Context: an optimization exercise on an open-source flow, tuned for small area, a short achievable clock period and few clock cycles per item. The choices shown serve that exercise and are no tape-out recipe.
At most, simulation tests tie the RTL to the original design; equivalence was not proved.
Some runs may be left out. An edit can pass the tests and still lose a function that they never use.
For runs 6 and 11, only the layout was checked, not whether the RTL still works.

## flow/run.sh

```bash
#!/bin/bash
# The standard layout, with a stronger buffer on every input and output port
# than buffer_ports picks by default.
set -euo pipefail
bash standard.sh "BUFFER_PORTS_ARGS=-buffer_cell sky130_fd_sc_hd__buf_4" finish > standard_make.log 2>&1
```

## standard.sh

```bash
#!/bin/bash
# synth_recipe.tcl (not shown) runs the flow's synth.tcl, then flattens the netlist and writes it again
# the make line also repeats each setting of config.mk as NAME=value (left out here)
make -C /OpenROAD-flow-scripts/flow DESIGN_CONFIG=/design/flow/config.mk WORK_HOME=/design/flow/orfs CLKGATE_MAP_FILE= SYNTH_SCRIPT=/design/flow/synth_recipe.tcl "${@:-finish}"
```

## config.mk

```make
export PLATFORM = sky130hd
export DESIGN_NAME = calc_core
export DESIGN_NICKNAME = calc_core
export VERILOG_FILES = /design/flow/design.v
export SDC_FILE = /design/flow/constraint.sdc
export NUM_CORES = 4
export LEC_CHECK = 0
export ABC_AREA = 1
export CAP_MARGIN = 50
export CORE_MARGIN = 2
export CORE_UTILIZATION = 40
export SLEW_MARGIN = 70
```

## constraint.sdc

```tcl
create_clock -name core_clock -period 55.0 [get_ports {clk}]
set_input_delay 11.0000 -clock core_clock [delete_from_list [all_inputs] [get_ports {clk}]]
set_output_delay 11.0000 -clock core_clock [all_outputs]
set_load 0.01 [all_outputs]
```

## design.v

```verilog
module calc_core (
	input             clk,
	input             rst,
	input             start,
	input      [9:0]  op,
	input      [19:0] a,
	input      [19:0] b,
	output            busy,
	output reg        done,
	output reg [19:0] result,
	output            neg,
	output     [47:0] hex
	);
	localparam OP_ADD  = 10'b0000000001;
	localparam OP_SUB  = 10'b0000000010;
	localparam OP_MUL  = 10'b0000000100;
	localparam OP_DIV  = 10'b0000001000;
	localparam OP_LOG  = 10'b1000000001;
	localparam OP_POW  = 10'b1000000010;
	localparam OP_FACT = 10'b1000000100;
	localparam OP_D2R  = 10'b1000001000;
	localparam N = 4;  
	reg        busy_r;
	reg        mode_pow;    
	reg        divz;        
	reg        acc1;        
	reg [19:0] ra;          
	reg [19:0] rb;          
	reg [2:0]  cnt;         
	assign busy = busy_r;
	assign neg  = result[19];
	wire accept = start & ~busy_r;
	wire        pmul   = rb[0] & ~acc1;            
	wire [19:0] mx = busy_r ? (pmul ? result : ra) : a;
	wire [19:0] my = busy_r ? ra : (op[1] ? a : b);
	wire [19:0] pp [0:19];
	genvar gi;
	generate
		for (gi = 0; gi < 20; gi = gi + 1) begin : g_pp
			assign pp[gi] = {20{mx[gi]}} & my;
		end
	endgenerate
	wire ms1 = pp[0][19] ^ pp[1][18];
	wire mc1 = pp[0][19] & pp[1][18];
	wire ms2 = pp[0][13] ^ pp[1][12];
	wire mc2 = pp[0][13] & pp[1][12];
	wire ms3 = pp[0][14] ^ pp[1][13] ^ pp[2][12];
	wire mc3 = (pp[0][14] & pp[1][13]) | (pp[2][12] & (pp[0][14] ^ pp[1][13]));
	wire ms4 = pp[3][11] ^ pp[4][10];
	wire mc4 = pp[3][11] & pp[4][10];
	wire ms5 = pp[0][15] ^ pp[1][14] ^ pp[2][13];
	wire mc5 = (pp[0][15] & pp[1][14]) | (pp[2][13] & (pp[0][15] ^ pp[1][14]));
	wire ms6 = pp[3][12] ^ pp[4][11] ^ pp[5][10];
	wire mc6 = (pp[3][12] & pp[4][11]) | (pp[5][10] & (pp[3][12] ^ pp[4][11]));
	wire ms7 = pp[6][9] ^ pp[7][8];
	wire mc7 = pp[6][9] & pp[7][8];
	wire ms8 = pp[0][16] ^ pp[1][15] ^ pp[2][14];
	wire mc8 = (pp[0][16] & pp[1][15]) | (pp[2][14] & (pp[0][16] ^ pp[1][15]));
	wire ms9 = pp[3][13] ^ pp[4][12] ^ pp[5][11];
	wire mc9 = (pp[3][13] & pp[4][12]) | (pp[5][11] & (pp[3][13] ^ pp[4][12]));
	wire ms10 = pp[6][10] ^ pp[7][9] ^ pp[8][8];
	wire mc10 = (pp[6][10] & pp[7][9]) | (pp[8][8] & (pp[6][10] ^ pp[7][9]));
	wire ms11 = pp[9][7] ^ pp[10][6];
	wire mc11 = pp[9][7] & pp[10][6];
	wire ms12 = pp[0][17] ^ pp[1][16] ^ pp[2][15];
	wire mc12 = (pp[0][17] & pp[1][16]) | (pp[2][15] & (pp[0][17] ^ pp[1][16]));
	wire ms13 = pp[3][14] ^ pp[4][13] ^ pp[5][12];
	wire mc13 = (pp[3][14] & pp[4][13]) | (pp[5][12] & (pp[3][14] ^ pp[4][13]));
	wire ms14 = pp[6][11] ^ pp[7][10] ^ pp[8][9];
	wire mc14 = (pp[6][11] & pp[7][10]) | (pp[8][9] & (pp[6][11] ^ pp[7][10]));
	wire ms15 = pp[9][8] ^ pp[10][7] ^ pp[11][6];
	wire mc15 = (pp[9][8] & pp[10][7]) | (pp[11][6] & (pp[9][8] ^ pp[10][7]));
	wire ms16 = pp[12][5] ^ pp[13][4];
	wire mc16 = pp[12][5] & pp[13][4];
	wire ms17 = pp[0][18] ^ pp[1][17] ^ pp[2][16];
	wire mc17 = (pp[0][18] & pp[1][17]) | (pp[2][16] & (pp[0][18] ^ pp[1][17]));
	wire ms18 = pp[3][15] ^ pp[4][14] ^ pp[5][13];
	wire mc18 = (pp[3][15] & pp[4][14]) | (pp[5][13] & (pp[3][15] ^ pp[4][14]));
	wire ms19 = pp[6][12] ^ pp[7][11] ^ pp[8][10];
	wire mc19 = (pp[6][12] & pp[7][11]) | (pp[8][10] & (pp[6][12] ^ pp[7][11]));
	wire ms20 = pp[9][9] ^ pp[10][8] ^ pp[11][7];
	wire mc20 = (pp[9][9] & pp[10][8]) | (pp[11][7] & (pp[9][9] ^ pp[10][8]));
	wire ms21 = pp[12][6] ^ pp[13][5] ^ pp[14][4];
	wire mc21 = (pp[12][6] & pp[13][5]) | (pp[14][4] & (pp[12][6] ^ pp[13][5]));
	wire ms22 = pp[15][3] ^ pp[16][2];
	wire mc22 = pp[15][3] & pp[16][2];
	wire ms23 = ms1 ^ pp[2][17] ^ pp[3][16];
	wire mc23 = (ms1 & pp[2][17]) | (pp[3][16] & (ms1 ^ pp[2][17]));
	wire ms24 = pp[4][15] ^ pp[5][14] ^ pp[6][13];
	wire mc24 = (pp[4][15] & pp[5][14]) | (pp[6][13] & (pp[4][15] ^ pp[5][14]));
	wire ms25 = pp[7][12] ^ pp[8][11] ^ pp[9][10];
	wire mc25 = (pp[7][12] & pp[8][11]) | (pp[9][10] & (pp[7][12] ^ pp[8][11]));
	wire ms26 = pp[10][9] ^ pp[11][8] ^ pp[12][7];
	wire mc26 = (pp[10][9] & pp[11][8]) | (pp[12][7] & (pp[10][9] ^ pp[11][8]));
	wire ms27 = pp[13][6] ^ pp[14][5] ^ pp[15][4];
	wire mc27 = (pp[13][6] & pp[14][5]) | (pp[15][4] & (pp[13][6] ^ pp[14][5]));
	wire ms28 = pp[16][3] ^ pp[17][2] ^ pp[18][1];
	wire mc28 = (pp[16][3] & pp[17][2]) | (pp[18][1] & (pp[16][3] ^ pp[17][2]));
	wire ms29 = pp[0][9] ^ pp[1][8];
	wire mc29 = pp[0][9] & pp[1][8];
	wire ms30 = pp[0][10] ^ pp[1][9] ^ pp[2][8];
	wire mc30 = (pp[0][10] & pp[1][9]) | (pp[2][8] & (pp[0][10] ^ pp[1][9]));
	wire ms31 = pp[3][7] ^ pp[4][6];
	wire mc31 = pp[3][7] & pp[4][6];
	wire ms32 = pp[0][11] ^ pp[1][10] ^ pp[2][9];
	wire mc32 = (pp[0][11] & pp[1][10]) | (pp[2][9] & (pp[0][11] ^ pp[1][10]));
	wire ms33 = pp[3][8] ^ pp[4][7] ^ pp[5][6];
	wire mc33 = (pp[3][8] & pp[4][7]) | (pp[5][6] & (pp[3][8] ^ pp[4][7]));
	wire ms34 = pp[6][5] ^ pp[7][4];
	wire mc34 = pp[6][5] & pp[7][4];
	wire ms35 = pp[0][12] ^ pp[1][11] ^ pp[2][10];
	wire mc35 = (pp[0][12] & pp[1][11]) | (pp[2][10] & (pp[0][12] ^ pp[1][11]));
	wire ms36 = pp[3][9] ^ pp[4][8] ^ pp[5][7];
	wire mc36 = (pp[3][9] & pp[4][8]) | (pp[5][7] & (pp[3][9] ^ pp[4][8]));
	wire ms37 = pp[6][6] ^ pp[7][5] ^ pp[8][4];
	wire mc37 = (pp[6][6] & pp[7][5]) | (pp[8][4] & (pp[6][6] ^ pp[7][5]));
	wire ms38 = pp[9][3] ^ pp[10][2];
	wire mc38 = pp[9][3] & pp[10][2];
	wire ms39 = ms2 ^ pp[2][11] ^ pp[3][10];
	wire mc39 = (ms2 & pp[2][11]) | (pp[3][10] & (ms2 ^ pp[2][11]));
	wire ms40 = pp[4][9] ^ pp[5][8] ^ pp[6][7];
	wire mc40 = (pp[4][9] & pp[5][8]) | (pp[6][7] & (pp[4][9] ^ pp[5][8]));
	wire ms41 = pp[7][6] ^ pp[8][5] ^ pp[9][4];
	wire mc41 = (pp[7][6] & pp[8][5]) | (pp[9][4] & (pp[7][6] ^ pp[8][5]));
	wire ms42 = pp[10][3] ^ pp[11][2] ^ pp[12][1];
	wire mc42 = (pp[10][3] & pp[11][2]) | (pp[12][1] & (pp[10][3] ^ pp[11][2]));
	wire ms43 = ms3 ^ ms4 ^ pp[5][9];
	wire mc43 = (ms3 & ms4) | (pp[5][9] & (ms3 ^ ms4));
	wire ms44 = pp[6][8] ^ pp[7][7] ^ pp[8][6];
	wire mc44 = (pp[6][8] & pp[7][7]) | (pp[8][6] & (pp[6][8] ^ pp[7][7]));
	wire ms45 = pp[9][5] ^ pp[10][4] ^ pp[11][3];
	wire mc45 = (pp[9][5] & pp[10][4]) | (pp[11][3] & (pp[9][5] ^ pp[10][4]));
	wire ms46 = pp[12][2] ^ pp[13][1] ^ pp[14][0];
	wire mc46 = (pp[12][2] & pp[13][1]) | (pp[14][0] & (pp[12][2] ^ pp[13][1]));
	wire ms47 = ms5 ^ ms6 ^ ms7;
	wire mc47 = (ms5 & ms6) | (ms7 & (ms5 ^ ms6));
	wire ms48 = pp[8][7] ^ pp[9][6] ^ pp[10][5];
	wire mc48 = (pp[8][7] & pp[9][6]) | (pp[10][5] & (pp[8][7] ^ pp[9][6]));
	wire ms49 = pp[11][4] ^ pp[12][3] ^ pp[13][2];
	wire mc49 = (pp[11][4] & pp[12][3]) | (pp[13][2] & (pp[11][4] ^ pp[12][3]));
	wire ms50 = pp[14][1] ^ pp[15][0] ^ mc3;
	wire mc50 = (pp[14][1] & pp[15][0]) | (mc3 & (pp[14][1] ^ pp[15][0]));
	wire ms51 = ms8 ^ ms9 ^ ms10;
	wire mc51 = (ms8 & ms9) | (ms10 & (ms8 ^ ms9));
	wire ms52 = ms11 ^ pp[11][5] ^ pp[12][4];
	wire mc52 = (ms11 & pp[11][5]) | (pp[12][4] & (ms11 ^ pp[11][5]));
	wire ms53 = pp[13][3] ^ pp[14][2] ^ pp[15][1];
	wire mc53 = (pp[13][3] & pp[14][2]) | (pp[15][1] & (pp[13][3] ^ pp[14][2]));
	wire ms54 = pp[16][0] ^ mc5 ^ mc6;
	wire mc54 = (pp[16][0] & mc5) | (mc6 & (pp[16][0] ^ mc5));
	wire ms55 = ms12 ^ ms13 ^ ms14;
	wire mc55 = (ms12 & ms13) | (ms14 & (ms12 ^ ms13));
	wire ms56 = ms15 ^ ms16 ^ pp[14][3];
	wire mc56 = (ms15 & ms16) | (pp[14][3] & (ms15 ^ ms16));
	wire ms57 = pp[15][2] ^ pp[16][1] ^ pp[17][0];
	wire mc57 = (pp[15][2] & pp[16][1]) | (pp[17][0] & (pp[15][2] ^ pp[16][1]));
	wire ms58 = mc8 ^ mc9 ^ mc10;
	wire mc58 = (mc8 & mc9) | (mc10 & (mc8 ^ mc9));
	wire ms59 = ms17 ^ ms18 ^ ms19;
	wire mc59 = (ms17 & ms18) | (ms19 & (ms17 ^ ms18));
	wire ms60 = ms20 ^ ms21 ^ ms22;
	wire mc60 = (ms20 & ms21) | (ms22 & (ms20 ^ ms21));
	wire ms61 = pp[17][1] ^ pp[18][0] ^ mc12;
	wire mc61 = (pp[17][1] & pp[18][0]) | (mc12 & (pp[17][1] ^ pp[18][0]));
	wire ms62 = mc13 ^ mc14 ^ mc15;
	wire mc62 = (mc13 & mc14) | (mc15 & (mc13 ^ mc14));
	wire ms63 = ms23 ^ ms24 ^ ms25;
	wire mc63 = (ms23 & ms24) | (ms25 & (ms23 ^ ms24));
	wire ms64 = ms26 ^ ms27 ^ ms28;
	wire mc64 = (ms26 & ms27) | (ms28 & (ms26 ^ ms27));
	wire ms65 = pp[19][0] ^ mc17 ^ mc18;
	wire mc65 = (pp[19][0] & mc17) | (mc18 & (pp[19][0] ^ mc17));
	wire ms66 = mc19 ^ mc20 ^ mc21;
	wire mc66 = (mc19 & mc20) | (mc21 & (mc19 ^ mc20));
	wire ms67 = pp[0][6] ^ pp[1][5];
	wire mc67 = pp[0][6] & pp[1][5];
	wire ms68 = pp[0][7] ^ pp[1][6] ^ pp[2][5];
	wire mc68 = (pp[0][7] & pp[1][6]) | (pp[2][5] & (pp[0][7] ^ pp[1][6]));
	wire ms69 = pp[3][4] ^ pp[4][3];
	wire mc69 = pp[3][4] & pp[4][3];
	wire ms70 = pp[0][8] ^ pp[1][7] ^ pp[2][6];
	wire mc70 = (pp[0][8] & pp[1][7]) | (pp[2][6] & (pp[0][8] ^ pp[1][7]));
	wire ms71 = pp[3][5] ^ pp[4][4] ^ pp[5][3];
	wire mc71 = (pp[3][5] & pp[4][4]) | (pp[5][3] & (pp[3][5] ^ pp[4][4]));
	wire ms72 = pp[6][2] ^ pp[7][1];
	wire mc72 = pp[6][2] & pp[7][1];
	wire ms73 = ms29 ^ pp[2][7] ^ pp[3][6];
	wire mc73 = (ms29 & pp[2][7]) | (pp[3][6] & (ms29 ^ pp[2][7]));
	wire ms74 = pp[4][5] ^ pp[5][4] ^ pp[6][3];
	wire mc74 = (pp[4][5] & pp[5][4]) | (pp[6][3] & (pp[4][5] ^ pp[5][4]));
	wire ms75 = pp[7][2] ^ pp[8][1] ^ pp[9][0];
	wire mc75 = (pp[7][2] & pp[8][1]) | (pp[9][0] & (pp[7][2] ^ pp[8][1]));
	wire ms76 = ms30 ^ ms31 ^ pp[5][5];
	wire mc76 = (ms30 & ms31) | (pp[5][5] & (ms30 ^ ms31));
	wire ms77 = pp[6][4] ^ pp[7][3] ^ pp[8][2];
	wire mc77 = (pp[6][4] & pp[7][3]) | (pp[8][2] & (pp[6][4] ^ pp[7][3]));
	wire ms78 = pp[9][1] ^ pp[10][0] ^ mc29;
	wire mc78 = (pp[9][1] & pp[10][0]) | (mc29 & (pp[9][1] ^ pp[10][0]));
	wire ms79 = ms32 ^ ms33 ^ ms34;
	wire mc79 = (ms32 & ms33) | (ms34 & (ms32 ^ ms33));
	wire ms80 = pp[8][3] ^ pp[9][2] ^ pp[10][1];
	wire mc80 = (pp[8][3] & pp[9][2]) | (pp[10][1] & (pp[8][3] ^ pp[9][2]));
	wire ms81 = pp[11][0] ^ mc30 ^ mc31;
	wire mc81 = (pp[11][0] & mc30) | (mc31 & (pp[11][0] ^ mc30));
	wire ms82 = ms35 ^ ms36 ^ ms37;
	wire mc82 = (ms35 & ms36) | (ms37 & (ms35 ^ ms36));
	wire ms83 = ms38 ^ pp[11][1] ^ pp[12][0];
	wire mc83 = (ms38 & pp[11][1]) | (pp[12][0] & (ms38 ^ pp[11][1]));
	wire ms84 = mc32 ^ mc33 ^ mc34;
	wire mc84 = (mc32 & mc33) | (mc34 & (mc32 ^ mc33));
	wire ms85 = ms39 ^ ms40 ^ ms41;
	wire mc85 = (ms39 & ms40) | (ms41 & (ms39 ^ ms40));
	wire ms86 = ms42 ^ pp[13][0] ^ mc35;
	wire mc86 = (ms42 & pp[13][0]) | (mc35 & (ms42 ^ pp[13][0]));
	wire ms87 = mc36 ^ mc37 ^ mc38;
	wire mc87 = (mc36 & mc37) | (mc38 & (mc36 ^ mc37));
	wire ms88 = ms43 ^ ms44 ^ ms45;
	wire mc88 = (ms43 & ms44) | (ms45 & (ms43 ^ ms44));
	wire ms89 = ms46 ^ mc2 ^ mc39;
	wire mc89 = (ms46 & mc2) | (mc39 & (ms46 ^ mc2));
	wire ms90 = mc40 ^ mc41 ^ mc42;
	wire mc90 = (mc40 & mc41) | (mc42 & (mc40 ^ mc41));
	wire ms91 = ms47 ^ ms48 ^ ms49;
	wire mc91 = (ms47 & ms48) | (ms49 & (ms47 ^ ms48));
	wire ms92 = ms50 ^ mc4 ^ mc43;
	wire mc92 = (ms50 & mc4) | (mc43 & (ms50 ^ mc4));
	wire ms93 = mc44 ^ mc45 ^ mc46;
	wire mc93 = (mc44 & mc45) | (mc46 & (mc44 ^ mc45));
	wire ms94 = ms51 ^ ms52 ^ ms53;
	wire mc94 = (ms51 & ms52) | (ms53 & (ms51 ^ ms52));
	wire ms95 = ms54 ^ mc7 ^ mc47;
	wire mc95 = (ms54 & mc7) | (mc47 & (ms54 ^ mc7));
	wire ms96 = mc48 ^ mc49 ^ mc50;
	wire mc96 = (mc48 & mc49) | (mc50 & (mc48 ^ mc49));
	wire ms97 = ms55 ^ ms56 ^ ms57;
	wire mc97 = (ms55 & ms56) | (ms57 & (ms55 ^ ms56));
	wire ms98 = ms58 ^ mc11 ^ mc51;
	wire mc98 = (ms58 & mc11) | (mc51 & (ms58 ^ mc11));
	wire ms99 = mc52 ^ mc53 ^ mc54;
	wire mc99 = (mc52 & mc53) | (mc54 & (mc52 ^ mc53));
	wire ms100 = ms59 ^ ms60 ^ ms61;
	wire mc100 = (ms59 & ms60) | (ms61 & (ms59 ^ ms60));
	wire ms101 = ms62 ^ mc16 ^ mc55;
	wire mc101 = (ms62 & mc16) | (mc55 & (ms62 ^ mc16));
	wire ms102 = mc56 ^ mc57 ^ mc58;
	wire mc102 = (mc56 & mc57) | (mc58 & (mc56 ^ mc57));
	wire ms103 = ms63 ^ ms64 ^ ms65;
	wire mc103 = (ms63 & ms64) | (ms65 & (ms63 ^ ms64));
	wire ms104 = ms66 ^ mc22 ^ mc59;
	wire mc104 = (ms66 & mc22) | (mc59 & (ms66 ^ mc22));
	wire ms105 = mc60 ^ mc61 ^ mc62;
	wire mc105 = (mc60 & mc61) | (mc62 & (mc60 ^ mc61));
	wire ms106 = pp[0][4] ^ pp[1][3];
	wire mc106 = pp[0][4] & pp[1][3];
	wire ms107 = pp[0][5] ^ pp[1][4] ^ pp[2][3];
	wire mc107 = (pp[0][5] & pp[1][4]) | (pp[2][3] & (pp[0][5] ^ pp[1][4]));
	wire ms108 = pp[3][2] ^ pp[4][1];
	wire mc108 = pp[3][2] & pp[4][1];
	wire ms109 = ms67 ^ pp[2][4] ^ pp[3][3];
	wire mc109 = (ms67 & pp[2][4]) | (pp[3][3] & (ms67 ^ pp[2][4]));
	wire ms110 = pp[4][2] ^ pp[5][1] ^ pp[6][0];
	wire mc110 = (pp[4][2] & pp[5][1]) | (pp[6][0] & (pp[4][2] ^ pp[5][1]));
	wire ms111 = ms68 ^ ms69 ^ pp[5][2];
	wire mc111 = (ms68 & ms69) | (pp[5][2] & (ms68 ^ ms69));
	wire ms112 = pp[6][1] ^ pp[7][0] ^ mc67;
	wire mc112 = (pp[6][1] & pp[7][0]) | (mc67 & (pp[6][1] ^ pp[7][0]));
	wire ms113 = ms70 ^ ms71 ^ ms72;
	wire mc113 = (ms70 & ms71) | (ms72 & (ms70 ^ ms71));
	wire ms114 = pp[8][0] ^ mc68 ^ mc69;
	wire mc114 = (pp[8][0] & mc68) | (mc69 & (pp[8][0] ^ mc68));
	wire ms115 = ms73 ^ ms74 ^ ms75;
	wire mc115 = (ms73 & ms74) | (ms75 & (ms73 ^ ms74));
	wire ms116 = mc70 ^ mc71 ^ mc72;
	wire mc116 = (mc70 & mc71) | (mc72 & (mc70 ^ mc71));
	wire ms117 = ms76 ^ ms77 ^ ms78;
	wire mc117 = (ms76 & ms77) | (ms78 & (ms76 ^ ms77));
	wire ms118 = mc73 ^ mc74 ^ mc75;
	wire mc118 = (mc73 & mc74) | (mc75 & (mc73 ^ mc74));
	wire ms119 = ms79 ^ ms80 ^ ms81;
	wire mc119 = (ms79 & ms80) | (ms81 & (ms79 ^ ms80));
	wire ms120 = mc76 ^ mc77 ^ mc78;
	wire mc120 = (mc76 & mc77) | (mc78 & (mc76 ^ mc77));
	wire ms121 = ms82 ^ ms83 ^ ms84;
	wire mc121 = (ms82 & ms83) | (ms84 & (ms82 ^ ms83));
	wire ms122 = mc79 ^ mc80 ^ mc81;
	wire mc122 = (mc79 & mc80) | (mc81 & (mc79 ^ mc80));
	wire ms123 = ms85 ^ ms86 ^ ms87;
	wire mc123 = (ms85 & ms86) | (ms87 & (ms85 ^ ms86));
	wire ms124 = mc82 ^ mc83 ^ mc84;
	wire mc124 = (mc82 & mc83) | (mc84 & (mc82 ^ mc83));
	wire ms125 = ms88 ^ ms89 ^ ms90;
	wire mc125 = (ms88 & ms89) | (ms90 & (ms88 ^ ms89));
	wire ms126 = mc85 ^ mc86 ^ mc87;
	wire mc126 = (mc85 & mc86) | (mc87 & (mc85 ^ mc86));
	wire ms127 = ms91 ^ ms92 ^ ms93;
	wire mc127 = (ms91 & ms92) | (ms93 & (ms91 ^ ms92));
	wire ms128 = mc88 ^ mc89 ^ mc90;
	wire mc128 = (mc88 & mc89) | (mc90 & (mc88 ^ mc89));
	wire ms129 = ms94 ^ ms95 ^ ms96;
	wire mc129 = (ms94 & ms95) | (ms96 & (ms94 ^ ms95));
	wire ms130 = mc91 ^ mc92 ^ mc93;
	wire mc130 = (mc91 & mc92) | (mc93 & (mc91 ^ mc92));
	wire ms131 = ms97 ^ ms98 ^ ms99;
	wire mc131 = (ms97 & ms98) | (ms99 & (ms97 ^ ms98));
	wire ms132 = mc94 ^ mc95 ^ mc96;
	wire mc132 = (mc94 & mc95) | (mc96 & (mc94 ^ mc95));
	wire ms133 = ms100 ^ ms101 ^ ms102;
	wire mc133 = (ms100 & ms101) | (ms102 & (ms100 ^ ms101));
	wire ms134 = mc97 ^ mc98 ^ mc99;
	wire mc134 = (mc97 & mc98) | (mc99 & (mc97 ^ mc98));
	wire ms135 = ms103 ^ ms104 ^ ms105;
	wire mc135 = (ms103 & ms104) | (ms105 & (ms103 ^ ms104));
	wire ms136 = mc100 ^ mc101 ^ mc102;
	wire mc136 = (mc100 & mc101) | (mc102 & (mc100 ^ mc101));
	wire ms137 = pp[0][3] ^ pp[1][2];
	wire mc137 = pp[0][3] & pp[1][2];
	wire ms138 = ms106 ^ pp[2][2] ^ pp[3][1];
	wire mc138 = (ms106 & pp[2][2]) | (pp[3][1] & (ms106 ^ pp[2][2]));
	wire ms139 = ms107 ^ ms108 ^ pp[5][0];
	wire mc139 = (ms107 & ms108) | (pp[5][0] & (ms107 ^ ms108));
	wire ms140 = ms109 ^ ms110 ^ mc107;
	wire mc140 = (ms109 & ms110) | (mc107 & (ms109 ^ ms110));
	wire ms141 = ms111 ^ ms112 ^ mc109;
	wire mc141 = (ms111 & ms112) | (mc109 & (ms111 ^ ms112));
	wire ms142 = ms113 ^ ms114 ^ mc111;
	wire mc142 = (ms113 & ms114) | (mc111 & (ms113 ^ ms114));
	wire ms143 = ms115 ^ ms116 ^ mc113;
	wire mc143 = (ms115 & ms116) | (mc113 & (ms115 ^ ms116));
	wire ms144 = ms117 ^ ms118 ^ mc115;
	wire mc144 = (ms117 & ms118) | (mc115 & (ms117 ^ ms118));
	wire ms145 = ms119 ^ ms120 ^ mc117;
	wire mc145 = (ms119 & ms120) | (mc117 & (ms119 ^ ms120));
	wire ms146 = ms121 ^ ms122 ^ mc119;
	wire mc146 = (ms121 & ms122) | (mc119 & (ms121 ^ ms122));
	wire ms147 = ms123 ^ ms124 ^ mc121;
	wire mc147 = (ms123 & ms124) | (mc121 & (ms123 ^ ms124));
	wire ms148 = ms125 ^ ms126 ^ mc123;
	wire mc148 = (ms125 & ms126) | (mc123 & (ms125 ^ ms126));
	wire ms149 = ms127 ^ ms128 ^ mc125;
	wire mc149 = (ms127 & ms128) | (mc125 & (ms127 ^ ms128));
	wire ms150 = ms129 ^ ms130 ^ mc127;
	wire mc150 = (ms129 & ms130) | (mc127 & (ms129 ^ ms130));
	wire ms151 = ms131 ^ ms132 ^ mc129;
	wire mc151 = (ms131 & ms132) | (mc129 & (ms131 ^ ms132));
	wire ms152 = ms133 ^ ms134 ^ mc131;
	wire mc152 = (ms133 & ms134) | (mc131 & (ms133 ^ ms134));
	wire ms153 = ms135 ^ ms136 ^ mc133;
	wire mc153 = (ms135 & ms136) | (mc133 & (ms135 ^ ms136));
	wire ms154 = pp[0][2] ^ pp[1][1];
	wire mc154 = pp[0][2] & pp[1][1];
	wire ms155 = ms137 ^ pp[2][1] ^ pp[3][0];
	wire mc155 = (ms137 & pp[2][1]) | (pp[3][0] & (ms137 ^ pp[2][1]));
	wire ms156 = ms138 ^ pp[4][0] ^ mc137;
	wire mc156 = (ms138 & pp[4][0]) | (mc137 & (ms138 ^ pp[4][0]));
	wire ms157 = ms139 ^ mc106 ^ mc138;
	wire mc157 = (ms139 & mc106) | (mc138 & (ms139 ^ mc106));
	wire ms158 = ms140 ^ mc108 ^ mc139;
	wire mc158 = (ms140 & mc108) | (mc139 & (ms140 ^ mc108));
	wire ms159 = ms141 ^ mc110 ^ mc140;
	wire mc159 = (ms141 & mc110) | (mc140 & (ms141 ^ mc110));
	wire ms160 = ms142 ^ mc112 ^ mc141;
	wire mc160 = (ms142 & mc112) | (mc141 & (ms142 ^ mc112));
	wire ms161 = ms143 ^ mc114 ^ mc142;
	wire mc161 = (ms143 & mc114) | (mc142 & (ms143 ^ mc114));
	wire ms162 = ms144 ^ mc116 ^ mc143;
	wire mc162 = (ms144 & mc116) | (mc143 & (ms144 ^ mc116));
	wire ms163 = ms145 ^ mc118 ^ mc144;
	wire mc163 = (ms145 & mc118) | (mc144 & (ms145 ^ mc118));
	wire ms164 = ms146 ^ mc120 ^ mc145;
	wire mc164 = (ms146 & mc120) | (mc145 & (ms146 ^ mc120));
	wire ms165 = ms147 ^ mc122 ^ mc146;
	wire mc165 = (ms147 & mc122) | (mc146 & (ms147 ^ mc122));
	wire ms166 = ms148 ^ mc124 ^ mc147;
	wire mc166 = (ms148 & mc124) | (mc147 & (ms148 ^ mc124));
	wire ms167 = ms149 ^ mc126 ^ mc148;
	wire mc167 = (ms149 & mc126) | (mc148 & (ms149 ^ mc126));
	wire ms168 = ms150 ^ mc128 ^ mc149;
	wire mc168 = (ms150 & mc128) | (mc149 & (ms150 ^ mc128));
	wire ms169 = ms151 ^ mc130 ^ mc150;
	wire mc169 = (ms151 & mc130) | (mc150 & (ms151 ^ mc130));
	wire ms170 = ms152 ^ mc132 ^ mc151;
	wire mc170 = (ms152 & mc132) | (mc151 & (ms152 ^ mc132));
	wire ms171 = ms153 ^ mc134 ^ mc152;
	wire mc171 = (ms153 & mc134) | (mc152 & (ms153 ^ mc134));
	wire [19:0] mt0 = {ms171, ms170, ms169, ms168, ms167, ms166, ms165, ms164, ms163, ms162, ms161, ms160, ms159, ms158, ms157, ms156, ms155, ms154, pp[0][1], pp[0][0]};
	wire [19:0] mt1 = {mc170, mc169, mc168, mc167, mc166, mc165, mc164, mc163, mc162, mc161, mc160, mc159, mc158, mc157, mc156, mc155, mc154, pp[2][0], pp[1][0], 1'b0};
	wire        use_tree = busy_r | op[2] | op[9];
	wire [19:0] sum_x = use_tree ? mt0 : a;
	wire [19:0] sum_y = use_tree ? mt1 : (b ^ {20{op[1]}});
	wire [19:0] prod  = sum_x + sum_y + {19'd0, op[1] & ~use_tree};
	wire [19:0] addsub = prod;
	function [19:0] fact_lut;
		input [4:0] x;
		begin
			case (x)
			5'd0: fact_lut = 20'd1;
			5'd1: fact_lut = 20'd1;
			5'd2: fact_lut = 20'd2;
			5'd3: fact_lut = 20'd6;
			5'd4: fact_lut = 20'd24;
			5'd5: fact_lut = 20'd120;
			5'd6: fact_lut = 20'd720;
			5'd7: fact_lut = 20'd5040;
			5'd8: fact_lut = 20'd40320;
			5'd9: fact_lut = 20'd362880;
			5'd10: fact_lut = 20'd483072;
			5'd11: fact_lut = 20'd70912;
			5'd12: fact_lut = 20'd850944;
			5'd13: fact_lut = 20'd576512;
			5'd14: fact_lut = 20'd731136;
			5'd15: fact_lut = 20'd481280;
			5'd16: fact_lut = 20'd360448;
			5'd17: fact_lut = 20'd884736;
			5'd18: fact_lut = 20'd196608;
			5'd19: fact_lut = 20'd589824;
			5'd20: fact_lut = 20'd262144;
			5'd21: fact_lut = 20'd262144;
			5'd22: fact_lut = 20'd524288;
			5'd23: fact_lut = 20'd524288;
			default: fact_lut = 20'd0;
			endcase
		end
	endfunction
	wire [19:0] fact_r = (a < 20'd24) ? fact_lut(a[4:0]) : 20'd0;
	wire [19:0] d2r_r  = a / 20'd60;
	reg [19:0] dq, dr;
	reg [20:0] dt;
	reg [21:0] dd;
	integer s;
	always @* begin
		dr = ra;
		dq = result;
		for (s = 0; s < N; s = s + 1) begin
			dt = {dr, dq[19]};
			dq = {dq[18:0], 1'b0};
			dd = {1'b0, dt} - {2'b0, rb};
			if (!dd[21]) begin
				dr = dd[19:0];
				dq[0] = 1'b1;
			end else
				dr = dt[19:0];
		end
	end
	reg [4:0] la, lb;
	integer m;
	always @* begin
		la = 5'd0;
		lb = 5'd0;
		for (m = 0; m < 20; m = m + 1) begin
			if (a[m]) la = m + 1;
			if (b[m]) lb = m + 1;
		end
	end
	wire [4:0] ldiff = la - lb;
	wire       qzero = (la < lb);
	wire [19:0] log_r = {15'd0, (la[4:1] == 4'd0) ? 5'd0 : la - 5'd1};
	reg [2:0]  j0;
	always @* begin
		if (ldiff >= 5'd16) j0 = 3'd4;
		else j0 = {1'b0, ldiff[3:2]};
	end
	wire pzero = (a == 20'd0) ||
		(a[0]   == 1'b0  && b >= 20'd20) ||
		(a[1:0] == 2'd0  && b >= 20'd10) ||
		(a[2:0] == 3'd0  && b >= 20'd7)  ||
		(a[3:0] == 4'd0  && b >= 20'd5)  ||
		(a[4:0] == 5'd0  && b >= 20'd4)  ||
		(a[6:0] == 7'd0  && b >= 20'd3)  ||
		(a[9:0] == 10'd0 && b >= 20'd2);
	wire take_prod = busy_r ?
		(mode_pow & ((rb[0] & ~acc1) | (~rb[0] & acc1 & (rb[19:1] == 19'd1)))) :
		(start & ((op == OP_MUL) | ((op == OP_POW) & (b == 20'd2) & ~pzero)));
	always @(posedge clk) begin
		done <= 1'b0;
		if (rst) begin
			busy_r <= 1'b0;
		end else if (!busy_r) begin
			if (start) begin
				divz <= 1'b0;
				case (op)
				OP_ADD:  begin result <= addsub; done <= 1'b1; end
				OP_SUB:  begin result <= addsub; done <= 1'b1; end
				OP_MUL:  done <= 1'b1;
				OP_LOG:  begin result <= log_r; done <= 1'b1; end
				OP_FACT: begin result <= fact_r; done <= 1'b1; end
				OP_D2R:  begin result <= d2r_r; done <= 1'b1; end
				OP_DIV: begin
					rb <= b;
					mode_pow <= 1'b0;
					if (b == 20'd0) begin
						result <= 20'd0; divz <= 1'b1; done <= 1'b1;
					end else if (qzero) begin
						result <= 20'd0; done <= 1'b1;
					end else begin
						busy_r <= 1'b1;
						cnt <= j0;
						case (j0)
						3'd0: begin ra <= {4'd0,  a[19:4]};  result <= {a[3:0],  16'd0}; end
						3'd1: begin ra <= {8'd0,  a[19:8]};  result <= {a[7:0],  12'd0}; end
						3'd2: begin ra <= {12'd0, a[19:12]}; result <= {a[11:0], 8'd0};  end
						3'd3: begin ra <= {16'd0, a[19:16]}; result <= {a[15:0], 4'd0};  end
						default: begin ra <= 20'd0; result <= a; end
						endcase
					end
				end
				OP_POW: begin
					mode_pow <= 1'b1;
					if (b == 20'd0) begin
						result <= a; done <= 1'b1;
					end else if (pzero) begin
						result <= 20'd0; done <= 1'b1;
					end else if (b == 20'd2) begin
						done <= 1'b1;
					end else begin
						result <= b[0] ? a : 20'd1;
						acc1 <= ~b[0];
						ra <= prod;
						rb <= {1'b0, b[19:1]};
						if (b[19:1] == 19'd0) done <= 1'b1;
						else busy_r <= 1'b1;
					end
				end
				default: begin result <= 20'd63; done <= 1'b1; end
				endcase
			end
		end else if (!mode_pow) begin
			ra <= dr;
			result <= dq;
			cnt <= cnt - 3'd1;
			if (cnt == 3'd0) begin
				busy_r <= 1'b0; done <= 1'b1;
			end
		end else begin
			if (rb[0]) begin
				if (acc1) begin
					result <= ra;
					acc1 <= 1'b0;
					ra <= prod;
					rb <= {1'b0, rb[19:1]};
				end else begin
					rb[0] <= 1'b0;
				end
				if (rb[19:1] == 19'd0) begin
					busy_r <= 1'b0; done <= 1'b1;
				end
			end else begin
				ra <= prod;
				rb <= {1'b0, rb[19:1]};
				if (acc1 && rb[19:1] == 19'd1) begin
					busy_r <= 1'b0; done <= 1'b1;
				end
			end
		end
		if (!rst && take_prod) result <= prod;
	end
	function [7:0] seg;
		input [3:0] d;
		begin
			case (d)
			4'd0: seg = 8'b11000000;
			4'd1: seg = 8'b11111001;
			4'd2: seg = 8'b10100100;
			4'd3: seg = 8'b10110000;
			4'd4: seg = 8'b10011001;
			4'd5: seg = 8'b10010010;
			4'd6: seg = 8'b10000010;
			4'd7: seg = 8'b11111000;
			4'd8: seg = 8'b10000000;
			4'd9: seg = 8'b10010000;
			default: seg = 8'b11111111;
			endcase
		end
	endfunction
	reg [19:0] low_or;
	integer q;
	always @* begin
		low_or[0] = 1'b0;
		for (q = 1; q < 20; q = q + 1)
			low_or[q] = |(result & ((20'd1 << q) - 20'd1));
	end
	wire [19:0] mag = result ^ ({20{result[19]}} & low_or);
	function [3:0] add3;
		input [3:0] d;
		begin
			add3[3] = d[3] | (d[2] & d[0]) | (d[2] & d[1]);
			add3[2] = (d[3] & d[0]) | (d[2] & ~d[1] & ~d[0]);
			add3[1] = (d[3] & ~d[0]) | (~d[2] & d[1]) | (d[1] & d[0]);
			add3[0] = (d[3] & ~d[0]) | (~d[3] & ~d[2] & d[0]) | (d[2] & d[1] & ~d[0]);
		end
	endfunction
	reg [23:0] bcd;
	integer i;
	always @* begin
		bcd = 24'd0;
		for (i = 19; i >= 0; i = i - 1) begin
			bcd[3:0]   = add3(bcd[3:0]);
			bcd[7:4]   = add3(bcd[7:4]);
			bcd[11:8]  = add3(bcd[11:8]);
			bcd[15:12] = add3(bcd[15:12]);
			bcd[19:16] = add3(bcd[19:16]);
			bcd[23:20] = add3(bcd[23:20]);
			bcd = {bcd[22:0], mag[i]};
		end
	end
	assign hex = divz ? 48'hFB8EAB_FFFFFF :
		{seg(bcd[23:20]), seg(bcd[19:16]), seg(bcd[15:12]),
		 seg(bcd[11:8]), seg(bcd[7:4]), seg(bcd[3:0])};
endmodule
```

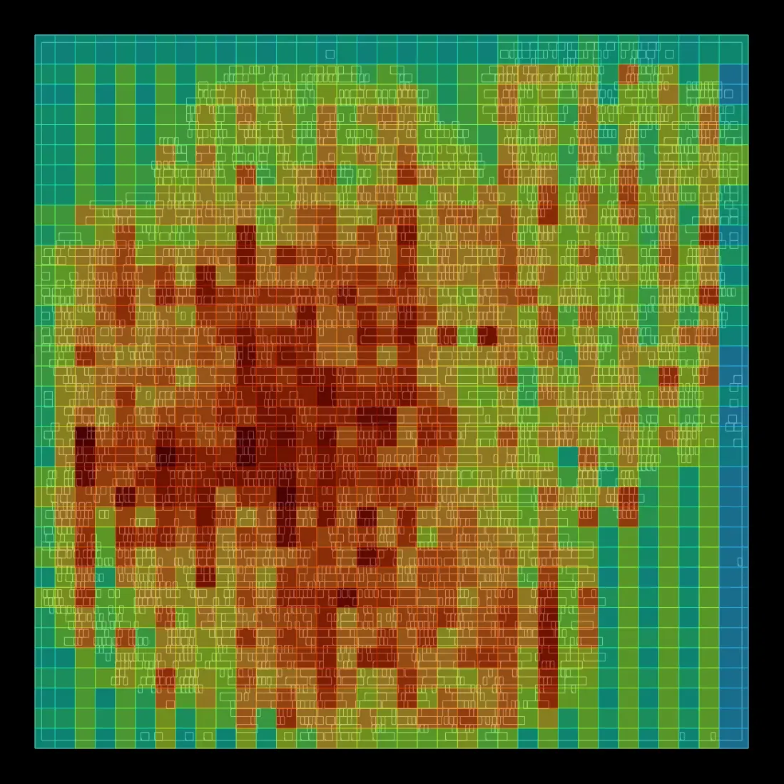
Fig. 1. Routing congestion (run 1).
met1 Usage GRT: 0.3727
Avg WL per Cell: 18.50 µm
met3 Track Usage GR: 0.06080
routing usage on met2: 0.4451

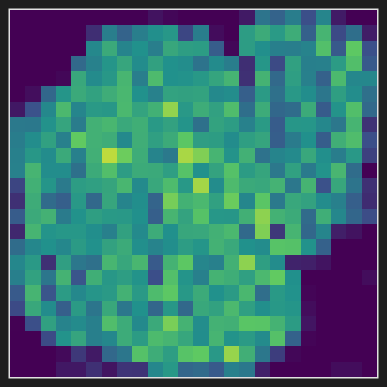
Fig. 2. Cell density map (run 1).
(1.5 px per µm) 24 x 24 tiles, from dark purple (low) to yellow (high), 0 to 100% covered.
fullest tile: 90%
mean over tiles: 42%
emptiest ninth of the die: south-east
Core Util, Final: 0.4482
CORE AREA: 57480 µm²
Initial Util: 0.4029

==> flow_summary.json, run 1 <==
{
  "status": "timing/DRC/antenna clean",
  "clkSlewWorstSetupHoldPaths_ns": 0.06,
  "yosysSeqAreaShare": 0.08732,
  "insertedDiodeCount": 0,
  "hold_start": "cnt[0]",
  "rr_endpoint": "ra[11]",
  "nNonClkInverters": 627,
  "rsz0062_at_grt": "false",
  "final.period_utilization": 0.3428,
  "clockRootBuffer": "clkbuf_16",
  "cts_buffers": 9,
  "synth_cell_types": 64,
  "n_all_buffers": 176,
  "hpwl_um": 69580,
  "seq_cell_count": 68,
  "initialDrtViolationCount": 2794,
  "routed-wl-met2_um": 36680,
  "synth_top_area_share": 0.1767,
  "clk_share": 0.01195,
  "synth_simple_gate_area_frac": 0.3411,
  "multi_input_area_um2": 18770,
  "cts.hold.buffers_added": 0,
  "die_x_um": 244.6,
  "synth_top_cell_by_area": "nand2_1",
  "ys_warn_count": 1,
  "ctsResizeCount": 0,
  "ant_nets": 0,
  "highest_layer": "met5",
  "fillers": 6195,
  "fin_tns_setup_ns": 0,
  "ios": 124,
  "synth_xor_xnor_area_share": 0.05182,
  "wl_met3_um": 8740,
  "grt_max_degree": 52,
  "hold_path_class": "reg2reg"
}
Testbench counts for the RTL of run 1, summed over its fixed seeds: cycles 2,871, items 1,920.
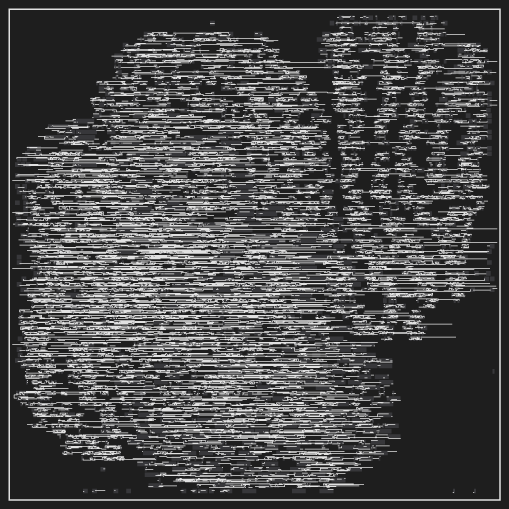
Fig. 3. M1 wires (run 1).
(2 px per µm) Cells faint in the background.
wire length on this layer: 35.6 mm
share of all routed wire: 41%
longest straight run: 69.9 µm
Routed WL: 86090 µm
Vias: 25730

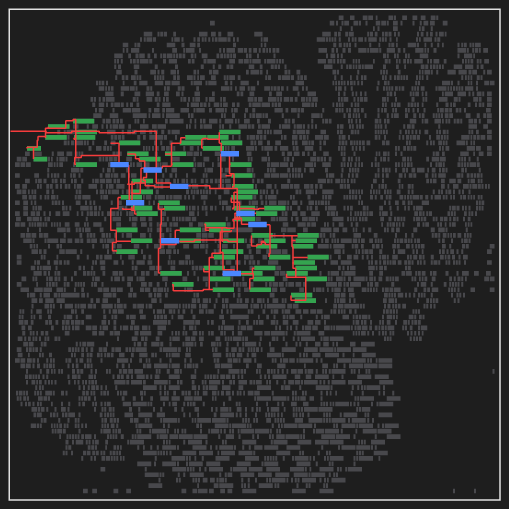
Fig. 4. Clock distribution (run 1).
(2 px per µm)
[red] clock wires | length: 1010 µm
[green] flip-flops | count: 68
[blue] cells driving clock nets | count: 9
routed clock nets: 10
Worst Skew: 0.009949 ns
clk latency of the worst-skew pair: 0.35 ns

run 1: worst max-delay path: cells and delay by family, from the launching register on:
| kind | cells | cell delay [ns] |
|---|---|---|
| fa+ha+maj | 1 | 0.28 |
| buf+inv | 8 | 0.76 |
| flops | 1 | 0.51 |
| compound gates | 2 | 0.38 |
| simple gates | 52 | 5.56 |
run 1: cell usage in the layout, fill, tap and decap left out, drive strengths merged, types with 5 or more instances in the layout:
master	count
o221ai	46
nand4	26
conb	6
a21oi	204
nor3	31
fa	142
o31ai	14
or2	12
a211oi	6
a22oi	16
inv	618
o21bai	31
ha	161
o211ai	18
nor2	343
xor2	91
buf	171
a221oi	33
a31oi	9
o22ai	33
nor4	14
clkinv	13
nand3b	16
clkbuf	12
o2111ai	13
edfxtp	66
nand2	1155
xnor2	46
o21ai	245
a21o	9
and2	5
nand3	248
run 1: metrics by stage:
stage	util	hold slack (ns)	setup WS (ns)	std cells
2_1_floorplan	-	0.6182	37.64	3814
3_3_place_gp	0.4323	0.6684	35.81	4617
3_5_place_dp	0.4404	0.6750	36.47	4633
4_1_cts	0.4458	0.6841	36.20	4649
5_1_grt	0.4482	0.7598	35.07	4653
6_report	0.4482	0.6915	36.14	4653
run 1: per-layer routing:
metal / vias up / global-route usage
li1: 12510 / -
met1: 11710 / 0.3727
met2: 1234 / 0.4451
met3: 270 / 0.06080
met4: 8 / 0.1327
met5: - / 0
run 1: synth_stat cells, drive strengths merged (2+ instances only):
| cell | n |
|---|---|
| a31oi | 9 |
| dfxtp | 2 |
| o21a | 3 |
| nand3b | 16 |
| a21o | 9 |
| o21ai | 245 |
| clkinv | 10 |
| o21bai | 31 |
| a211oi | 6 |
| nand3 | 248 |
| o2111ai | 13 |
| a221oi | 33 |
| a21boi | 4 |
| clkbuf | 93 |
| o311a | 2 |
| o221ai | 46 |
| nand2 | 1155 |
| nor2 | 343 |
| o211ai | 18 |
| buf | 25 |
| o31ai | 14 |
| o311ai | 4 |
| a21oi | 204 |
| a32oi | 4 |
| and2 | 5 |
| nor4 | 14 |
| a22oi | 16 |
| or2 | 12 |
| xnor2 | 46 |
| ha | 161 |
| xor2 | 91 |
| nand4 | 26 |
| inv | 617 |
| edfxtp | 66 |
| nor3 | 31 |
| o22ai | 33 |
| fa | 142 |
| o41ai | 3 |
==> inputs of run 2 (changes only) <==
==> flow/run.sh (replaced) <==
#!/bin/bash
# The standard layout, with a stronger buffer on every input and output port
# than buffer_ports picks by default.
set -euo pipefail
bash standard.sh "BUFFER_PORTS_ARGS=-buffer_cell sky130_fd_sc_hd__buf_2" finish > standard_make.log 2>&1
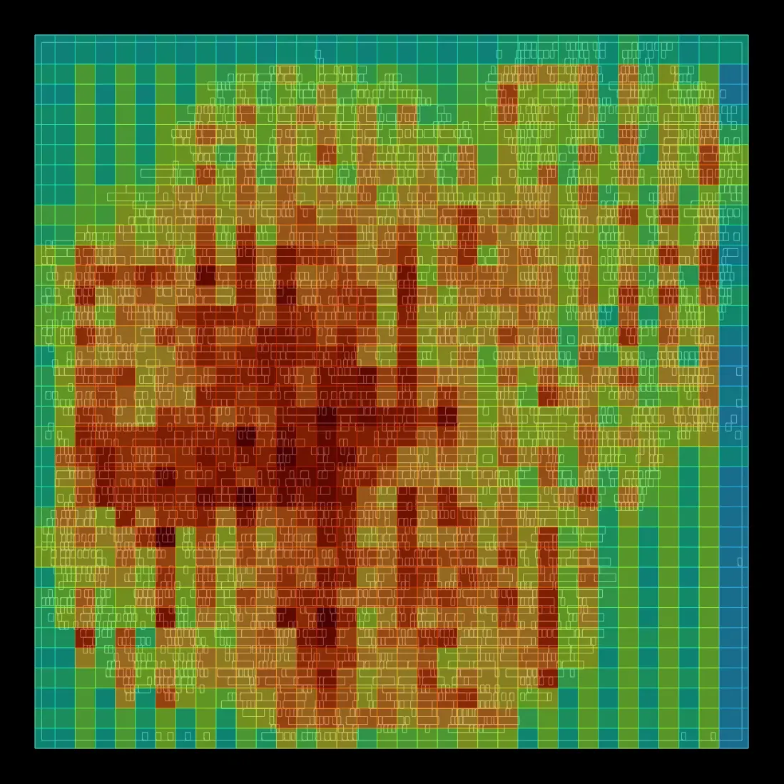
Fig. 5. Routing congestion (run 2).
Avg WL per Cell: 18.74 µm
routing usage on met2: 0.4498
GRT busiest layer: met2
GRT Total Usage: 0.2871

==> run 2 against run 1 <==
Cell area shrank 1.2%. Still clean. Clock skew is 0.0024 ns higher. Sequential share of layout area rose by 0.091 points. Non-clock buffer count fell by 1. Fmax rose by 0.13%. Die area unchanged. Critical endpoint is now hex[37]. Sequential cell count unchanged. Worst setup slack gained 0.025 ns. Wire length is 1.3% higher. Critical path depth decreased by 5. Highest routed layer is now met4.
==> flow_summary.json, run 2 <==
{
  "layout_commonest_cell": "nand2_1",
  "first_pass_iters": 7,
  "clkSlewWorstSetupHoldPaths_ns": 0.06,
  "fillers": 6190,
  "grt_overflow": 0,
  "insertedDiodeCount": 0,
  "syn_inst": 3809,
  "core_um2": 57480,
  "synth_cell_types": 64,
  "final.period_utilization": 0.3424,
  "cp_top_family": "simple AND/OR/NAND/NOR gates",
  "cts_buffers": 9,
  "drt-total-wl_um": 87200,
  "ant_nets": 0,
  "synth_top_area_share": 0.1767,
  "synth_edf_count": 66,
  "initialDrtViolationCount": 2662,
  "hpwl_um": 69880,
  "yosysSeqAreaShare": 0.08732,
  "synth_simple_gate_area_frac": 0.3411,
  "hold_path_class": "reg2reg",
  "initial_core_util": 0.4029,
  "die_x_um": 244.6,
  "rsz0062_at_grt": "false",
  "ctsResizeCount": 0,
  "worstPathRequired_ns": 44.00,
  "ios": 124,
  "synth.most_common_cell": "nand2_1",
  "synth_top_cell_by_area": "nand2_1",
  "layout_common_cells": "1086 x nand2_1, 561 x inv_1, 294 x nor2_1",
  "slowest_delay_ns": 0.51,
  "final_cells": 4652,
  "areaGrowthSynthToFinish_pct": 9.975,
  "synthTopCellsByCount": "1090 x nand2_1, 580 x inv_1, 309 x nor2_1",
  "grt_max_degree": 52,
  "worst-path-buf-inv": 6,
  "via_count": 25830,
  "cts.hold.buffers_added": 0,
  "status": "timing/DRC/antenna clean",
  "ys_warn_count": 1,
  "clk_latency_ns": 0.35,
  "fin_tns_setup_ns": 0,
  "clockRootBuffer": "clkbuf_16"
}
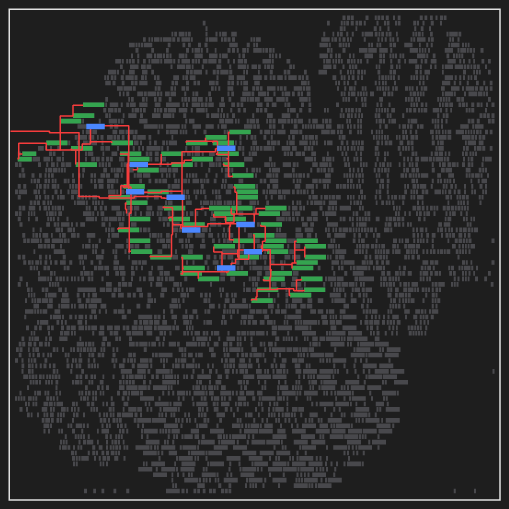
Fig. 6. Clock distribution (run 2).
(2 px per µm)
[green] flip-flops | count: 68
[red] clock wires | length: 1010 µm
[blue] cells driving clock nets | count: 9
routed clock nets: 10
Worst Skew: 0.01234 ns

==> run 2: cell counts after synthesis <==
No cell type changed its count.
==> run 2: tightest hold or removal path, cell delays in order, from the launching register on <==
cell and delay (ns):
edfxtp_1 0.44, nand2_1 0.09, o221ai_1 0.07
==> run 2: layer usage <==
metal	global-route usage	wire (µm)
met3	0.05553	8738
met1	0.3790	36290
met5	0	0
met4	0.1358	5136
met2	0.4498	37030
==> run 2: logic make-up (layout without fill, tap and decap cells) <==
group                    count (synthesis)  count (layout)
AO/OA/AOI/OAI                          702             702
XOR/XNOR                               137             137
adder cells (fa/ha/maj)                303             303
buffers and inverters                  745             818
flip-flops                              68              68
multiplexers                             1               1
other                                    1               6
AND/OR/NAND/NOR                       1852            1852
==> run 2: final cells by class <==
class | count | area, µm² | share of cell area
Multi-Input combinational cell | 3001 | 18760 | 0.7365
Inverter | 627 | 2372 | 0.09316
Sequential cell | 68 | 2022 | 0.07940
Timing Repair Buffer | 175 | 1050 | 0.04122
Tap cell | 765 | 957.2 | 0.03759
Clock buffer | 9 | 225.2 | 0.008844
Clock inverter | 7 | 82.58 | 0.003243
==> run 2: per-stage QoR <==
step | setup slack (ns) | area (µm²)
finish | 36.17 | 25460
global route | 35.10 | 25460
CTS | 36.20 | 25290
detailed placement | 36.40 | 24990
global placement | 36.01 | 24540
floorplan | 37.64 | 23170
==> run 2: final timing paths <==
path,startpoint,endpoint,slack (ns),depth (start not counted)
setup / recovery,result[1],hex[37],36.17,58
hold reg to reg,rb[1],rb[0],0.72,2
setup reg to reg,rb[1],ra[11],39.28,101
hold / removal,rb[1],rb[0],0.72,2
==> inputs of run 3 (changes only) <==
--- a/config.mk
+++ b/config.mk
@@ -7,6 +7,6 @@
 export LEC_CHECK = 0
 export ABC_AREA = 1
-export CAP_MARGIN = 50
+export CAP_MARGIN = 35
 export CORE_MARGIN = 2
 export CORE_UTILIZATION = 40
-export SLEW_MARGIN = 70
+export SLEW_MARGIN = 45
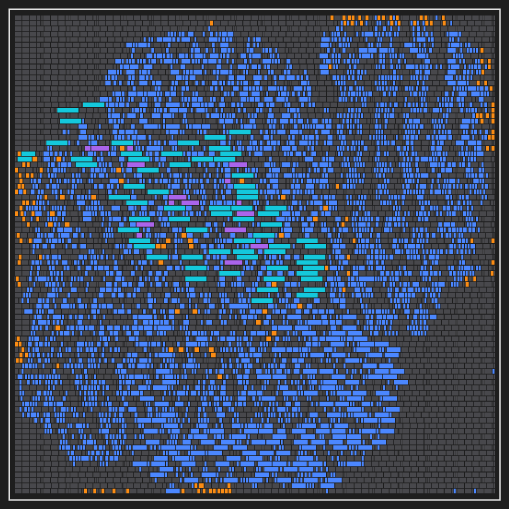
Fig. 7. Placement by cell class (run 3).
(2 px per µm) Fill, decap, tap and diode cells in gray.
[cyan] flops | cells: 68 | share of their area: 8.4%
[orange] other buffers and delay cells | cells: 155 | share of their area: 3.6%
[blue] all other logic | cells: 3628 | share of their area: 87%
[purple] clock drivers and dummy loads | cells: 16 | share of their area: 1.3%
final instance area: 24890 µm²
Core Util, Final: 0.4331
cell row count: 88
sequential cell area share: 0.08123

==> run 3 against run 2 <==
Non-clock buffer count is 20 lower. Synthesized cell count is the same. Critical path depth is 27 lower.
==> flow_summary.json, run 3 <==
{
  "status": "timing/DRC/antenna clean",
  "fillers": 6261,
  "worstPathRequired_ns": 55.06,
  "synth_top_area_share": 0.1767,
  "clockRootBuffer": "clkbuf_16",
  "final.period_utilization": 0.3454,
  "grt_util_all_layers": 0.2880,
  "dp_cells": 4616,
  "core_um2": 57480,
  "via_count": 25850,
  "place_ws_ns": 36.00,
  "cp_top_family": "compound AO/OA/AOI/OAI gates",
  "ys_warn_count": 1,
  "synth_cell_types": 64,
  "slowest_delay_ns": 0.85,
  "initial_core_util": 0.4029,
  "rsz0062_at_grt": "false",
  "clkSlewWorstSetupHoldPaths_ns": 0.07,
  "insertedDiodeCount": 0,
  "areaGrowthSynthToFinish_pct": 7.500,
  "worst-path-buf-inv": 6,
  "final_cells": 4632,
  "hpwl_um": 69280,
  "fin_worst_skew_ns": 0.009706,
  "initialDrtViolationCount": 2719,
  "fin_ws_ns": 36.00,
  "ios": 124,
  "grt_max_degree": 52,
  "cts.hold.buffers_added": 0,
  "cts_buffers": 9,
  "holdWs_ns": 0.7223,
  "first_pass_iters": 7,
  "ant_nets": 0,
  "ff_latch_area_um2": 2022,
  "grt_overflow": 0,
  "yosysSeqAreaShare": 0.08732,
  "die_x_um": 244.6,
  "synthTopCellsByCount": "1090 x nand2_1, 580 x inv_1, 309 x nor2_1"
}
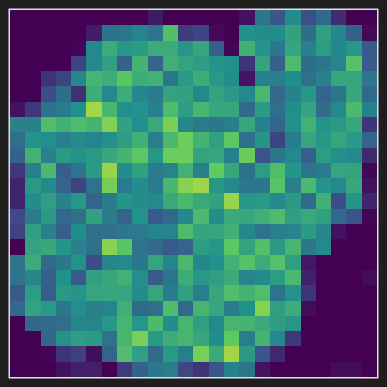
Fig. 8. Cell density map (run 3).
(1.5 px per µm) 24 x 24 tiles, from dark purple (low) to yellow (high), 0 to 100% covered.
fullest tile: 86%
emptiest ninth of the die: south-east
nearly empty tiles: 16%

==> run 3: cell types whose count changed in the layout (fill, tap and decap cells not counted), moves of 5 or more <==
| cell | change |
|---|---|
| nor2_2 | -9 |
| xor2_1 | +18 |
| nor3_2 | -5 |
| inv_1 | +17 |
| nor3_1 | +5 |
| xor2_2 | -18 |
| inv_2 | -16 |
| nor2_1 | +13 |
| o21ai_1 | -20 |
| o21ai_0 | +24 |
==> run 3: logic make-up (layout without fill, tap and decap cells) <==
group | count (synthesis) | after routing | share of synthesized area
AND/OR/NAND/NOR | 1852 | 1852 | 0.3411
XOR/XNOR | 137 | 137 | 0.05182
AO/OA/AOI/OAI | 702 | 702 | 0.1866
multiplexers | 1 | 1 | 0.0004323
adder cells (fa/ha/maj) | 303 | 303 | 0.2098
flip-flops | 68 | 68 | 0.08732
other | 1 | 6 | 0.0001620
buffers and inverters | 745 | 798 | 0.1227
==> run 3: final cells by class <==
class,count,area share
timing repair buffer,155,0.03499
clock buffer,9,0.009048
inverter,627,0.09465
tap,765,0.03845
clock inverter,7,0.003267
multi-input combinational,3001,0.7384
sequential,68,0.08123
==> run 3: layer usage <==
| metal | share of wire | vias up | track usage | wire length, µm |
|---|---|---|---|---|
| met5 | 0 | - | 0 | 0 |
| met4 | 0.056 | 0 | 0.1298 | 4847 |
| met3 | 0.10 | 304 | 0.06025 | 9098 |
| met2 | 0.42 | 1283 | 0.4500 | 36950 |
| met1 | 0.42 | 11780 | 0.3808 | 36310 |
| li1 | - | 12480 | - | - |
==> run 3: worst paths after layout <==
kind	startpoint	endpoint	slack [ns]	cells past startpoint
setup / recovery	op[1]	result[18]	36.00	31
setup reg to reg	rb[1]	ra[11]	38.89	101
hold / removal	cnt[0]	cnt[0]	0.72	3
hold reg to reg	cnt[0]	cnt[0]	0.72	3
==> run 3: worst reg2reg max path: cells and delay by family, from the launching register on <==
kind	cells	cell delay, ns
AO/OA/AOI/OAI	42	7.75
adder cells (fa/ha/maj)	4	1.35
buffers and inverters	11	2.42
flip-flops	1	0.47
AND/OR/NAND/NOR	44	3.82
==> inputs of run 4 (changes only) <==
--- a/config.mk
+++ b/config.mk
@@ -7,6 +7,6 @@
 export LEC_CHECK = 0
 export ABC_AREA = 1
-export CAP_MARGIN = 35
+export CAP_MARGIN = 20
 export CORE_MARGIN = 2
 export CORE_UTILIZATION = 40
-export SLEW_MARGIN = 45
+export SLEW_MARGIN = 20
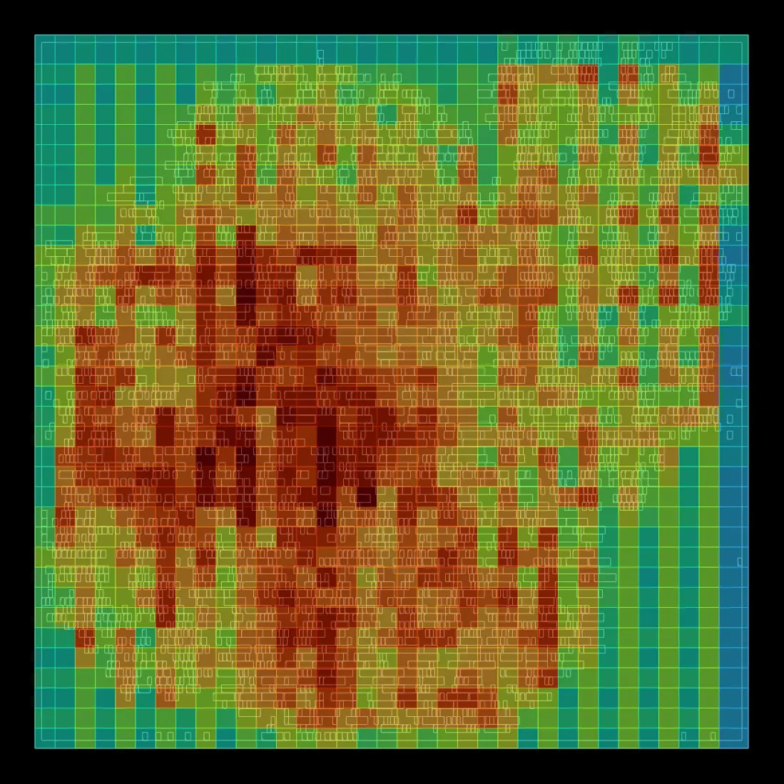
Fig. 9. Routing congestion (run 4).
met1 Usage GRT: 0.3800
Avg WL per Cell: 18.85 µm
met3 Track Usage GR: 0.05674

==> run 4 against run 3 <==
First-iteration DRC count shrank 2.2%. Sequential cell count stayed put. Via count fell by 0.25%. Critical endpoint unchanged. Highest routed layer unchanged.
==> flow_summary.json, run 4 <==
{
  "status": "timing/DRC/antenna clean",
  "grt_max_degree": 52,
  "hold_path_class": "reg2reg",
  "reg2reg_depth": 101,
  "drt-total-wl_um": 87340,
  "ys_warn_count": 1,
  "hold_depth": 3,
  "critPathKind": "in2reg",
  "clkSlewWorstSetupHoldPaths_ns": 0.07,
  "slowest_delay_ns": 0.83,
  "final.period_utilization": 0.3448,
  "insertedDiodeCount": 0,
  "synth_cell_types": 64,
  "layout_common_cells": "1090 x nand2_1, 579 x inv_1, 308 x nor2_1",
  "yosysSeqAreaShare": 0.08732,
  "layout_commonest_cell": "nand2_1",
  "grt_util_all_layers": 0.2874,
  "synth_top_area_share": 0.1767,
  "synth_ff_type": "edfxtp_1",
  "row_count": 88,
  "hpwl_um": 69440,
  "synth.most_common_cell": "nand2_1",
  "fillers": 6285,
  "fin_worst_skew_ns": 0.009775,
  "clk_latency_ns": 0.35,
  "synthTopCellsByCount": "1090 x nand2_1, 580 x inv_1, 309 x nor2_1",
  "worstPathRequired_ns": 55.08,
  "syn_inst": 3809,
  "grt_overflow": 0,
  "initialDrtViolationCount": 2659,
  "first_pass_iters": 8,
  "initial_core_util": 0.4029,
  "rsz0062_at_grt": "false",
  "ios": 124,
  "fin_tns_setup_ns": 0,
  "core_um2": 57480,
  "cts.hold.buffers_added": 0,
  "areaGrowthSynthToFinish_pct": 7.436,
  "ant_nets": 0,
  "synth_top_cell_by_area": "nand2_1",
  "die_x_um": 244.6,
  "via_count": 25780,
  "drv_slew": 0,
  "synth_edf_count": 66
}
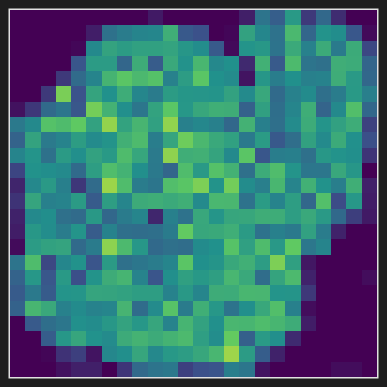
Fig. 10. Cell density map (run 4).
(1.5 px per µm) 24 x 24 tiles, from dark purple (low) to yellow (high), 0 to 100% covered.
nearly empty tiles: 15%
fullest tile: 85%
emptiest ninth of the die: south-east
tiles over 75% full: 2.6%
mean over tiles: 40%
Core Util, Final: 0.4328

## run 4: cell counts after synthesis
Identical to the previous run, type by type.
## run 4: critical path: cells and delay by family
| family | cells | cell delay, ns |
|---|---|---|
| AOI/OAI and AO/OA | 13 | 2.47 |
| xor gates and xnor gates | 1 | 0.41 |
| adders and majority gates | 5 | 2.32 |
| buffers and inverters | 6 | 2.06 |
| and+or+nand+nor | 6 | 0.72 |
## run 4: layout make-up
type                            count  area (µm²)  area share
Tap cell                          765       957.2     0.03848
Clock inverter                      7       81.33    0.003269
Sequential cell                    68        2022     0.08128
Inverter                          627        2354     0.09461
Clock buffer                        9       225.2    0.009053
Multi-Input combinational cell   3001       18340      0.7373
Timing Repair Buffer              156       895.9     0.03601
## run 4: logic make-up (layout without fill, tap and decap cells)
logic type,after synthesis,in the layout,share of synthesized area
AO/OA/AOI/OAI,702,702,0.1866
XOR/XNOR,137,137,0.05182
adder cells (fa/ha/maj),303,303,0.2098
buffers and inverters,745,799,0.1227
flip-flops,68,68,0.08732
multiplexers,1,1,0.0004323
other,1,6,0.0001620
AND/OR/NAND/NOR,1852,1852,0.3411
## run 4: per-stage QoR
stage	instances	worst slack (ns)	hold slack [ns]	cell area (µm²)
finish	4633	36.04	0.6907	24880
global route	4633	35.17	0.7449	24880
CTS	4632	36.25	0.7076	24850
detailed placement	4616	36.00	0.6990	24540
global placement	4616	36.01	0.6774	24540
floorplan	3814	37.64	0.6182	23170
## run 4: worst paths after layout
check	to	start	slack, ns
min	cnt[0]	cnt[0]	0.69
max reg2reg	ra[11]	rb[1]	38.99
max	result[18]	op[1]	36.04
min reg2reg	cnt[0]	cnt[0]	0.69
## run 4: metal layers
layer | track usage | part of all wire | vias to the layer above
met5 | 0 | 0 | -
met2 | 0.4554 | 0.42 | 1278
li1 | - | - | 12480
met4 | 0.1212 | 0.057 | 0
met3 | 0.05674 | 0.10 | 289
met1 | 0.3800 | 0.42 | 11740
==> inputs of run 5 (changes only) <==
--- a/design.v
+++ b/design.v
@@ -556,18 +556,15 @@
 	function [7:0] seg;
 		input [3:0] d;
+		reg sa, sb, sc, sd, se, sf, sg;
 		begin
-			case (d)
-			4'd0: seg = 8'b11000000;
-			4'd1: seg = 8'b11111001;
-			4'd2: seg = 8'b10100100;
-			4'd3: seg = 8'b10110000;
-			4'd4: seg = 8'b10011001;
-			4'd5: seg = 8'b10010010;
-			4'd6: seg = 8'b10000010;
-			4'd7: seg = 8'b11111000;
-			4'd8: seg = 8'b10000000;
-			4'd9: seg = 8'b10010000;
-			default: seg = 8'b11111111;
-			endcase
+			sa = d[3] | d[1] | (d[2] & d[0]) | (~d[2] & ~d[0]);
+			sb = ~d[2] | (~d[1] & ~d[0]) | (d[1] & d[0]);
+			sc = d[2] | ~d[1] | d[0];
+			sd = d[3] | (~d[2] & ~d[0]) | (~d[2] & d[1]) | (d[1] & ~d[0]) |
+			     (d[2] & ~d[1] & d[0]);
+			se = (~d[2] & ~d[0]) | (d[1] & ~d[0]);
+			sf = d[3] | (~d[1] & ~d[0]) | (d[2] & ~d[1]) | (d[2] & ~d[0]);
+			sg = d[3] | (d[2] & ~d[1]) | (~d[2] & d[1]) | (d[1] & ~d[0]);
+			seg = {1'b1, ~sg, ~sf, ~se, ~sd, ~sc, ~sb, ~sa};
 		end
 	endfunction
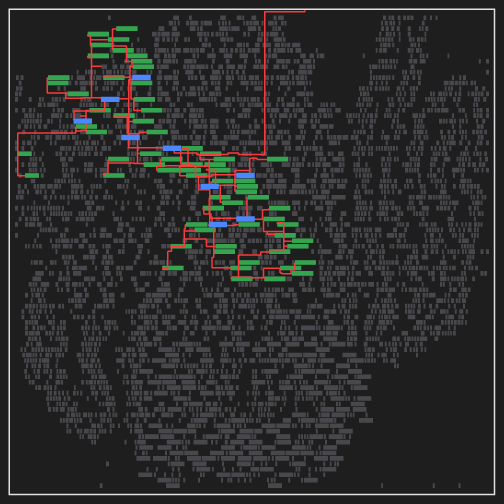
Fig. 11. Clock distribution (run 5).
(2 px per µm)
[green] flip-flops | count: 68
[red] clock wires | length: 1110 µm
[blue] cells driving clock nets | count: 9
routed clock nets: 10
Worst Skew: 0.01491 ns

==> run 5 against run 4 <==
Still clean. Fmax rose by 1.8%. Critical path depth is 4 higher. Die area down 2.2%. Sequential share of layout area is 0.18 points higher. Clock-buffer cell count stayed put. Worst setup slack better by 0.34 ns. Critical endpoint unchanged.
==> flow_summary.json, run 5 <==
{
  "grt_overflow": 0,
  "synth_ff_type": "edfxtp_1",
  "slowest_delay_ns": 0.81,
  "cts.hold.buffers_added": 0,
  "syn_inst": 3739,
  "synth_cell_types": 64,
  "layout_common_cells": "1067 x nand2_1, 570 x inv_1, 316 x nor2_1",
  "yosysSeqAreaShare": 0.08933,
  "ios": 124,
  "hold_path_class": "reg2reg",
  "final.period_utilization": 0.3386,
  "synth.most_common_cell": "nand2_1",
  "fin_ws_ns": 36.38,
  "finalCoreUtilization": 0.4332,
  "synth_top_cell_by_area": "nand2_1",
  "grt_max_degree": 65,
  "cts_tree": "done",
  "cts_buffers": 9,
  "synth_top_area_share": 0.1769,
  "initialDrtViolationCount": 2696,
  "areaGrowthSynthToFinish_pct": 7.496,
  "die_x_um": 241.9,
  "ant_nets": 0,
  "fin_tns_setup_ns": 0,
  "row_count": 87,
  "layout_commonest_cell": "nand2_1",
  "synth_edf_count": 66,
  "worstPathRequired_ns": 55.07,
  "ctsResizeCount": 0,
  "clkSlewWorstSetupHoldPaths_ns": 0.07,
  "ys_async_sr_fraction": 0,
  "clockRootBuffer": "clkbuf_16",
  "critPathKind": "in2reg",
  "rsz0062_at_grt": "false",
  "ys_warn_count": 1,
  "clk_latency_ns": 0.35,
  "status": "timing/DRC/antenna clean",
  "hpwl_um": 70280,
  "initial_core_util": 0.4030,
  "wl_per_cell_um": 19.21
}
Testbench counts for the RTL of run 5, summed over its fixed seeds: cycles 2,871, items 1,920.
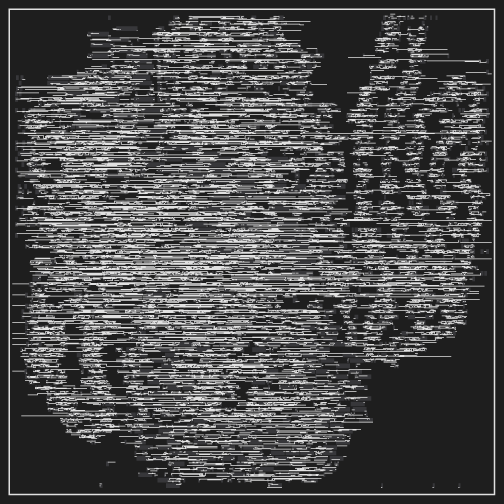
Fig. 12. M1 wires (run 5).
(2 px per µm) Cells faint in the background.
share of all routed wire: 41%
longest straight run: 105 µm
wire length on this layer: 36.2 mm
main direction: horizontal
met1 Usage GRT: 0.3909
Vias: 25350
Routed WL: 87570 µm

[run 5: path summary, 6_finish.rpt]
| kind | slack [ns] | cells past startpoint | endpoint | from |
|---|---|---|---|---|
| worst max-delay path | 36.38 | 35 | result[18] | op[1] |
| worst min-delay path | 0.67 | 3 | cnt[0] | cnt[0] |
| worst min register to register | 0.67 | 3 | cnt[0] | cnt[0] |
| worst max register to register | 38.24 | 86 | ra[19] | result[19] |
[run 5: layout make-up]
cell class                      count  area [µm²]
Fill cell                        6197       31840
Multi-Input combinational cell   2940       17840
Inverter                          621        2331
Sequential cell                    68        2022
Tap cell                          756       945.9
Timing Repair Buffer              156       878.3
Clock buffer                        9       225.2
Clock inverter                      7       82.58
Antenna cell                        1       2.502
[run 5: stage by stage]
step | cells | hold slack (ns) | instance area, µm²
after global routing | 4557 | 0.7142 | 24330
after CTS | 4557 | 0.6768 | 24330
after floorplan | 3744 | 0.6300 | 22650
final | 4558 | 0.6740 | 24330
after global placement | 4541 | 0.6621 | 24020
after detailed placement | 4541 | 0.6679 | 24020
[run 5: per-layer routing]
layer  track usage  share of wire
met4        0.1643          0.070
met1        0.3909           0.41
met5             0              0
met2        0.4490           0.41
met3       0.05461           0.11
[run 5: cells by family after synthesis]
group	count (synthesis)	share of synthesized area
multiplexers	1	0.0004423
AO/OA/AOI/OAI	704	0.1913
adder cells (fa/ha/maj)	271	0.1969
buffers and inverters	736	0.1244
AND/OR/NAND/NOR	1817	0.3426
flip-flops	68	0.08933
XOR/XNOR	141	0.05489
other	1	0.0001657
[run 5: worst max-delay path, delay by kind of cell]
| family | cells | cell delay [ns] |
|---|---|---|
| buf+inv | 8 | 1.99 |
| xor+xnor | 1 | 0.20 |
| fa+ha+maj | 5 | 2.36 |
| simple gates | 5 | 0.69 |
| compound gates | 16 | 2.41 |
==> inputs of run 6 (changes only) <==
--- a/design.v
+++ b/design.v
@@ -33,5 +33,5 @@
 	wire        pmul   = rb[0] & ~acc1;            
 	wire [19:0] mx = busy_r ? (pmul ? result : ra) : a;
-	wire [19:0] my = busy_r ? ra : (op[1] ? a : b);
+	wire [19:0] my = busy_r ? ra : (op[9] ? a : b);
 	wire [19:0] pp [0:19];
 	genvar gi;
@@ -442,17 +442,27 @@
 		end
 	end
-	reg [4:0] la, lb;
-	integer m;
-	always @* begin
-		la = 5'd0;
-		lb = 5'd0;
-		for (m = 0; m < 20; m = m + 1) begin
-			if (a[m]) la = m + 1;
-			if (b[m]) lb = m + 1;
+	function [4:0] msb;
+		input [19:0] v;
+		reg [15:0] x1;
+		reg [7:0]  x2;
+		reg [3:0]  x3;
+		reg [1:0]  x4;
+		begin
+			msb[4] = |v[19:16];
+			x1 = msb[4] ? {12'd0, v[19:16]} : v[15:0];
+			msb[3] = |x1[15:8];
+			x2 = msb[3] ? x1[15:8] : x1[7:0];
+			msb[2] = |x2[7:4];
+			x3 = msb[2] ? x2[7:4] : x2[3:0];
+			msb[1] = |x3[3:2];
+			x4 = msb[1] ? x3[3:2] : x3[1:0];
+			msb[0] = x4[1];
 		end
-	end
-	wire [4:0] ldiff = la - lb;
-	wire       qzero = (la < lb);
-	wire [19:0] log_r = {15'd0, (la[4:1] == 4'd0) ? 5'd0 : la - 5'd1};
+	endfunction
+	wire [4:0] pa = msb(a);
+	wire [4:0] pb = msb(b);
+	wire [4:0] ldiff = pa - pb;
+	wire       qzero = (a == 20'd0) | (pa < pb);
+	wire [19:0] log_r = {15'd0, pa};
 	reg [2:0]  j0;
 	always @* begin
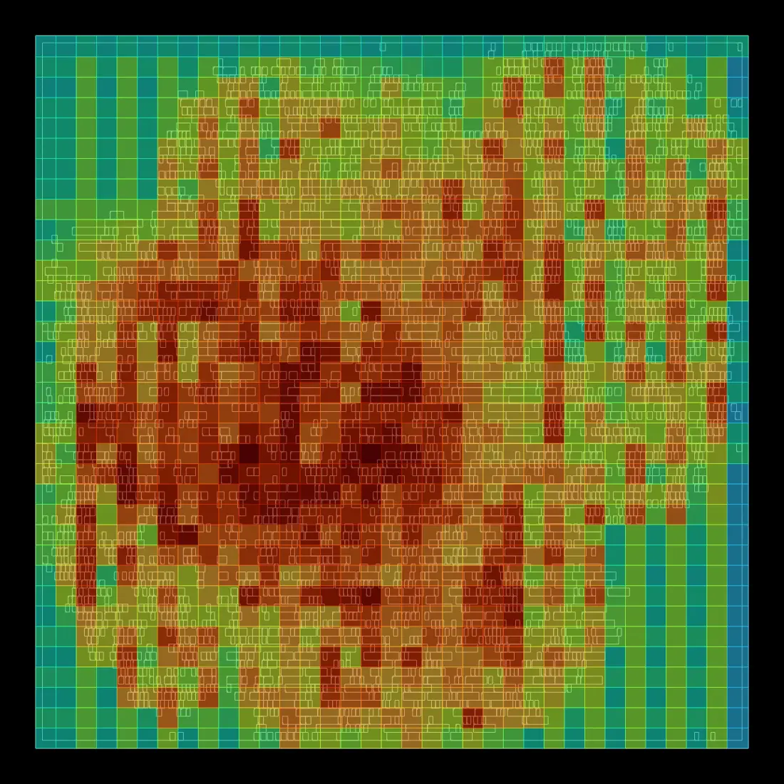
Fig. 13. Routing congestion (run 6).
routing usage on met2: 0.4784
met3 Track Usage GR: 0.06726

==> run 6 against run 5 <==
Register-to-register slack better by 1.2 ns. Synthesized cell count down 1.5%. Wire length up 2.9%. Core utilization down 0.23 points. Sequential share of layout area about the same. First-iteration DRC count down 5.5%. Clock skew down 0.0042 ns. Area after synthesis about the same. Largest cell class unchanged. Worst setup slack better by 0.15 ns. Highest routed layer is now met5.
==> flow_summary.json, run 6 <==
{
  "status": "timing/DRC/antenna clean",
  "fin_worst_skew_ns": 0.01066,
  "hold_path_class": "reg2reg",
  "clkSlewWorstSetupHoldPaths_ns": 0.07,
  "syn_inst": 3682,
  "hpwl_um": 72760,
  "cts_buffers": 9,
  "initial_core_util": 0.4027,
  "row_count": 87,
  "synth_cell_types": 71,
  "synth_compound_area_frac": 0.1960,
  "grt_overflow": 0,
  "synth_top_area_share": 0.1704,
  "initialDrtViolationCount": 2548,
  "layout_commonest_cell": "nand2_1",
  "final.period_utilization": 0.3358,
  "clockRootBuffer": "clkbuf_16",
  "via_count": 25470,
  "die_x_um": 241.8,
  "drt-total-wl_um": 90120,
  "yosysSeqAreaShare": 0.08939,
  "synth_simple_gate_area_frac": 0.3342,
  "synth_edf_count": 66,
  "areaGrowthSynthToFinish_pct": 7.003,
  "critPathKind": "in2reg",
  "ys_async_sr_fraction": 0,
  "rsz0062_at_grt": "false",
  "cts_tree": "done",
  "synthMuxAreaShare": 0.0004425,
  "slowest_delay_ns": 0.76,
  "grt_util_all_layers": 0.3031,
  "wl_per_cell_um": 19.98,
  "synth_xor_xnor_area_share": 0.05963,
  "grt_max_degree": 72,
  "synth_ff_type": "edfxtp_1",
  "first_pass_iters": 6,
  "synthAdderAreaFrac": 0.1965,
  "worstPathRequired_ns": 55.19,
  "ys_warn_count": 1,
  "layout_common_cells": "1027 x nand2_1, 523 x inv_1, 318 x nor2_1",
  "clk_latency_ns": 0.35
}
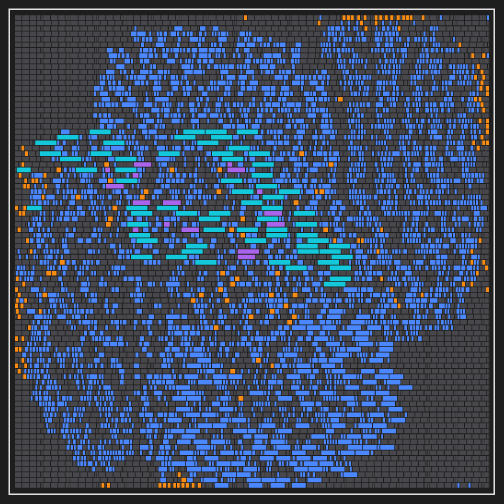
Fig. 14. Placement by cell class (run 6).
(2 px per µm) Fill, decap, tap and diode cells in gray.
[blue] all other logic | cells: 3507 | share of their area: 86%
[cyan] flops | cells: 68 | share of their area: 8.7%
[orange] other buffers and delay cells | cells: 162 | share of their area: 4.0%
[purple] clock drivers and dummy loads | cells: 16 | share of their area: 1.3%
CORE AREA: 56170 µm²
sequential cell area share: 0.08359

run 6: cell count changes after synthesis, sizes merged, moves of 10 or more:
cell,change
inv,-38
xnor2,+23
o22ai,+17
nand2,-43
a21oi,+31
nand3,-20
nor2,+10
xor2,-10
run 6: worst reg2reg max path: cells and delay by family (launching register included):
kind | cells | cell delay [ns]
buf+inv | 9 | 2.26
flops | 1 | 0.45
compound gates | 44 | 8.33
simple gates | 29 | 3.10
fa+ha+maj | 4 | 1.18
run 6: metal layers:
layer | vias to the layer above | track usage | share of wire
li1 | 12170 | - | -
met1 | 11690 | 0.3890 | 0.41
met2 | 1289 | 0.4784 | 0.43
met3 | 324 | 0.06726 | 0.10
met4 | 6 | 0.1536 | 0.064
met5 | - | 0 | 0.00048
run 6: final timing paths:
check	slack, ns	end	startpoint	cells past startpoint
worst max register to register	39.40	ra[6]	rb[1]	86
worst min-delay path	0.58	cnt[0]	cnt[0]	1
worst max-delay path	36.53	result[19]	op[9]	31
worst min register to register	0.58	cnt[0]	cnt[0]	1
run 6: kinds of logic after synthesis:
kind of cell,count (synthesis)
AND/OR/NAND/NOR,1767
XOR/XNOR,154
multiplexers,1
buffers and inverters,689
adder cells (fa/ha/maj),270
other,1
AO/OA/AOI/OAI,732
flip-flops,68
run 6: layout make-up:
| type | instances | area, µm² |
|---|---|---|
| Fill cell | 6201 | 31970 |
| Multi-Input combinational cell | 2930 | 17840 |
| Inverter | 577 | 2166 |
| Sequential cell | 68 | 2023 |
| Tap cell | 756 | 945.9 |
| Timing Repair Buffer | 162 | 923.4 |
| Clock buffer | 9 | 225.2 |
| Clock inverter | 7 | 80.08 |
| Antenna cell | 1 | 2.502 |
run 6: stage by stage:
stage                       util  cell area (µm²)  instances  setup slack [ns]  hold slack (ns)
after floorplan                -            22640       3687             37.96           0.5490
after global placement    0.4253            23890       4492             36.37           0.5820
after detailed placement  0.4253            23890       4492             36.39           0.5789
after CTS                 0.4307            24190       4508             36.64           0.5892
after global routing      0.4309            24200       4510             35.67           0.6357
final                     0.4309            24200       4510             36.53           0.5844
==> inputs of run 7 (changes only) <==
--- a/design.v
+++ b/design.v
@@ -33,5 +33,5 @@
 	wire        pmul   = rb[0] & ~acc1;            
 	wire [19:0] mx = busy_r ? (pmul ? result : ra) : a;
-	wire [19:0] my = busy_r ? ra : (op[9] ? a : b);
+	wire [19:0] my = busy_r ? ra : (op[1] ? a : b);
 	wire [19:0] pp [0:19];
 	genvar gi;
--- a/config.mk
+++ b/config.mk
@@ -10,3 +10,4 @@
 export CORE_MARGIN = 2
 export CORE_UTILIZATION = 40
+export PLACE_DENSITY = 0.8
 export SLEW_MARGIN = 20
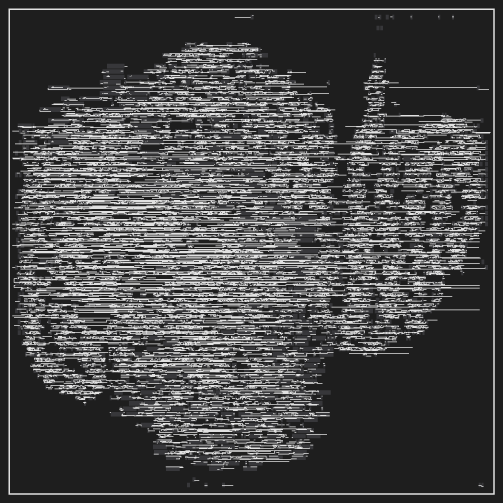
Fig. 15. M1 wires (run 7).
(2 px per µm) Cells faint in the background.
nets with wire on the layer: 3775
longest straight run: 71.8 µm
share of all routed wire: 39%
Vias: 25850
Routed WL: 83330 µm
met1 Usage GRT: 0.3546

==> run 7 against run 6 <==
Cell area grew 0.15%. Critical path depth grew 23. Core utilization grew 0.15 points. Non-clock buffer count shrank 9. Die area shrank 0.19%. First-iteration DRC count grew 29%. Fmax grew 0.92%. Final cell count grew 0.38%. Synthesized cell count grew 0.68%. Critical endpoint is now hex[27].
==> flow_summary.json, run 7 <==
{
  "synth_cell_types": 68,
  "finalCoreUtilization": 0.4324,
  "post_dp_cell_area_um2": 23960,
  "drv_slew": 0,
  "grt_overflow": 0,
  "synth_top_area_share": 0.1728,
  "first_pass_iters": 9,
  "grt_max_degree": 52,
  "slowest_delay_ns": 0.69,
  "status": "timing/DRC/antenna clean",
  "fin_worst_skew_ns": 0.01558,
  "cts_tree": "done",
  "layout_common_cells": "1039 x nand2_1, 540 x inv_1, 303 x nor2_1",
  "final.period_utilization": 0.3327,
  "final_cell_area_um2": 24240,
  "synth_edf_count": 66,
  "ys_async_sr_fraction": 0,
  "synth_top_cell_by_area": "nand2_1",
  "areaGrowthSynthToFinish_pct": 7.371,
  "syn_inst": 3707,
  "holdWs_ns": 0.5872,
  "die_x_um": 241.6,
  "layout_commonest_cell": "nand2_1",
  "ys_warn_count": 1
}
Testbench counts for the RTL of run 7, summed over its fixed seeds: cycles 2,871, items 1,920.
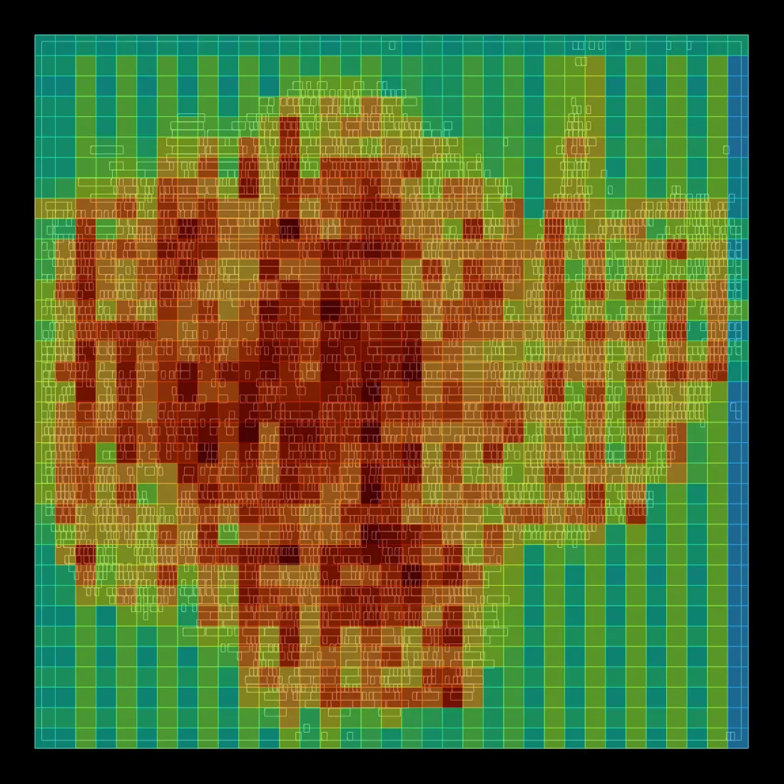
Fig. 16. Routing congestion (run 7).
routing usage on met2: 0.4294
met3 Track Usage GR: 0.06959
GRT Total Usage: 0.2779
Avg WL per Cell: 18.41 µm

-- run 7: changes by cell type after synthesis, moves of 8 or more --
cell	before	now
xnor2_1	71	53
nand4_1	28	36
nand2_1	1027	1039
nand3_1	207	222
inv_1	523	541
inv_2	33	58
nor2_1	319	304
clkbuf_8	9	0
o21ai_1	31	39
clkbuf_1	72	86
a21oi_1	219	191
o22ai_1	50	40
-- run 7: area by class of cell --
class	instances	area, µm²
Inverter	615	2308
Multi-Input combinational cell	2917	17830
Tap cell	756	945.9
Timing Repair Buffer	153	855.8
Antenna cell	2	5.005
Clock buffer	9	225.2
Sequential cell	68	2022
Fill cell	5879	31820
Clock inverter	7	50.05
-- run 7: kinds of logic after synthesis --
family | synth area share
and+or+nand+nor | 0.3428
muxes | 0.0004988
buffers and inverters | 0.1232
DFF | 0.08956
other | 0.0001661
adders and majority gates | 0.1969
AOI/OAI and AO/OA | 0.1919
xor gates and xnor gates | 0.05498
-- run 7: path summary, 6_finish.rpt --
kind                    from       to  slack (ns)  cells after the start
setup / recovery   result[1]  hex[27]       36.70                     54
hold / removal        cnt[0]   cnt[0]        0.59                      1
setup reg to reg  result[19]    ra[7]       38.34                     90
hold reg to reg       cnt[0]   cnt[0]        0.59                      1
-- run 7: metal layers --
| metal | part of all wire | global-route usage | wire length, µm | vias up |
|---|---|---|---|---|
| li1 | - | - | - | 12200 |
| met1 | 0.39 | 0.3546 | 32380 | 11700 |
| met2 | 0.42 | 0.4294 | 34590 | 1546 |
| met3 | 0.13 | 0.06959 | 10580 | 400 |
| met4 | 0.069 | 0.1525 | 5769 | 2 |
| met5 | 0.00012 | 0 | 10 | - |
-- run 7: critical path, delay by kind of cell (launching register included) --
kind	cells	cell delay (ns)
flops	1	0.69
simple gates	43	4.74
compound gates	5	1.05
buf+inv	6	0.48
==> inputs of run 8 (changes only) <==
--- a/config.mk
+++ b/config.mk
@@ -10,4 +10,3 @@
 export CORE_MARGIN = 2
 export CORE_UTILIZATION = 40
-export PLACE_DENSITY = 0.8
 export SLEW_MARGIN = 20
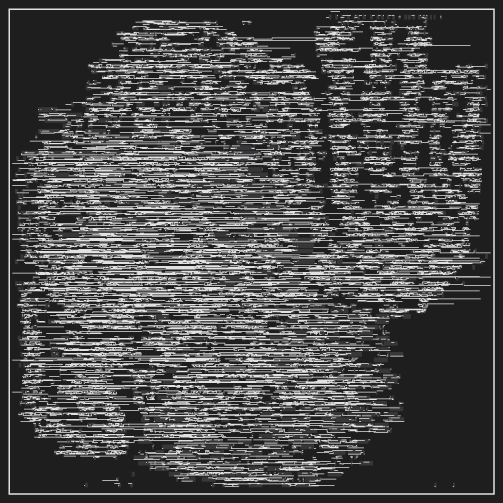
Fig. 17. M1 wires (run 8).
(2 px per µm) Cells faint in the background.
main direction: horizontal
longest straight run: 61.4 µm
nets with wire on the layer: 3820
met1 Usage GRT: 0.3896
Routed WL: 87370 µm
Vias: 25420

==> run 8 against run 7 <==
Clock skew is 0.0050 ns lower. Largest cell class unchanged. Core utilization is 0.24 points higher. Worst hold slack better by 0.0024 ns. Worst setup slack better by 0.066 ns.
==> flow_summary.json, run 8 <==
{
  "status": "timing/DRC/antenna clean",
  "worstPathRequired_ns": 44.00,
  "critPathKind": "reg2out",
  "synth_edf_count": 66,
  "slowest_delay_ns": 0.50,
  "cts.hold.buffers_added": 0,
  "ys_async_sr_fraction": 0,
  "grt_util_all_layers": 0.2912,
  "final_cell_area_um2": 24370,
  "ios": 124,
  "clk_latency_ns": 0.34,
  "ys_warn_count": 1,
  "ant_nets": 0,
  "layout_commonest_cell": "nand2_1",
  "areaGrowthSynthToFinish_pct": 7.959,
  "synth_top_area_share": 0.1728,
  "clockRootBuffer": "clkbuf_16",
  "synth_cell_types": 68,
  "synth.most_common_cell": "nand2_1",
  "synth_ff_type": "edfxtp_1",
  "rsz0062_at_grt": "false",
  "drv_slew": 0,
  "yosysSeqAreaShare": 0.08956,
  "cts_buffers": 9,
  "grt_max_degree": 53,
  "fin_worst_skew_ns": 0.01062,
  "cts_tree": "done",
  "fillers": 6048
}
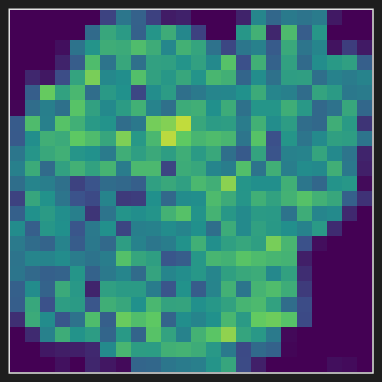
Fig. 18. Cell density map (run 8).
(1.5 px per µm) 24 x 24 tiles, from dark purple (low) to yellow (high), 0 to 100% covered.
emptiest ninth of the die: south-east
nearly empty tiles: 14%
tiles over 75% full: 2.3%
fullest tile: 91%
mean over tiles: 40%
Core Util, Final: 0.4348
CORE AREA: 56060 µm²
Initial Util: 0.4027

[run 8: cell type report]
class | count | area share
tap | 756 | 0.03881
sequential | 68 | 0.08296
multi-input combinational | 2917 | 0.7322
antenna | 1 | 0.0001027
inverter | 615 | 0.09472
clock inverter | 7 | 0.004056
clock buffer | 9 | 0.009241
timing repair buffer | 162 | 0.03794
[run 8: final timing paths]
kind	start	to	slack [ns]	cells past startpoint
worst min-delay path	cnt[0]	cnt[0]	0.59	1
worst min register to register	cnt[0]	cnt[0]	0.59	1
worst max-delay path	result[5]	hex[27]	36.77	55
worst max register to register	result[19]	ra[12]	38.59	91
[run 8: logic make-up (layout without fill, tap and decap cells)]
group	after synthesis	after routing	synth area share
XOR/XNOR	140	140	0.05498
multiplexers	1	1	0.0004988
AND/OR/NAND/NOR	1791	1791	0.3428
other	1	7	0.0001661
AO/OA/AOI/OAI	709	709	0.1919
buffers and inverters	727	793	0.1232
adder cells (fa/ha/maj)	270	270	0.1969
flip-flops	68	68	0.08956
[run 8: per-layer routing]
layer | up-vias | track usage | wire length [µm]
li1 | 12240 | - | -
met1 | 11720 | 0.3896 | 36870
met2 | 1207 | 0.4633 | 37530
met3 | 258 | 0.04772 | 8405
met4 | 0 | 0.1253 | 4561
met5 | - | 0 | 0
[run 8: critical path, delay by kind of cell, from the launching register on]
family / cells / cell delay, ns
compound gates: 5 / 0.96
flops: 1 / 0.50
buf+inv: 8 / 0.55
simple gates: 42 / 4.84
[run 8: through the flow]
step / cells / hold slack (ns) / setup slack, ns
6_report: 4535 / 0.5895 / 36.77
3_3_place_gp: 4514 / 0.5806 / 36.99
5_1_grt: 4534 / 0.6116 / 35.83
2_1_floorplan: 3712 / 0.5490 / 37.88
4_1_cts: 4530 / 0.5866 / 36.83
3_5_place_dp: 4514 / 0.5780 / 36.85
==> inputs of run 9 (changes only) <==
--- a/config.mk
+++ b/config.mk
@@ -10,3 +10,4 @@
 export CORE_MARGIN = 2
 export CORE_UTILIZATION = 40
+export PLACE_DENSITY = 0.45
 export SLEW_MARGIN = 20
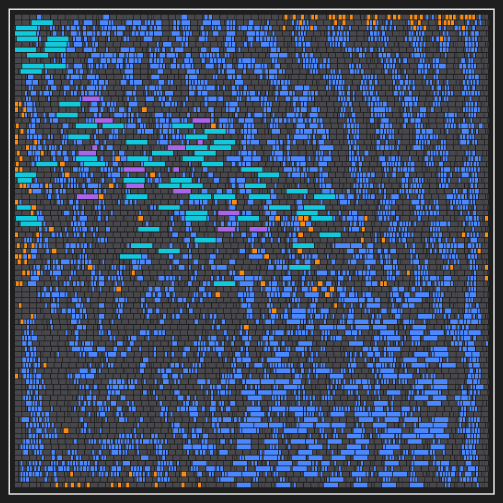
Fig. 19. Placement by cell class (run 9).
(2 px per µm) Fill, decap, tap and diode cells in gray.
[purple] clock drivers and dummy loads | cells: 15 | share of their area: 1.5%
[cyan] flops | cells: 68 | share of their area: 8.7%
[orange] other buffers and delay cells | cells: 153 | share of their area: 3.7%
[blue] all other logic | cells: 3532 | share of their area: 86%
sequential cell area share: 0.08317
Core Util, Final: 0.4337
cell row count: 87
final instance area: 24310 µm²

==> run 9 against run 8 <==
Critical path depth is 7 lower. Clock-buffer cell count unchanged. Wire length grew 13%. Critical path type unchanged.
==> flow_summary.json, run 9 <==
{
  "yosysSeqAreaShare": 0.08956,
  "hold_path_end": "cnt[0]",
  "ys_async_sr_fraction": 0,
  "slowest_delay_ns": 0.67,
  "ctsResizeCount": 0,
  "ant_nets": 0,
  "r2r-start": "rb[1]",
  "hold_path_class": "reg2reg",
  "crit_path_start": "result[0]",
  "hpwl_um": 80830,
  "synth_edf_count": 66,
  "cts_tree": "done",
  "rr_endpoint": "ra[15]",
  "synth_top_area_share": 0.1728,
  "initialDrtViolationCount": 2284,
  "multi_input_area_um2": 17840,
  "hold_start": "cnt[0]",
  "areaGrowthSynthToFinish_pct": 7.687,
  "rsz0062_at_grt": "false",
  "core_um2": 56060,
  "ff_latch_area_um2": 2022,
  "synth_cell_types": 68,
  "drt-total-wl_um": 99090,
  "hold_depth": 1,
  "reg2reg_depth": 87,
  "clockRootBuffer": "clkbuf_16",
  "grt_overflow": 0,
  "grt_max_degree": 52,
  "via_count": 25870,
  "syn_inst": 3707,
  "ios": 124,
  "cts.hold.buffers_added": 0,
  "synth_ff_type": "edfxtp_1",
  "synth_top_cell_by_area": "nand2_1",
  "ff2ff_setup_slack_ns": 36.69,
  "initial_core_util": 0.4027,
  "cts_buffers": 9,
  "post_dp_cell_area_um2": 23960,
  "wl_per_cell_um": 21.90,
  "worstPathRequired_ns": 44.00,
  "synthTopCellsByCount": "1039 x nand2_1, 541 x inv_1, 304 x nor2_1",
  "synth.most_common_cell": "nand2_1",
  "status": "timing/DRC/antenna clean",
  "fillers": 6089
}
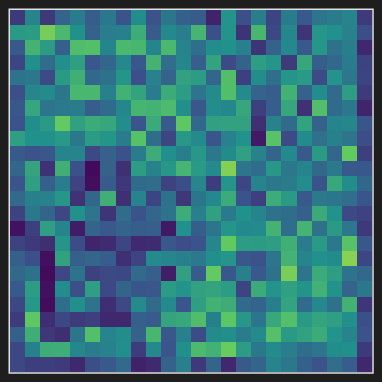
Fig. 20. Cell density map (run 9).
(1.5 px per µm) 24 x 24 tiles, from dark purple (low) to yellow (high), 0 to 100% covered.
fullest tile: 82%
mean over tiles: 40%
tiles over 75% full: 1.6%

## run 9: final cells by class
class,count,share of cell area
clock inverter,6,0.004683
tap,756,0.03891
multi-input combinational,2917,0.7337
antenna,1,0.0001029
clock buffer,9,0.009264
sequential,68,0.08317
inverter,615,0.09496
timing repair buffer,153,0.03520
## run 9: how the worst max path moves through the flow
stage                       endpoint  slack, ns
after global placement    result[19]      36.63
after CTS                     ra[15]      36.48
after global routing          ra[15]      34.99
final                        hex[27]      36.43
after detailed placement  result[19]      36.42
after floorplan           result[19]      37.88
## run 9: through the flow
stage / std cells / setup slack [ns] / hold slack, ns
5_1_grt: 4524 / 34.99 / 0.6410
2_1_floorplan: 3712 / 37.88 / 0.5490
3_3_place_gp: 4509 / 36.63 / 0.5874
6_report: 4525 / 36.43 / 0.5943
4_1_cts: 4524 / 36.48 / 0.5991
3_5_place_dp: 4509 / 36.42 / 0.5901
## run 9: metal layers
layer	global-route usage	vias to the layer above	wire length [µm]
li1	-	12190	-
met1	0.4190	12410	41400
met2	0.5566	1050	45380
met3	0.05583	227	7794
met4	0.1334	2	4508
met5	0	-	13
## run 9: worst max-delay path, delay by kind of cell, from the launching register on
family / cells / cell delay [ns]
AOI/OAI and AO/OA: 5 / 1.26
xor gates and xnor gates: 1 / 0.67
buffers and inverters: 5 / 0.61
and+or+nand+nor: 37 / 4.04
DFF: 1 / 0.61
## run 9: cells by family after synthesis
group	count (synthesis)	share of synthesized area
xor+xnor	140	0.05498
mux	1	0.0004988
compound gates	709	0.1919
buf+inv	727	0.1232
fa+ha+maj	270	0.1969
flops	68	0.08956
other cells	1	0.0001661
simple gates	1791	0.3428
==> inputs of run 10 (changes only) <==
--- a/design.v
+++ b/design.v
@@ -600,5 +600,5 @@
 	always @* begin
 		bcd = 24'd0;
-		for (i = 19; i >= 0; i = i - 1) begin
+		for (i = 18; i >= 0; i = i - 1) begin
 			bcd[3:0]   = add3(bcd[3:0]);
 			bcd[7:4]   = add3(bcd[7:4]);
@@ -611,4 +611,5 @@
 	end
 	assign hex = divz ? 48'hFB8EAB_FFFFFF :
+		mag[19] ? 48'h92A499A48080 :
 		{seg(bcd[23:20]), seg(bcd[19:16]), seg(bcd[15:12]),
 		 seg(bcd[11:8]), seg(bcd[7:4]), seg(bcd[3:0])};
--- a/config.mk
+++ b/config.mk
@@ -10,4 +10,3 @@
 export CORE_MARGIN = 2
 export CORE_UTILIZATION = 40
-export PLACE_DENSITY = 0.45
 export SLEW_MARGIN = 20
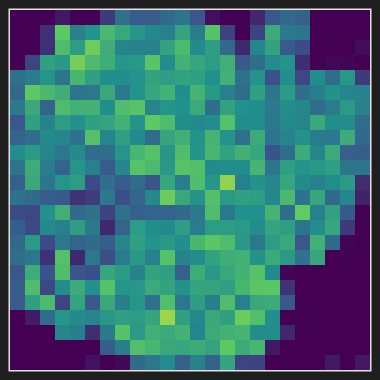
Fig. 21. Cell density map (run 10).
(1.5 px per µm) 24 x 24 tiles, from dark purple (low) to yellow (high), 0 to 100% covered.
emptiest ninth of the die: south-east
tiles over 75% full: 1.2%
nearly empty tiles: 16%
mean over tiles: 40%
Initial Util: 0.4046
CORE AREA: 55090 µm²
Core Util, Final: 0.4358

==> run 10 against run 9 <==
Worst setup slack better by 0.087 ns. First-iteration DRC count up 8.9%. Final cell count down 0.66%. Synthesized cell count down 1.0%. Sequential share of layout area up 0.11 points. Register-to-register slack better by 1.3 ns. Global-route usage down 2.6 points. Critical path type unchanged. Largest cell class unchanged.
==> flow_summary.json, run 10 <==
{
  "fin_worst_skew_ns": 0.01342,
  "die_x_um": 240.1,
  "cts_tree": "done",
  "synth_edf_count": 66,
  "status": "timing/DRC/antenna clean",
  "cts.hold.buffers_added": 0,
  "ctsResizeCount": 0,
  "cts_buffers": 9,
  "reg2reg_depth": 96,
  "r2r-start": "result[19]",
  "rr_endpoint": "ra[9]",
  "hold_viol_final": 0,
  "fillers": 5986,
  "insertedDiodeCount": 0,
  "via_count": 25000,
  "place_ws_ns": 36.71,
  "first_pass_iters": 8,
  "synth_ff_type": "edfxtp_1",
  "ant_nets": 0,
  "hold_path_class": "reg2reg",
  "syn_inst": 3670,
  "worst-path-buf-inv": 4,
  "wl_per_cell_um": 19.64,
  "fin_tns_setup_ns": 0,
  "slowest_delay_ns": 0.55,
  "initialDrtViolationCount": 2488,
  "synth.most_common_cell": "nand2_1",
  "rsz0062_at_grt": "false",
  "dieHeight_um": 240.1,
  "ff2ff_setup_slack_ns": 37.95,
  "synth_top_cell_by_area": "nand2_1",
  "layout_commonest_cell": "nand2_1",
  "ys_async_sr_fraction": 0,
  "crit_path_end": "hex[37]",
  "yosysSeqAreaShare": 0.09072,
  "row_count": 86,
  "worstPathRequired_ns": 44.00,
  "synth_cell_types": 57,
  "crit_path_start": "result[6]",
  "drt-total-wl_um": 88270,
  "clkSlewWorstSetupHoldPaths_ns": 0.06,
  "clk_latency_ns": 0.35,
  "drv_slew": 0,
  "cp_top_family": "simple AND/OR/NAND/NOR gates",
  "synth_top_area_share": 0.1792,
  "clockBufferDepth": 2,
  "cp_num_cells": 55,
  "grt_max_degree": 73,
  "hold_depth": 3,
  "final.period_utilization": 0.3360,
  "synthTopCellsByCount": "1064 x nand2_1, 547 x inv_1, 305 x nor2_1",
  "critPathKind": "reg2out",
  "fin_ws_ns": 36.52
}
Testbench counts for the RTL of run 10, summed over its fixed seeds: cycles 2,871, items 1,920.
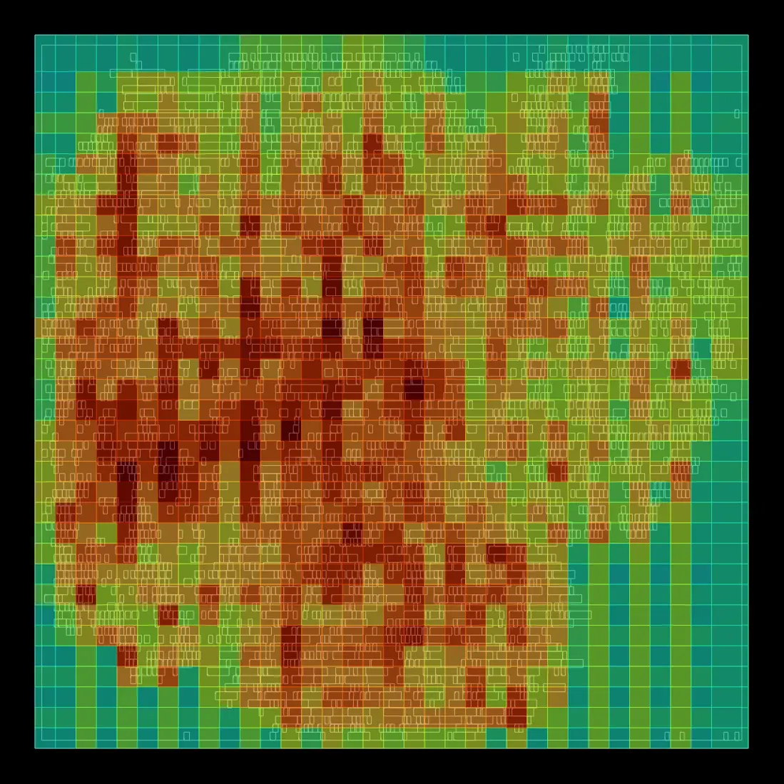
Fig. 22. Routing congestion (run 10).
met1 Usage GRT: 0.3935
GRT Total Usage: 0.3043

run 10: cell types whose count changed after synthesis, sizes merged, moves of 8 or more:
| cell | previous run | this run |
|---|---|---|
| inv | 599 | 588 |
| nand2 | 1103 | 1123 |
| nor3 | 26 | 18 |
| xor2 | 87 | 79 |
| xnor2 | 53 | 61 |
| nand3 | 250 | 233 |
run 10: worst min-delay path: stages (launching register included):
cell and delay, ns:
edfxtp_1 0.32, inv_1 0.07, nand2_1 0.06, o21ai_0 0.06
run 10: final cells by class:
type	count	area [µm²]	share of cell area
Multi-Input combinational cell	2902	17610	0.7333
Inverter	601	2256	0.09395
Sequential cell	68	2023	0.08426
Tap cell	748	935.9	0.03898
Timing Repair Buffer	160	908.4	0.03783
Clock buffer	11	242.7	0.01011
Clock inverter	5	37.54	0.001563
run 10: worst min path at each step:
stage,end,from
after floorplan,cnt[0],cnt[0]
after global placement,cnt[0],cnt[0]
after detailed placement,cnt[0],cnt[0]
after CTS,cnt[0],cnt[0]
after global routing,cnt[0],cnt[0]
final,cnt[0],cnt[0]
run 10: stage by stage:
step           instance area [µm²]  instances  utilization
6_report                     24010       4495       0.4358
5_1_grt                      24010       4495       0.4358
2_1_floorplan                22310       3675            -
4_1_cts                      24010       4495       0.4358
3_3_place_gp                 23730       4479       0.4307
3_5_place_dp                 23730       4479       0.4307
run 10: cells by family (layout without fill, tap and decap cells):
kind of cell / Yosys count / count (layout) / synth area share
muxes: 1 / 1 / 0.0005052
xor gates and xnor gates: 140 / 140 / 0.05569
buffers and inverters: 705 / 777 / 0.1208
AOI/OAI and AO/OA: 704 / 704 / 0.1917
other: 1 / 6 / 0.0001682
DFF: 68 / 68 / 0.09072
and+or+nand+nor: 1781 / 1781 / 0.3410
adders and majority gates: 270 / 270 / 0.1994
run 10: per-layer routing:
metal | up-vias | GRT usage | routed length, µm
li1 | 12100 | - | -
met1 | 11420 | 0.3935 | 36580
met2 | 1206 | 0.4828 | 37840
met3 | 275 | 0.06119 | 8573
met4 | 0 | 0.1506 | 5279
met5 | - | 0 | 0
==> inputs of run 11 (changes only) <==
--- a/design.v
+++ b/design.v
@@ -33,5 +33,5 @@
 	wire        pmul   = rb[0] & ~acc1;            
 	wire [19:0] mx = busy_r ? (pmul ? result : ra) : a;
-	wire [19:0] my = busy_r ? ra : (op[1] ? a : b);
+	wire [19:0] my = busy_r ? ra : (op[9] ? a : b);
 	wire [19:0] pp [0:19];
 	genvar gi;
@@ -388,5 +388,9 @@
 	wire [19:0] sum_x = use_tree ? mt0 : a;
 	wire [19:0] sum_y = use_tree ? mt1 : (b ^ {20{op[1]}});
-	wire [19:0] prod  = sum_x + sum_y + {19'd0, op[1] & ~use_tree};
+	wire        sum_c = op[1] & ~use_tree;
+	wire [11:0] sum_lo  = {1'b0, sum_x[9:0], 1'b1} + {1'b0, sum_y[9:0], sum_c};
+	wire [10:0] sum_hi0 = {1'b0, sum_x[19:10]} + {1'b0, sum_y[19:10]};
+	wire [10:0] sum_hi1 = {sum_x[19:10], 1'b1} + {sum_y[19:10], 1'b1};
+	wire [19:0] prod  = {sum_lo[11] ? sum_hi1[10:1] : sum_hi0[9:0], sum_lo[10:1]};
 	wire [19:0] addsub = prod;
 	function [19:0] fact_lut;
@@ -600,5 +604,5 @@
 	always @* begin
 		bcd = 24'd0;
-		for (i = 18; i >= 0; i = i - 1) begin
+		for (i = 19; i >= 0; i = i - 1) begin
 			bcd[3:0]   = add3(bcd[3:0]);
 			bcd[7:4]   = add3(bcd[7:4]);
@@ -611,5 +615,4 @@
 	end
 	assign hex = divz ? 48'hFB8EAB_FFFFFF :
-		mag[19] ? 48'h92A499A48080 :
 		{seg(bcd[23:20]), seg(bcd[19:16]), seg(bcd[15:12]),
 		 seg(bcd[11:8]), seg(bcd[7:4]), seg(bcd[3:0])};
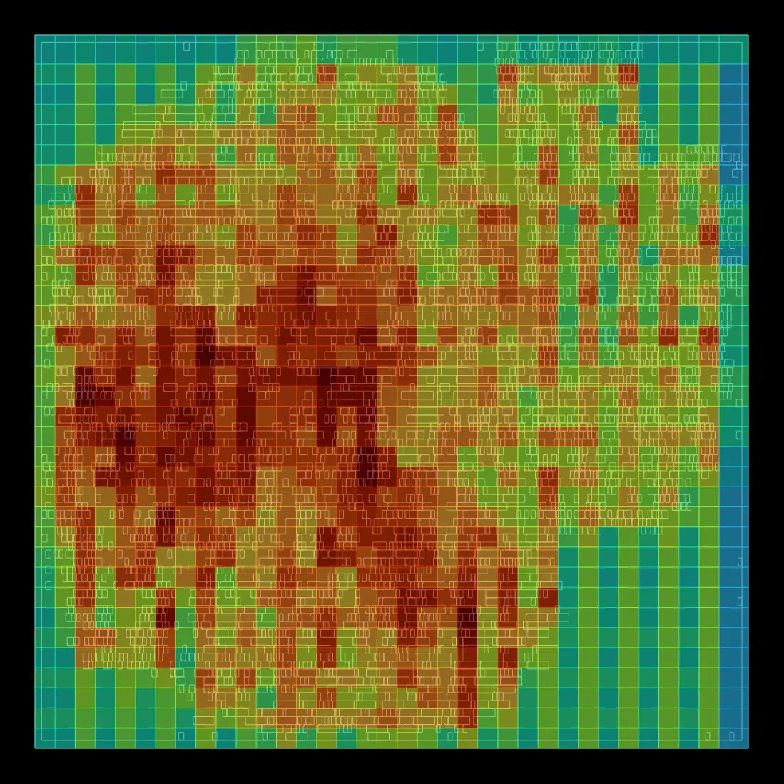
Fig. 23. Routing congestion (run 11).
met1 Usage GRT: 0.3949
met3 Track Usage GR: 0.05180

==> run 11 against run 10 <==
Still clean. Die area increased by 3.8%. Synthesized cell count grew 2.4%. Sequential cell count did not move. Highest routed layer unchanged.
==> flow_summary.json, run 11 <==
{
  "ios": 124,
  "fin_tns_setup_ns": 0,
  "rsz0062_at_grt": "false",
  "hold_viol_final": 0,
  "status": "timing/DRC/antenna clean",
  "ys_async_sr_fraction": 0,
  "ff2ff_setup_slack_ns": 38.97,
  "ctsResizeCount": 0,
  "synthTopCellsByCount": "1019 x nand2_1, 519 x inv_1, 315 x nor2_1",
  "layout_commonest_cell": "nand2_1",
  "critPathKind": "reg2out",
  "drv_slew": 0,
  "holdWs_ns": 0.5820,
  "fin_ws_ns": 36.72,
  "synth_ff_type": "edfxtp_1",
  "cts_tree": "done",
  "synth_top_area_share": 0.1652,
  "clk_latency_ns": 0.35,
  "wl_per_cell_um": 19.69,
  "cts.hold.buffers_added": 0,
  "hpwl_um": 73450,
  "areaGrowthSynthToFinish_pct": 7.078,
  "slowest_delay_ns": 0.67,
  "synth_edf_count": 66,
  "cp_num_cells": 56,
  "dieHeight_um": 244.6,
  "rr_endpoint": "ra[11]",
  "cts_buffers": 9,
  "crit_path_start": "result[0]",
  "grt_util_all_layers": 0.2976,
  "initialDrtViolationCount": 2709,
  "synth.most_common_cell": "nand2_1",
  "worstPathRequired_ns": 44.00,
  "clockRootBuffer": "clkbuf_16",
  "hold_path_class": "reg2reg",
  "r2r-start": "result[19]",
  "post_dp_cell_area_um2": 24510,
  "grt_use_met2": 0.4623,
  "crit_path_end": "hex[35]",
  "die_x_um": 244.6,
  "ys_warn_count": 1,
  "first_pass_iters": 10
}
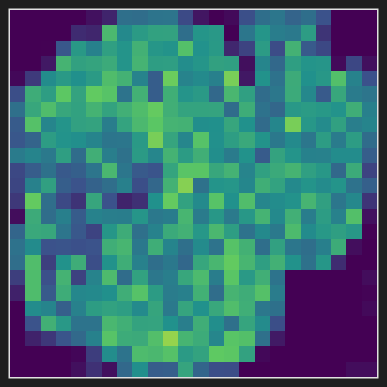
Fig. 24. Cell density map (run 11).
(1.5 px per µm) 24 x 24 tiles, from dark purple (low) to yellow (high), 0 to 100% covered.
mean over tiles: 40%
tiles over 75% full: 1.9%
emptiest ninth of the die: south-east
nearly empty tiles: 14%
fullest tile: 84%
Initial Util: 0.4029
CORE AREA: 57480 µm²
Core Util, Final: 0.4314

[run 11: cell count changes in the layout (fill, tap and decap cells not counted), sizes merged, moves of 12 or more]
cell	change
nor2	+25
nand2	+36
inv	-24
o22ai	+16
o21ai	-30
a21oi	+37
nor3	+12
[run 11: per-layer routing]
| metal | wire (µm) | part of all wire | vias up |
|---|---|---|---|
| met5 | 0 | 0 | - |
| met4 | 5934 | 0.066 | 0 |
| met3 | 8510 | 0.094 | 282 |
| met2 | 37910 | 0.42 | 1266 |
| met1 | 37980 | 0.42 | 11820 |
| li1 | - | - | 12370 |
[run 11: cell families (layout without fill, tap and decap cells)]
kind of cell	count (synthesis)	after routing	synth area share
xor+xnor	149	149	0.05636
flops	68	68	0.08732
other cells	1	6	0.0001619
simple gates	1865	1865	0.3600
buf+inv	696	755	0.1166
compound gates	704	704	0.1849
mux	2	2	0.0008646
fa+ha+maj	273	273	0.1939
[run 11: how the worst min path moves through the flow]
stage / cells after the start / start / slack, ns / to
floorplan: 1 / cnt[0] / 0.55 / cnt[0]
global placement: 1 / cnt[0] / 0.57 / cnt[0]
detailed placement: 1 / cnt[0] / 0.58 / cnt[0]
CTS: 1 / cnt[0] / 0.59 / cnt[0]
global route: 1 / cnt[0] / 0.64 / cnt[0]
finish: 1 / cnt[0] / 0.58 / cnt[0]
[run 11: area by class of cell]
class	instances	area, µm²
timing repair buffer	155	878.3
inverter	584	2192
tap	765	957.2
sequential	68	2023
clock buffer	9	225.2
fill	6286	32680
clock inverter	7	50.05
multi-input combinational	2999	18470
[run 11: per-stage QoR]
stage	utilization	cells
2_1_floorplan	-	3763
3_3_place_gp	0.4262	4569
3_5_place_dp	0.4265	4570
4_1_cts	0.4313	4586
5_1_grt	0.4314	4587
6_report	0.4314	4587
==> inputs of run 12 (changes only) <==
--- a/design.v
+++ b/design.v
@@ -33,5 +33,5 @@
 	wire        pmul   = rb[0] & ~acc1;            
 	wire [19:0] mx = busy_r ? (pmul ? result : ra) : a;
-	wire [19:0] my = busy_r ? ra : (op[9] ? a : b);
+	wire [19:0] my = busy_r ? ra : (op[1] ? a : b);
 	wire [19:0] pp [0:19];
 	genvar gi;
@@ -388,9 +388,5 @@
 	wire [19:0] sum_x = use_tree ? mt0 : a;
 	wire [19:0] sum_y = use_tree ? mt1 : (b ^ {20{op[1]}});
-	wire        sum_c = op[1] & ~use_tree;
-	wire [11:0] sum_lo  = {1'b0, sum_x[9:0], 1'b1} + {1'b0, sum_y[9:0], sum_c};
-	wire [10:0] sum_hi0 = {1'b0, sum_x[19:10]} + {1'b0, sum_y[19:10]};
-	wire [10:0] sum_hi1 = {sum_x[19:10], 1'b1} + {sum_y[19:10], 1'b1};
-	wire [19:0] prod  = {sum_lo[11] ? sum_hi1[10:1] : sum_hi0[9:0], sum_lo[10:1]};
+	wire [19:0] prod  = sum_x + sum_y + {19'd0, op[1] & ~use_tree};
 	wire [19:0] addsub = prod;
 	function [19:0] fact_lut;
==> flow/run.sh (replaced) <==
#!/bin/bash
# The standard layout with a buf_2 on every port, and repair_timing asked for
# a little extra setup slack on the worst paths only.
set -euo pipefail
bash standard.sh "BUFFER_PORTS_ARGS=-buffer_cell sky130_fd_sc_hd__buf_2" SETUP_SLACK_MARGIN=37 TNS_END_PERCENT=0 finish > standard_make.log 2>&1
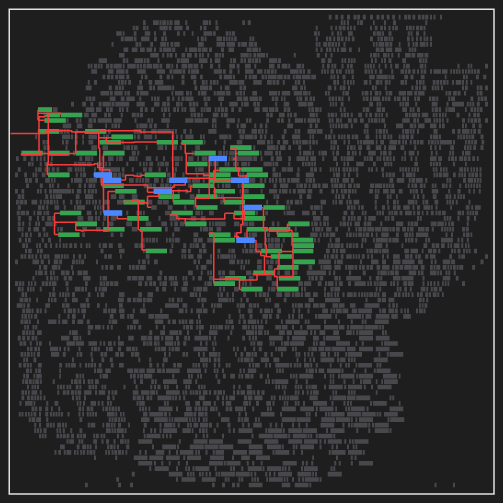
Fig. 25. Clock distribution (run 12).
(2 px per µm)
[red] clock wires | length: 1120 µm
[green] flip-flops | count: 68
[blue] cells driving clock nets | count: 9
routed clock nets: 10
clk latency of the worst-skew pair: 0.34 ns
Worst Skew: 0.01150 ns

==> run 12 against run 11 <==
Synthesized cell count shrank 1.4%. Global-route usage decreased by 0.63 points. Worst hold slack better by 0.0063 ns. Critical path depth rose by 8. Sequential share of layout area about the same. First-iteration DRC count up 0.55%. Clock-buffer cell count is the same.
==> flow_summary.json, run 12 <==
{
  "multi_input_area_um2": 18300,
  "worstPathMaxFanout": 7,
  "via_count": 25460,
  "synthAdderAreaFrac": 0.1969,
  "tightestPinTransition_ns": 1.009,
  "synth_top_family_by_area": "simple AND/OR/NAND/NOR gates",
  "final.period_utilization": 0.3280,
  "ff_latch_area_um2": 2022,
  "die_x_um": 241.6,
  "clockBufferDepth": 2,
  "status": "timing/DRC/antenna clean",
  "areaGrowthSynthToFinish_pct": 10.31,
  "hold_viol_final": 0,
  "slowest_delay_ns": 0.54,
  "syn_inst": 3707,
  "initial_core_util": 0.4027,
  "core_um2": 56060,
  "synthMuxAreaShare": 0.0004988,
  "fillers": 6002,
  "cts.hold.buffers_added": 0,
  "worst-path-buf-inv": 9,
  "synth_top_area_share": 0.1728,
  "clkSlewWorstSetupHoldPaths_ns": 0.06,
  "dieHeight_um": 241.6,
  "cts_buffers": 9,
  "synthTopCellsByCount": "1039 x nand2_1, 541 x inv_1, 304 x nor2_1",
  "fin_ws_ns": 36.96,
  "cp_top_family": "simple AND/OR/NAND/NOR gates",
  "min_period_ns": 18.04,
  "synth_edf_count": 66,
  "grt_util_all_layers": 0.2913,
  "wl_per_cell_um": 19.34,
  "ys_async_sr_fraction": 0,
  "hpwl_um": 70280,
  "synth_simple_gate_area_frac": 0.3428,
  "grt_overflow": 0,
  "synth.most_common_cell": "nand2_1",
  "ios": 124,
  "synth_compound_area_frac": 0.1919,
  "cts_tree": "done",
  "critPathKind": "reg2out",
  "ant_nets": 0,
  "insertedDiodeCount": 0,
  "row_count": 87,
  "ys_warn_count": 1,
  "drt-total-wl_um": 87880,
  "synth_ff_type": "edfxtp_1",
  "grt_max_degree": 53,
  "hold_path_class": "reg2reg",
  "initialDrtViolationCount": 2724,
  "worstPathRequired_ns": 44.00,
  "layout_common_cells": "994 x nand2_1, 538 x inv_1, 289 x nor2_1",
  "place_ws_ns": 36.85,
  "rsz0062_at_grt": "true",
  "drv_slew": 0
}
Testbench counts for the RTL of run 12, summed over its fixed seeds: cycles 2,871, items 1,920.
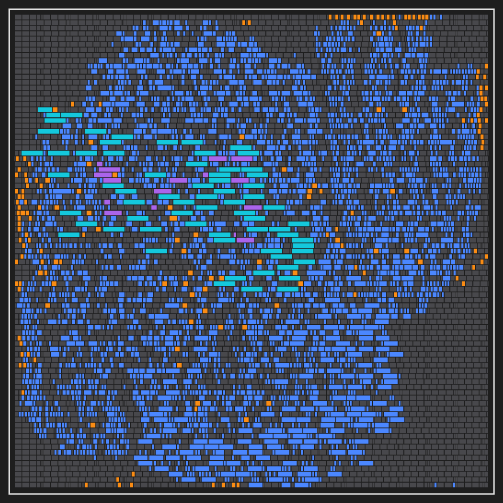
Fig. 26. Placement by cell class (run 12).
(2 px per µm) Fill, decap, tap and diode cells in gray.
[orange] other buffers and delay cells | cells: 172 | share of their area: 4.2%
[cyan] flops | cells: 68 | share of their area: 8.4%
[purple] clock drivers and dummy loads | cells: 16 | share of their area: 1.4%
[blue] all other logic | cells: 3532 | share of their area: 86%
final instance area: 24900 µm²
Core Util, Final: 0.4442

-- run 12: path summary, 6_finish.rpt --
check / startpoint / to / slack (ns) / depth (start not counted)
worst max-delay path: result[0] / hex[27] / 36.96 / 64
worst min-delay path: cnt[0] / cnt[0] / 0.59 / 1
worst max register to register: result[19] / ra[7] / 38.63 / 92
worst min register to register: cnt[0] / cnt[0] / 0.59 / 1
-- run 12: layout make-up --
class	count	share of cell area
multi-input cells	2917	0.7350
inverters	615	0.09269
flip-flops and latches	68	0.08119
well taps	756	0.03798
clock inverters	7	0.003969
repair buffers	172	0.04014
clock buffers	9	0.009043
-- run 12: cell families after synthesis --
family | after synthesis
AOI/OAI and AO/OA | 709
xor gates and xnor gates | 140
adders and majority gates | 270
buffers and inverters | 727
DFF | 68
muxes | 1
other | 1
and+or+nand+nor | 1791
-- run 12: per-layer routing --
metal,track usage,vias to the layer above,part of all wire
met5,0,-,0
met3,0.04806,257,0.098
met1,0.3898,11690,0.42
met4,0.1213,0,0.050
li1,-,12260,-
met2,0.4649,1254,0.43
-- run 12: what timing repair did --
action | 4_1_cts | 5_1_grt
pin swaps | 0 | 27
buffers inserted | 1 | 9
resized for setup | 3 | 120
setup endpoints to repair | 38 | 70
-- run 12: worst reg2reg max path: cells and delay by family (launching register included) --
kind	cells	cell delay, ns
adder cells (fa/ha/maj)	4	1.05
flip-flops	1	0.32
AND/OR/NAND/NOR	31	3.23
buffers and inverters	12	2.57
AO/OA/AOI/OAI	45	8.88
-- run 12: metrics by stage --
| step | hold slack [ns] | area, µm² | std cells |
|---|---|---|---|
| after global placement | 0.5806 | 24010 | 4514 |
| after floorplan | 0.5490 | 22590 | 3712 |
| after global routing | 0.6116 | 24900 | 4544 |
| after detailed placement | 0.5780 | 24010 | 4514 |
| after CTS | 0.5866 | 24350 | 4531 |
| final | 0.5883 | 24900 | 4544 |

## static timing again, ports no longer ideal
The flow's constraints put no driver on any port. The routed layouts listed below were extracted and timed again, unchanged, in two steps.
Step 1 (the two cells are an assumption about what drives the block):
set clk [get_ports {clk}]
set_driving_cell -lib_cell sky130_fd_sc_hd__clkbuf_16 $clk
set_driving_cell -lib_cell sky130_fd_sc_hd__buf_2 [delete_from_list [all_inputs] $clk]
Step 2 moves the port delays by t, midway between the first and last clock arrival at a register: inputs arrive t later, outputs are due t later. That takes back most of the time a late clock gives input paths.
Three values: no drivers, after step 1, after step 2; two values: the first two.
run | t (ns) | slack for setup (ns) | worst setup path after step 2 | cell pins on the clock port's net
run 1 | 0.386 | 36.144 / 36.103 / 36.357 | input to register | 1
run 2 | 0.388 | 36.169 / 36.126 / 36.336 | input to register | 1
run 3 | 0.381 | 36.002 / 36.023 / 35.642 | input to register | 1
run 4 | 0.388 | 36.036 / 36.058 / 35.670 | input to register | 1
run 5 | 0.393 | 36.379 / 36.392 / 36.000 | input to register | 1
run 6 | 0.389 | 36.532 / 36.518 / 36.129 | input to register | 1
run 7 | 0.394 | 36.701 / 36.657 / 36.541 | input to register | 1
run 8 | 0.376 | 36.767 / 36.725 / 36.647 | input to register | 1
run 9 | 0.389 | 36.435 / 36.388 / 36.260 | input to register | 1
run 10 | 0.389 | 36.521 / 36.478 / 36.386 | input to register | 1
run 11 | 0.384 | 36.724 / 36.681 / 36.506 | input to register | 1
run 12 | 0.374 | 36.960 / 36.918 / 36.639 | input to register | 1
After both steps every run listed still meets setup and hold. The setup slack of run 6, which loses most, moves by -0.014 ns with the drivers and by -0.403 ns with both steps.
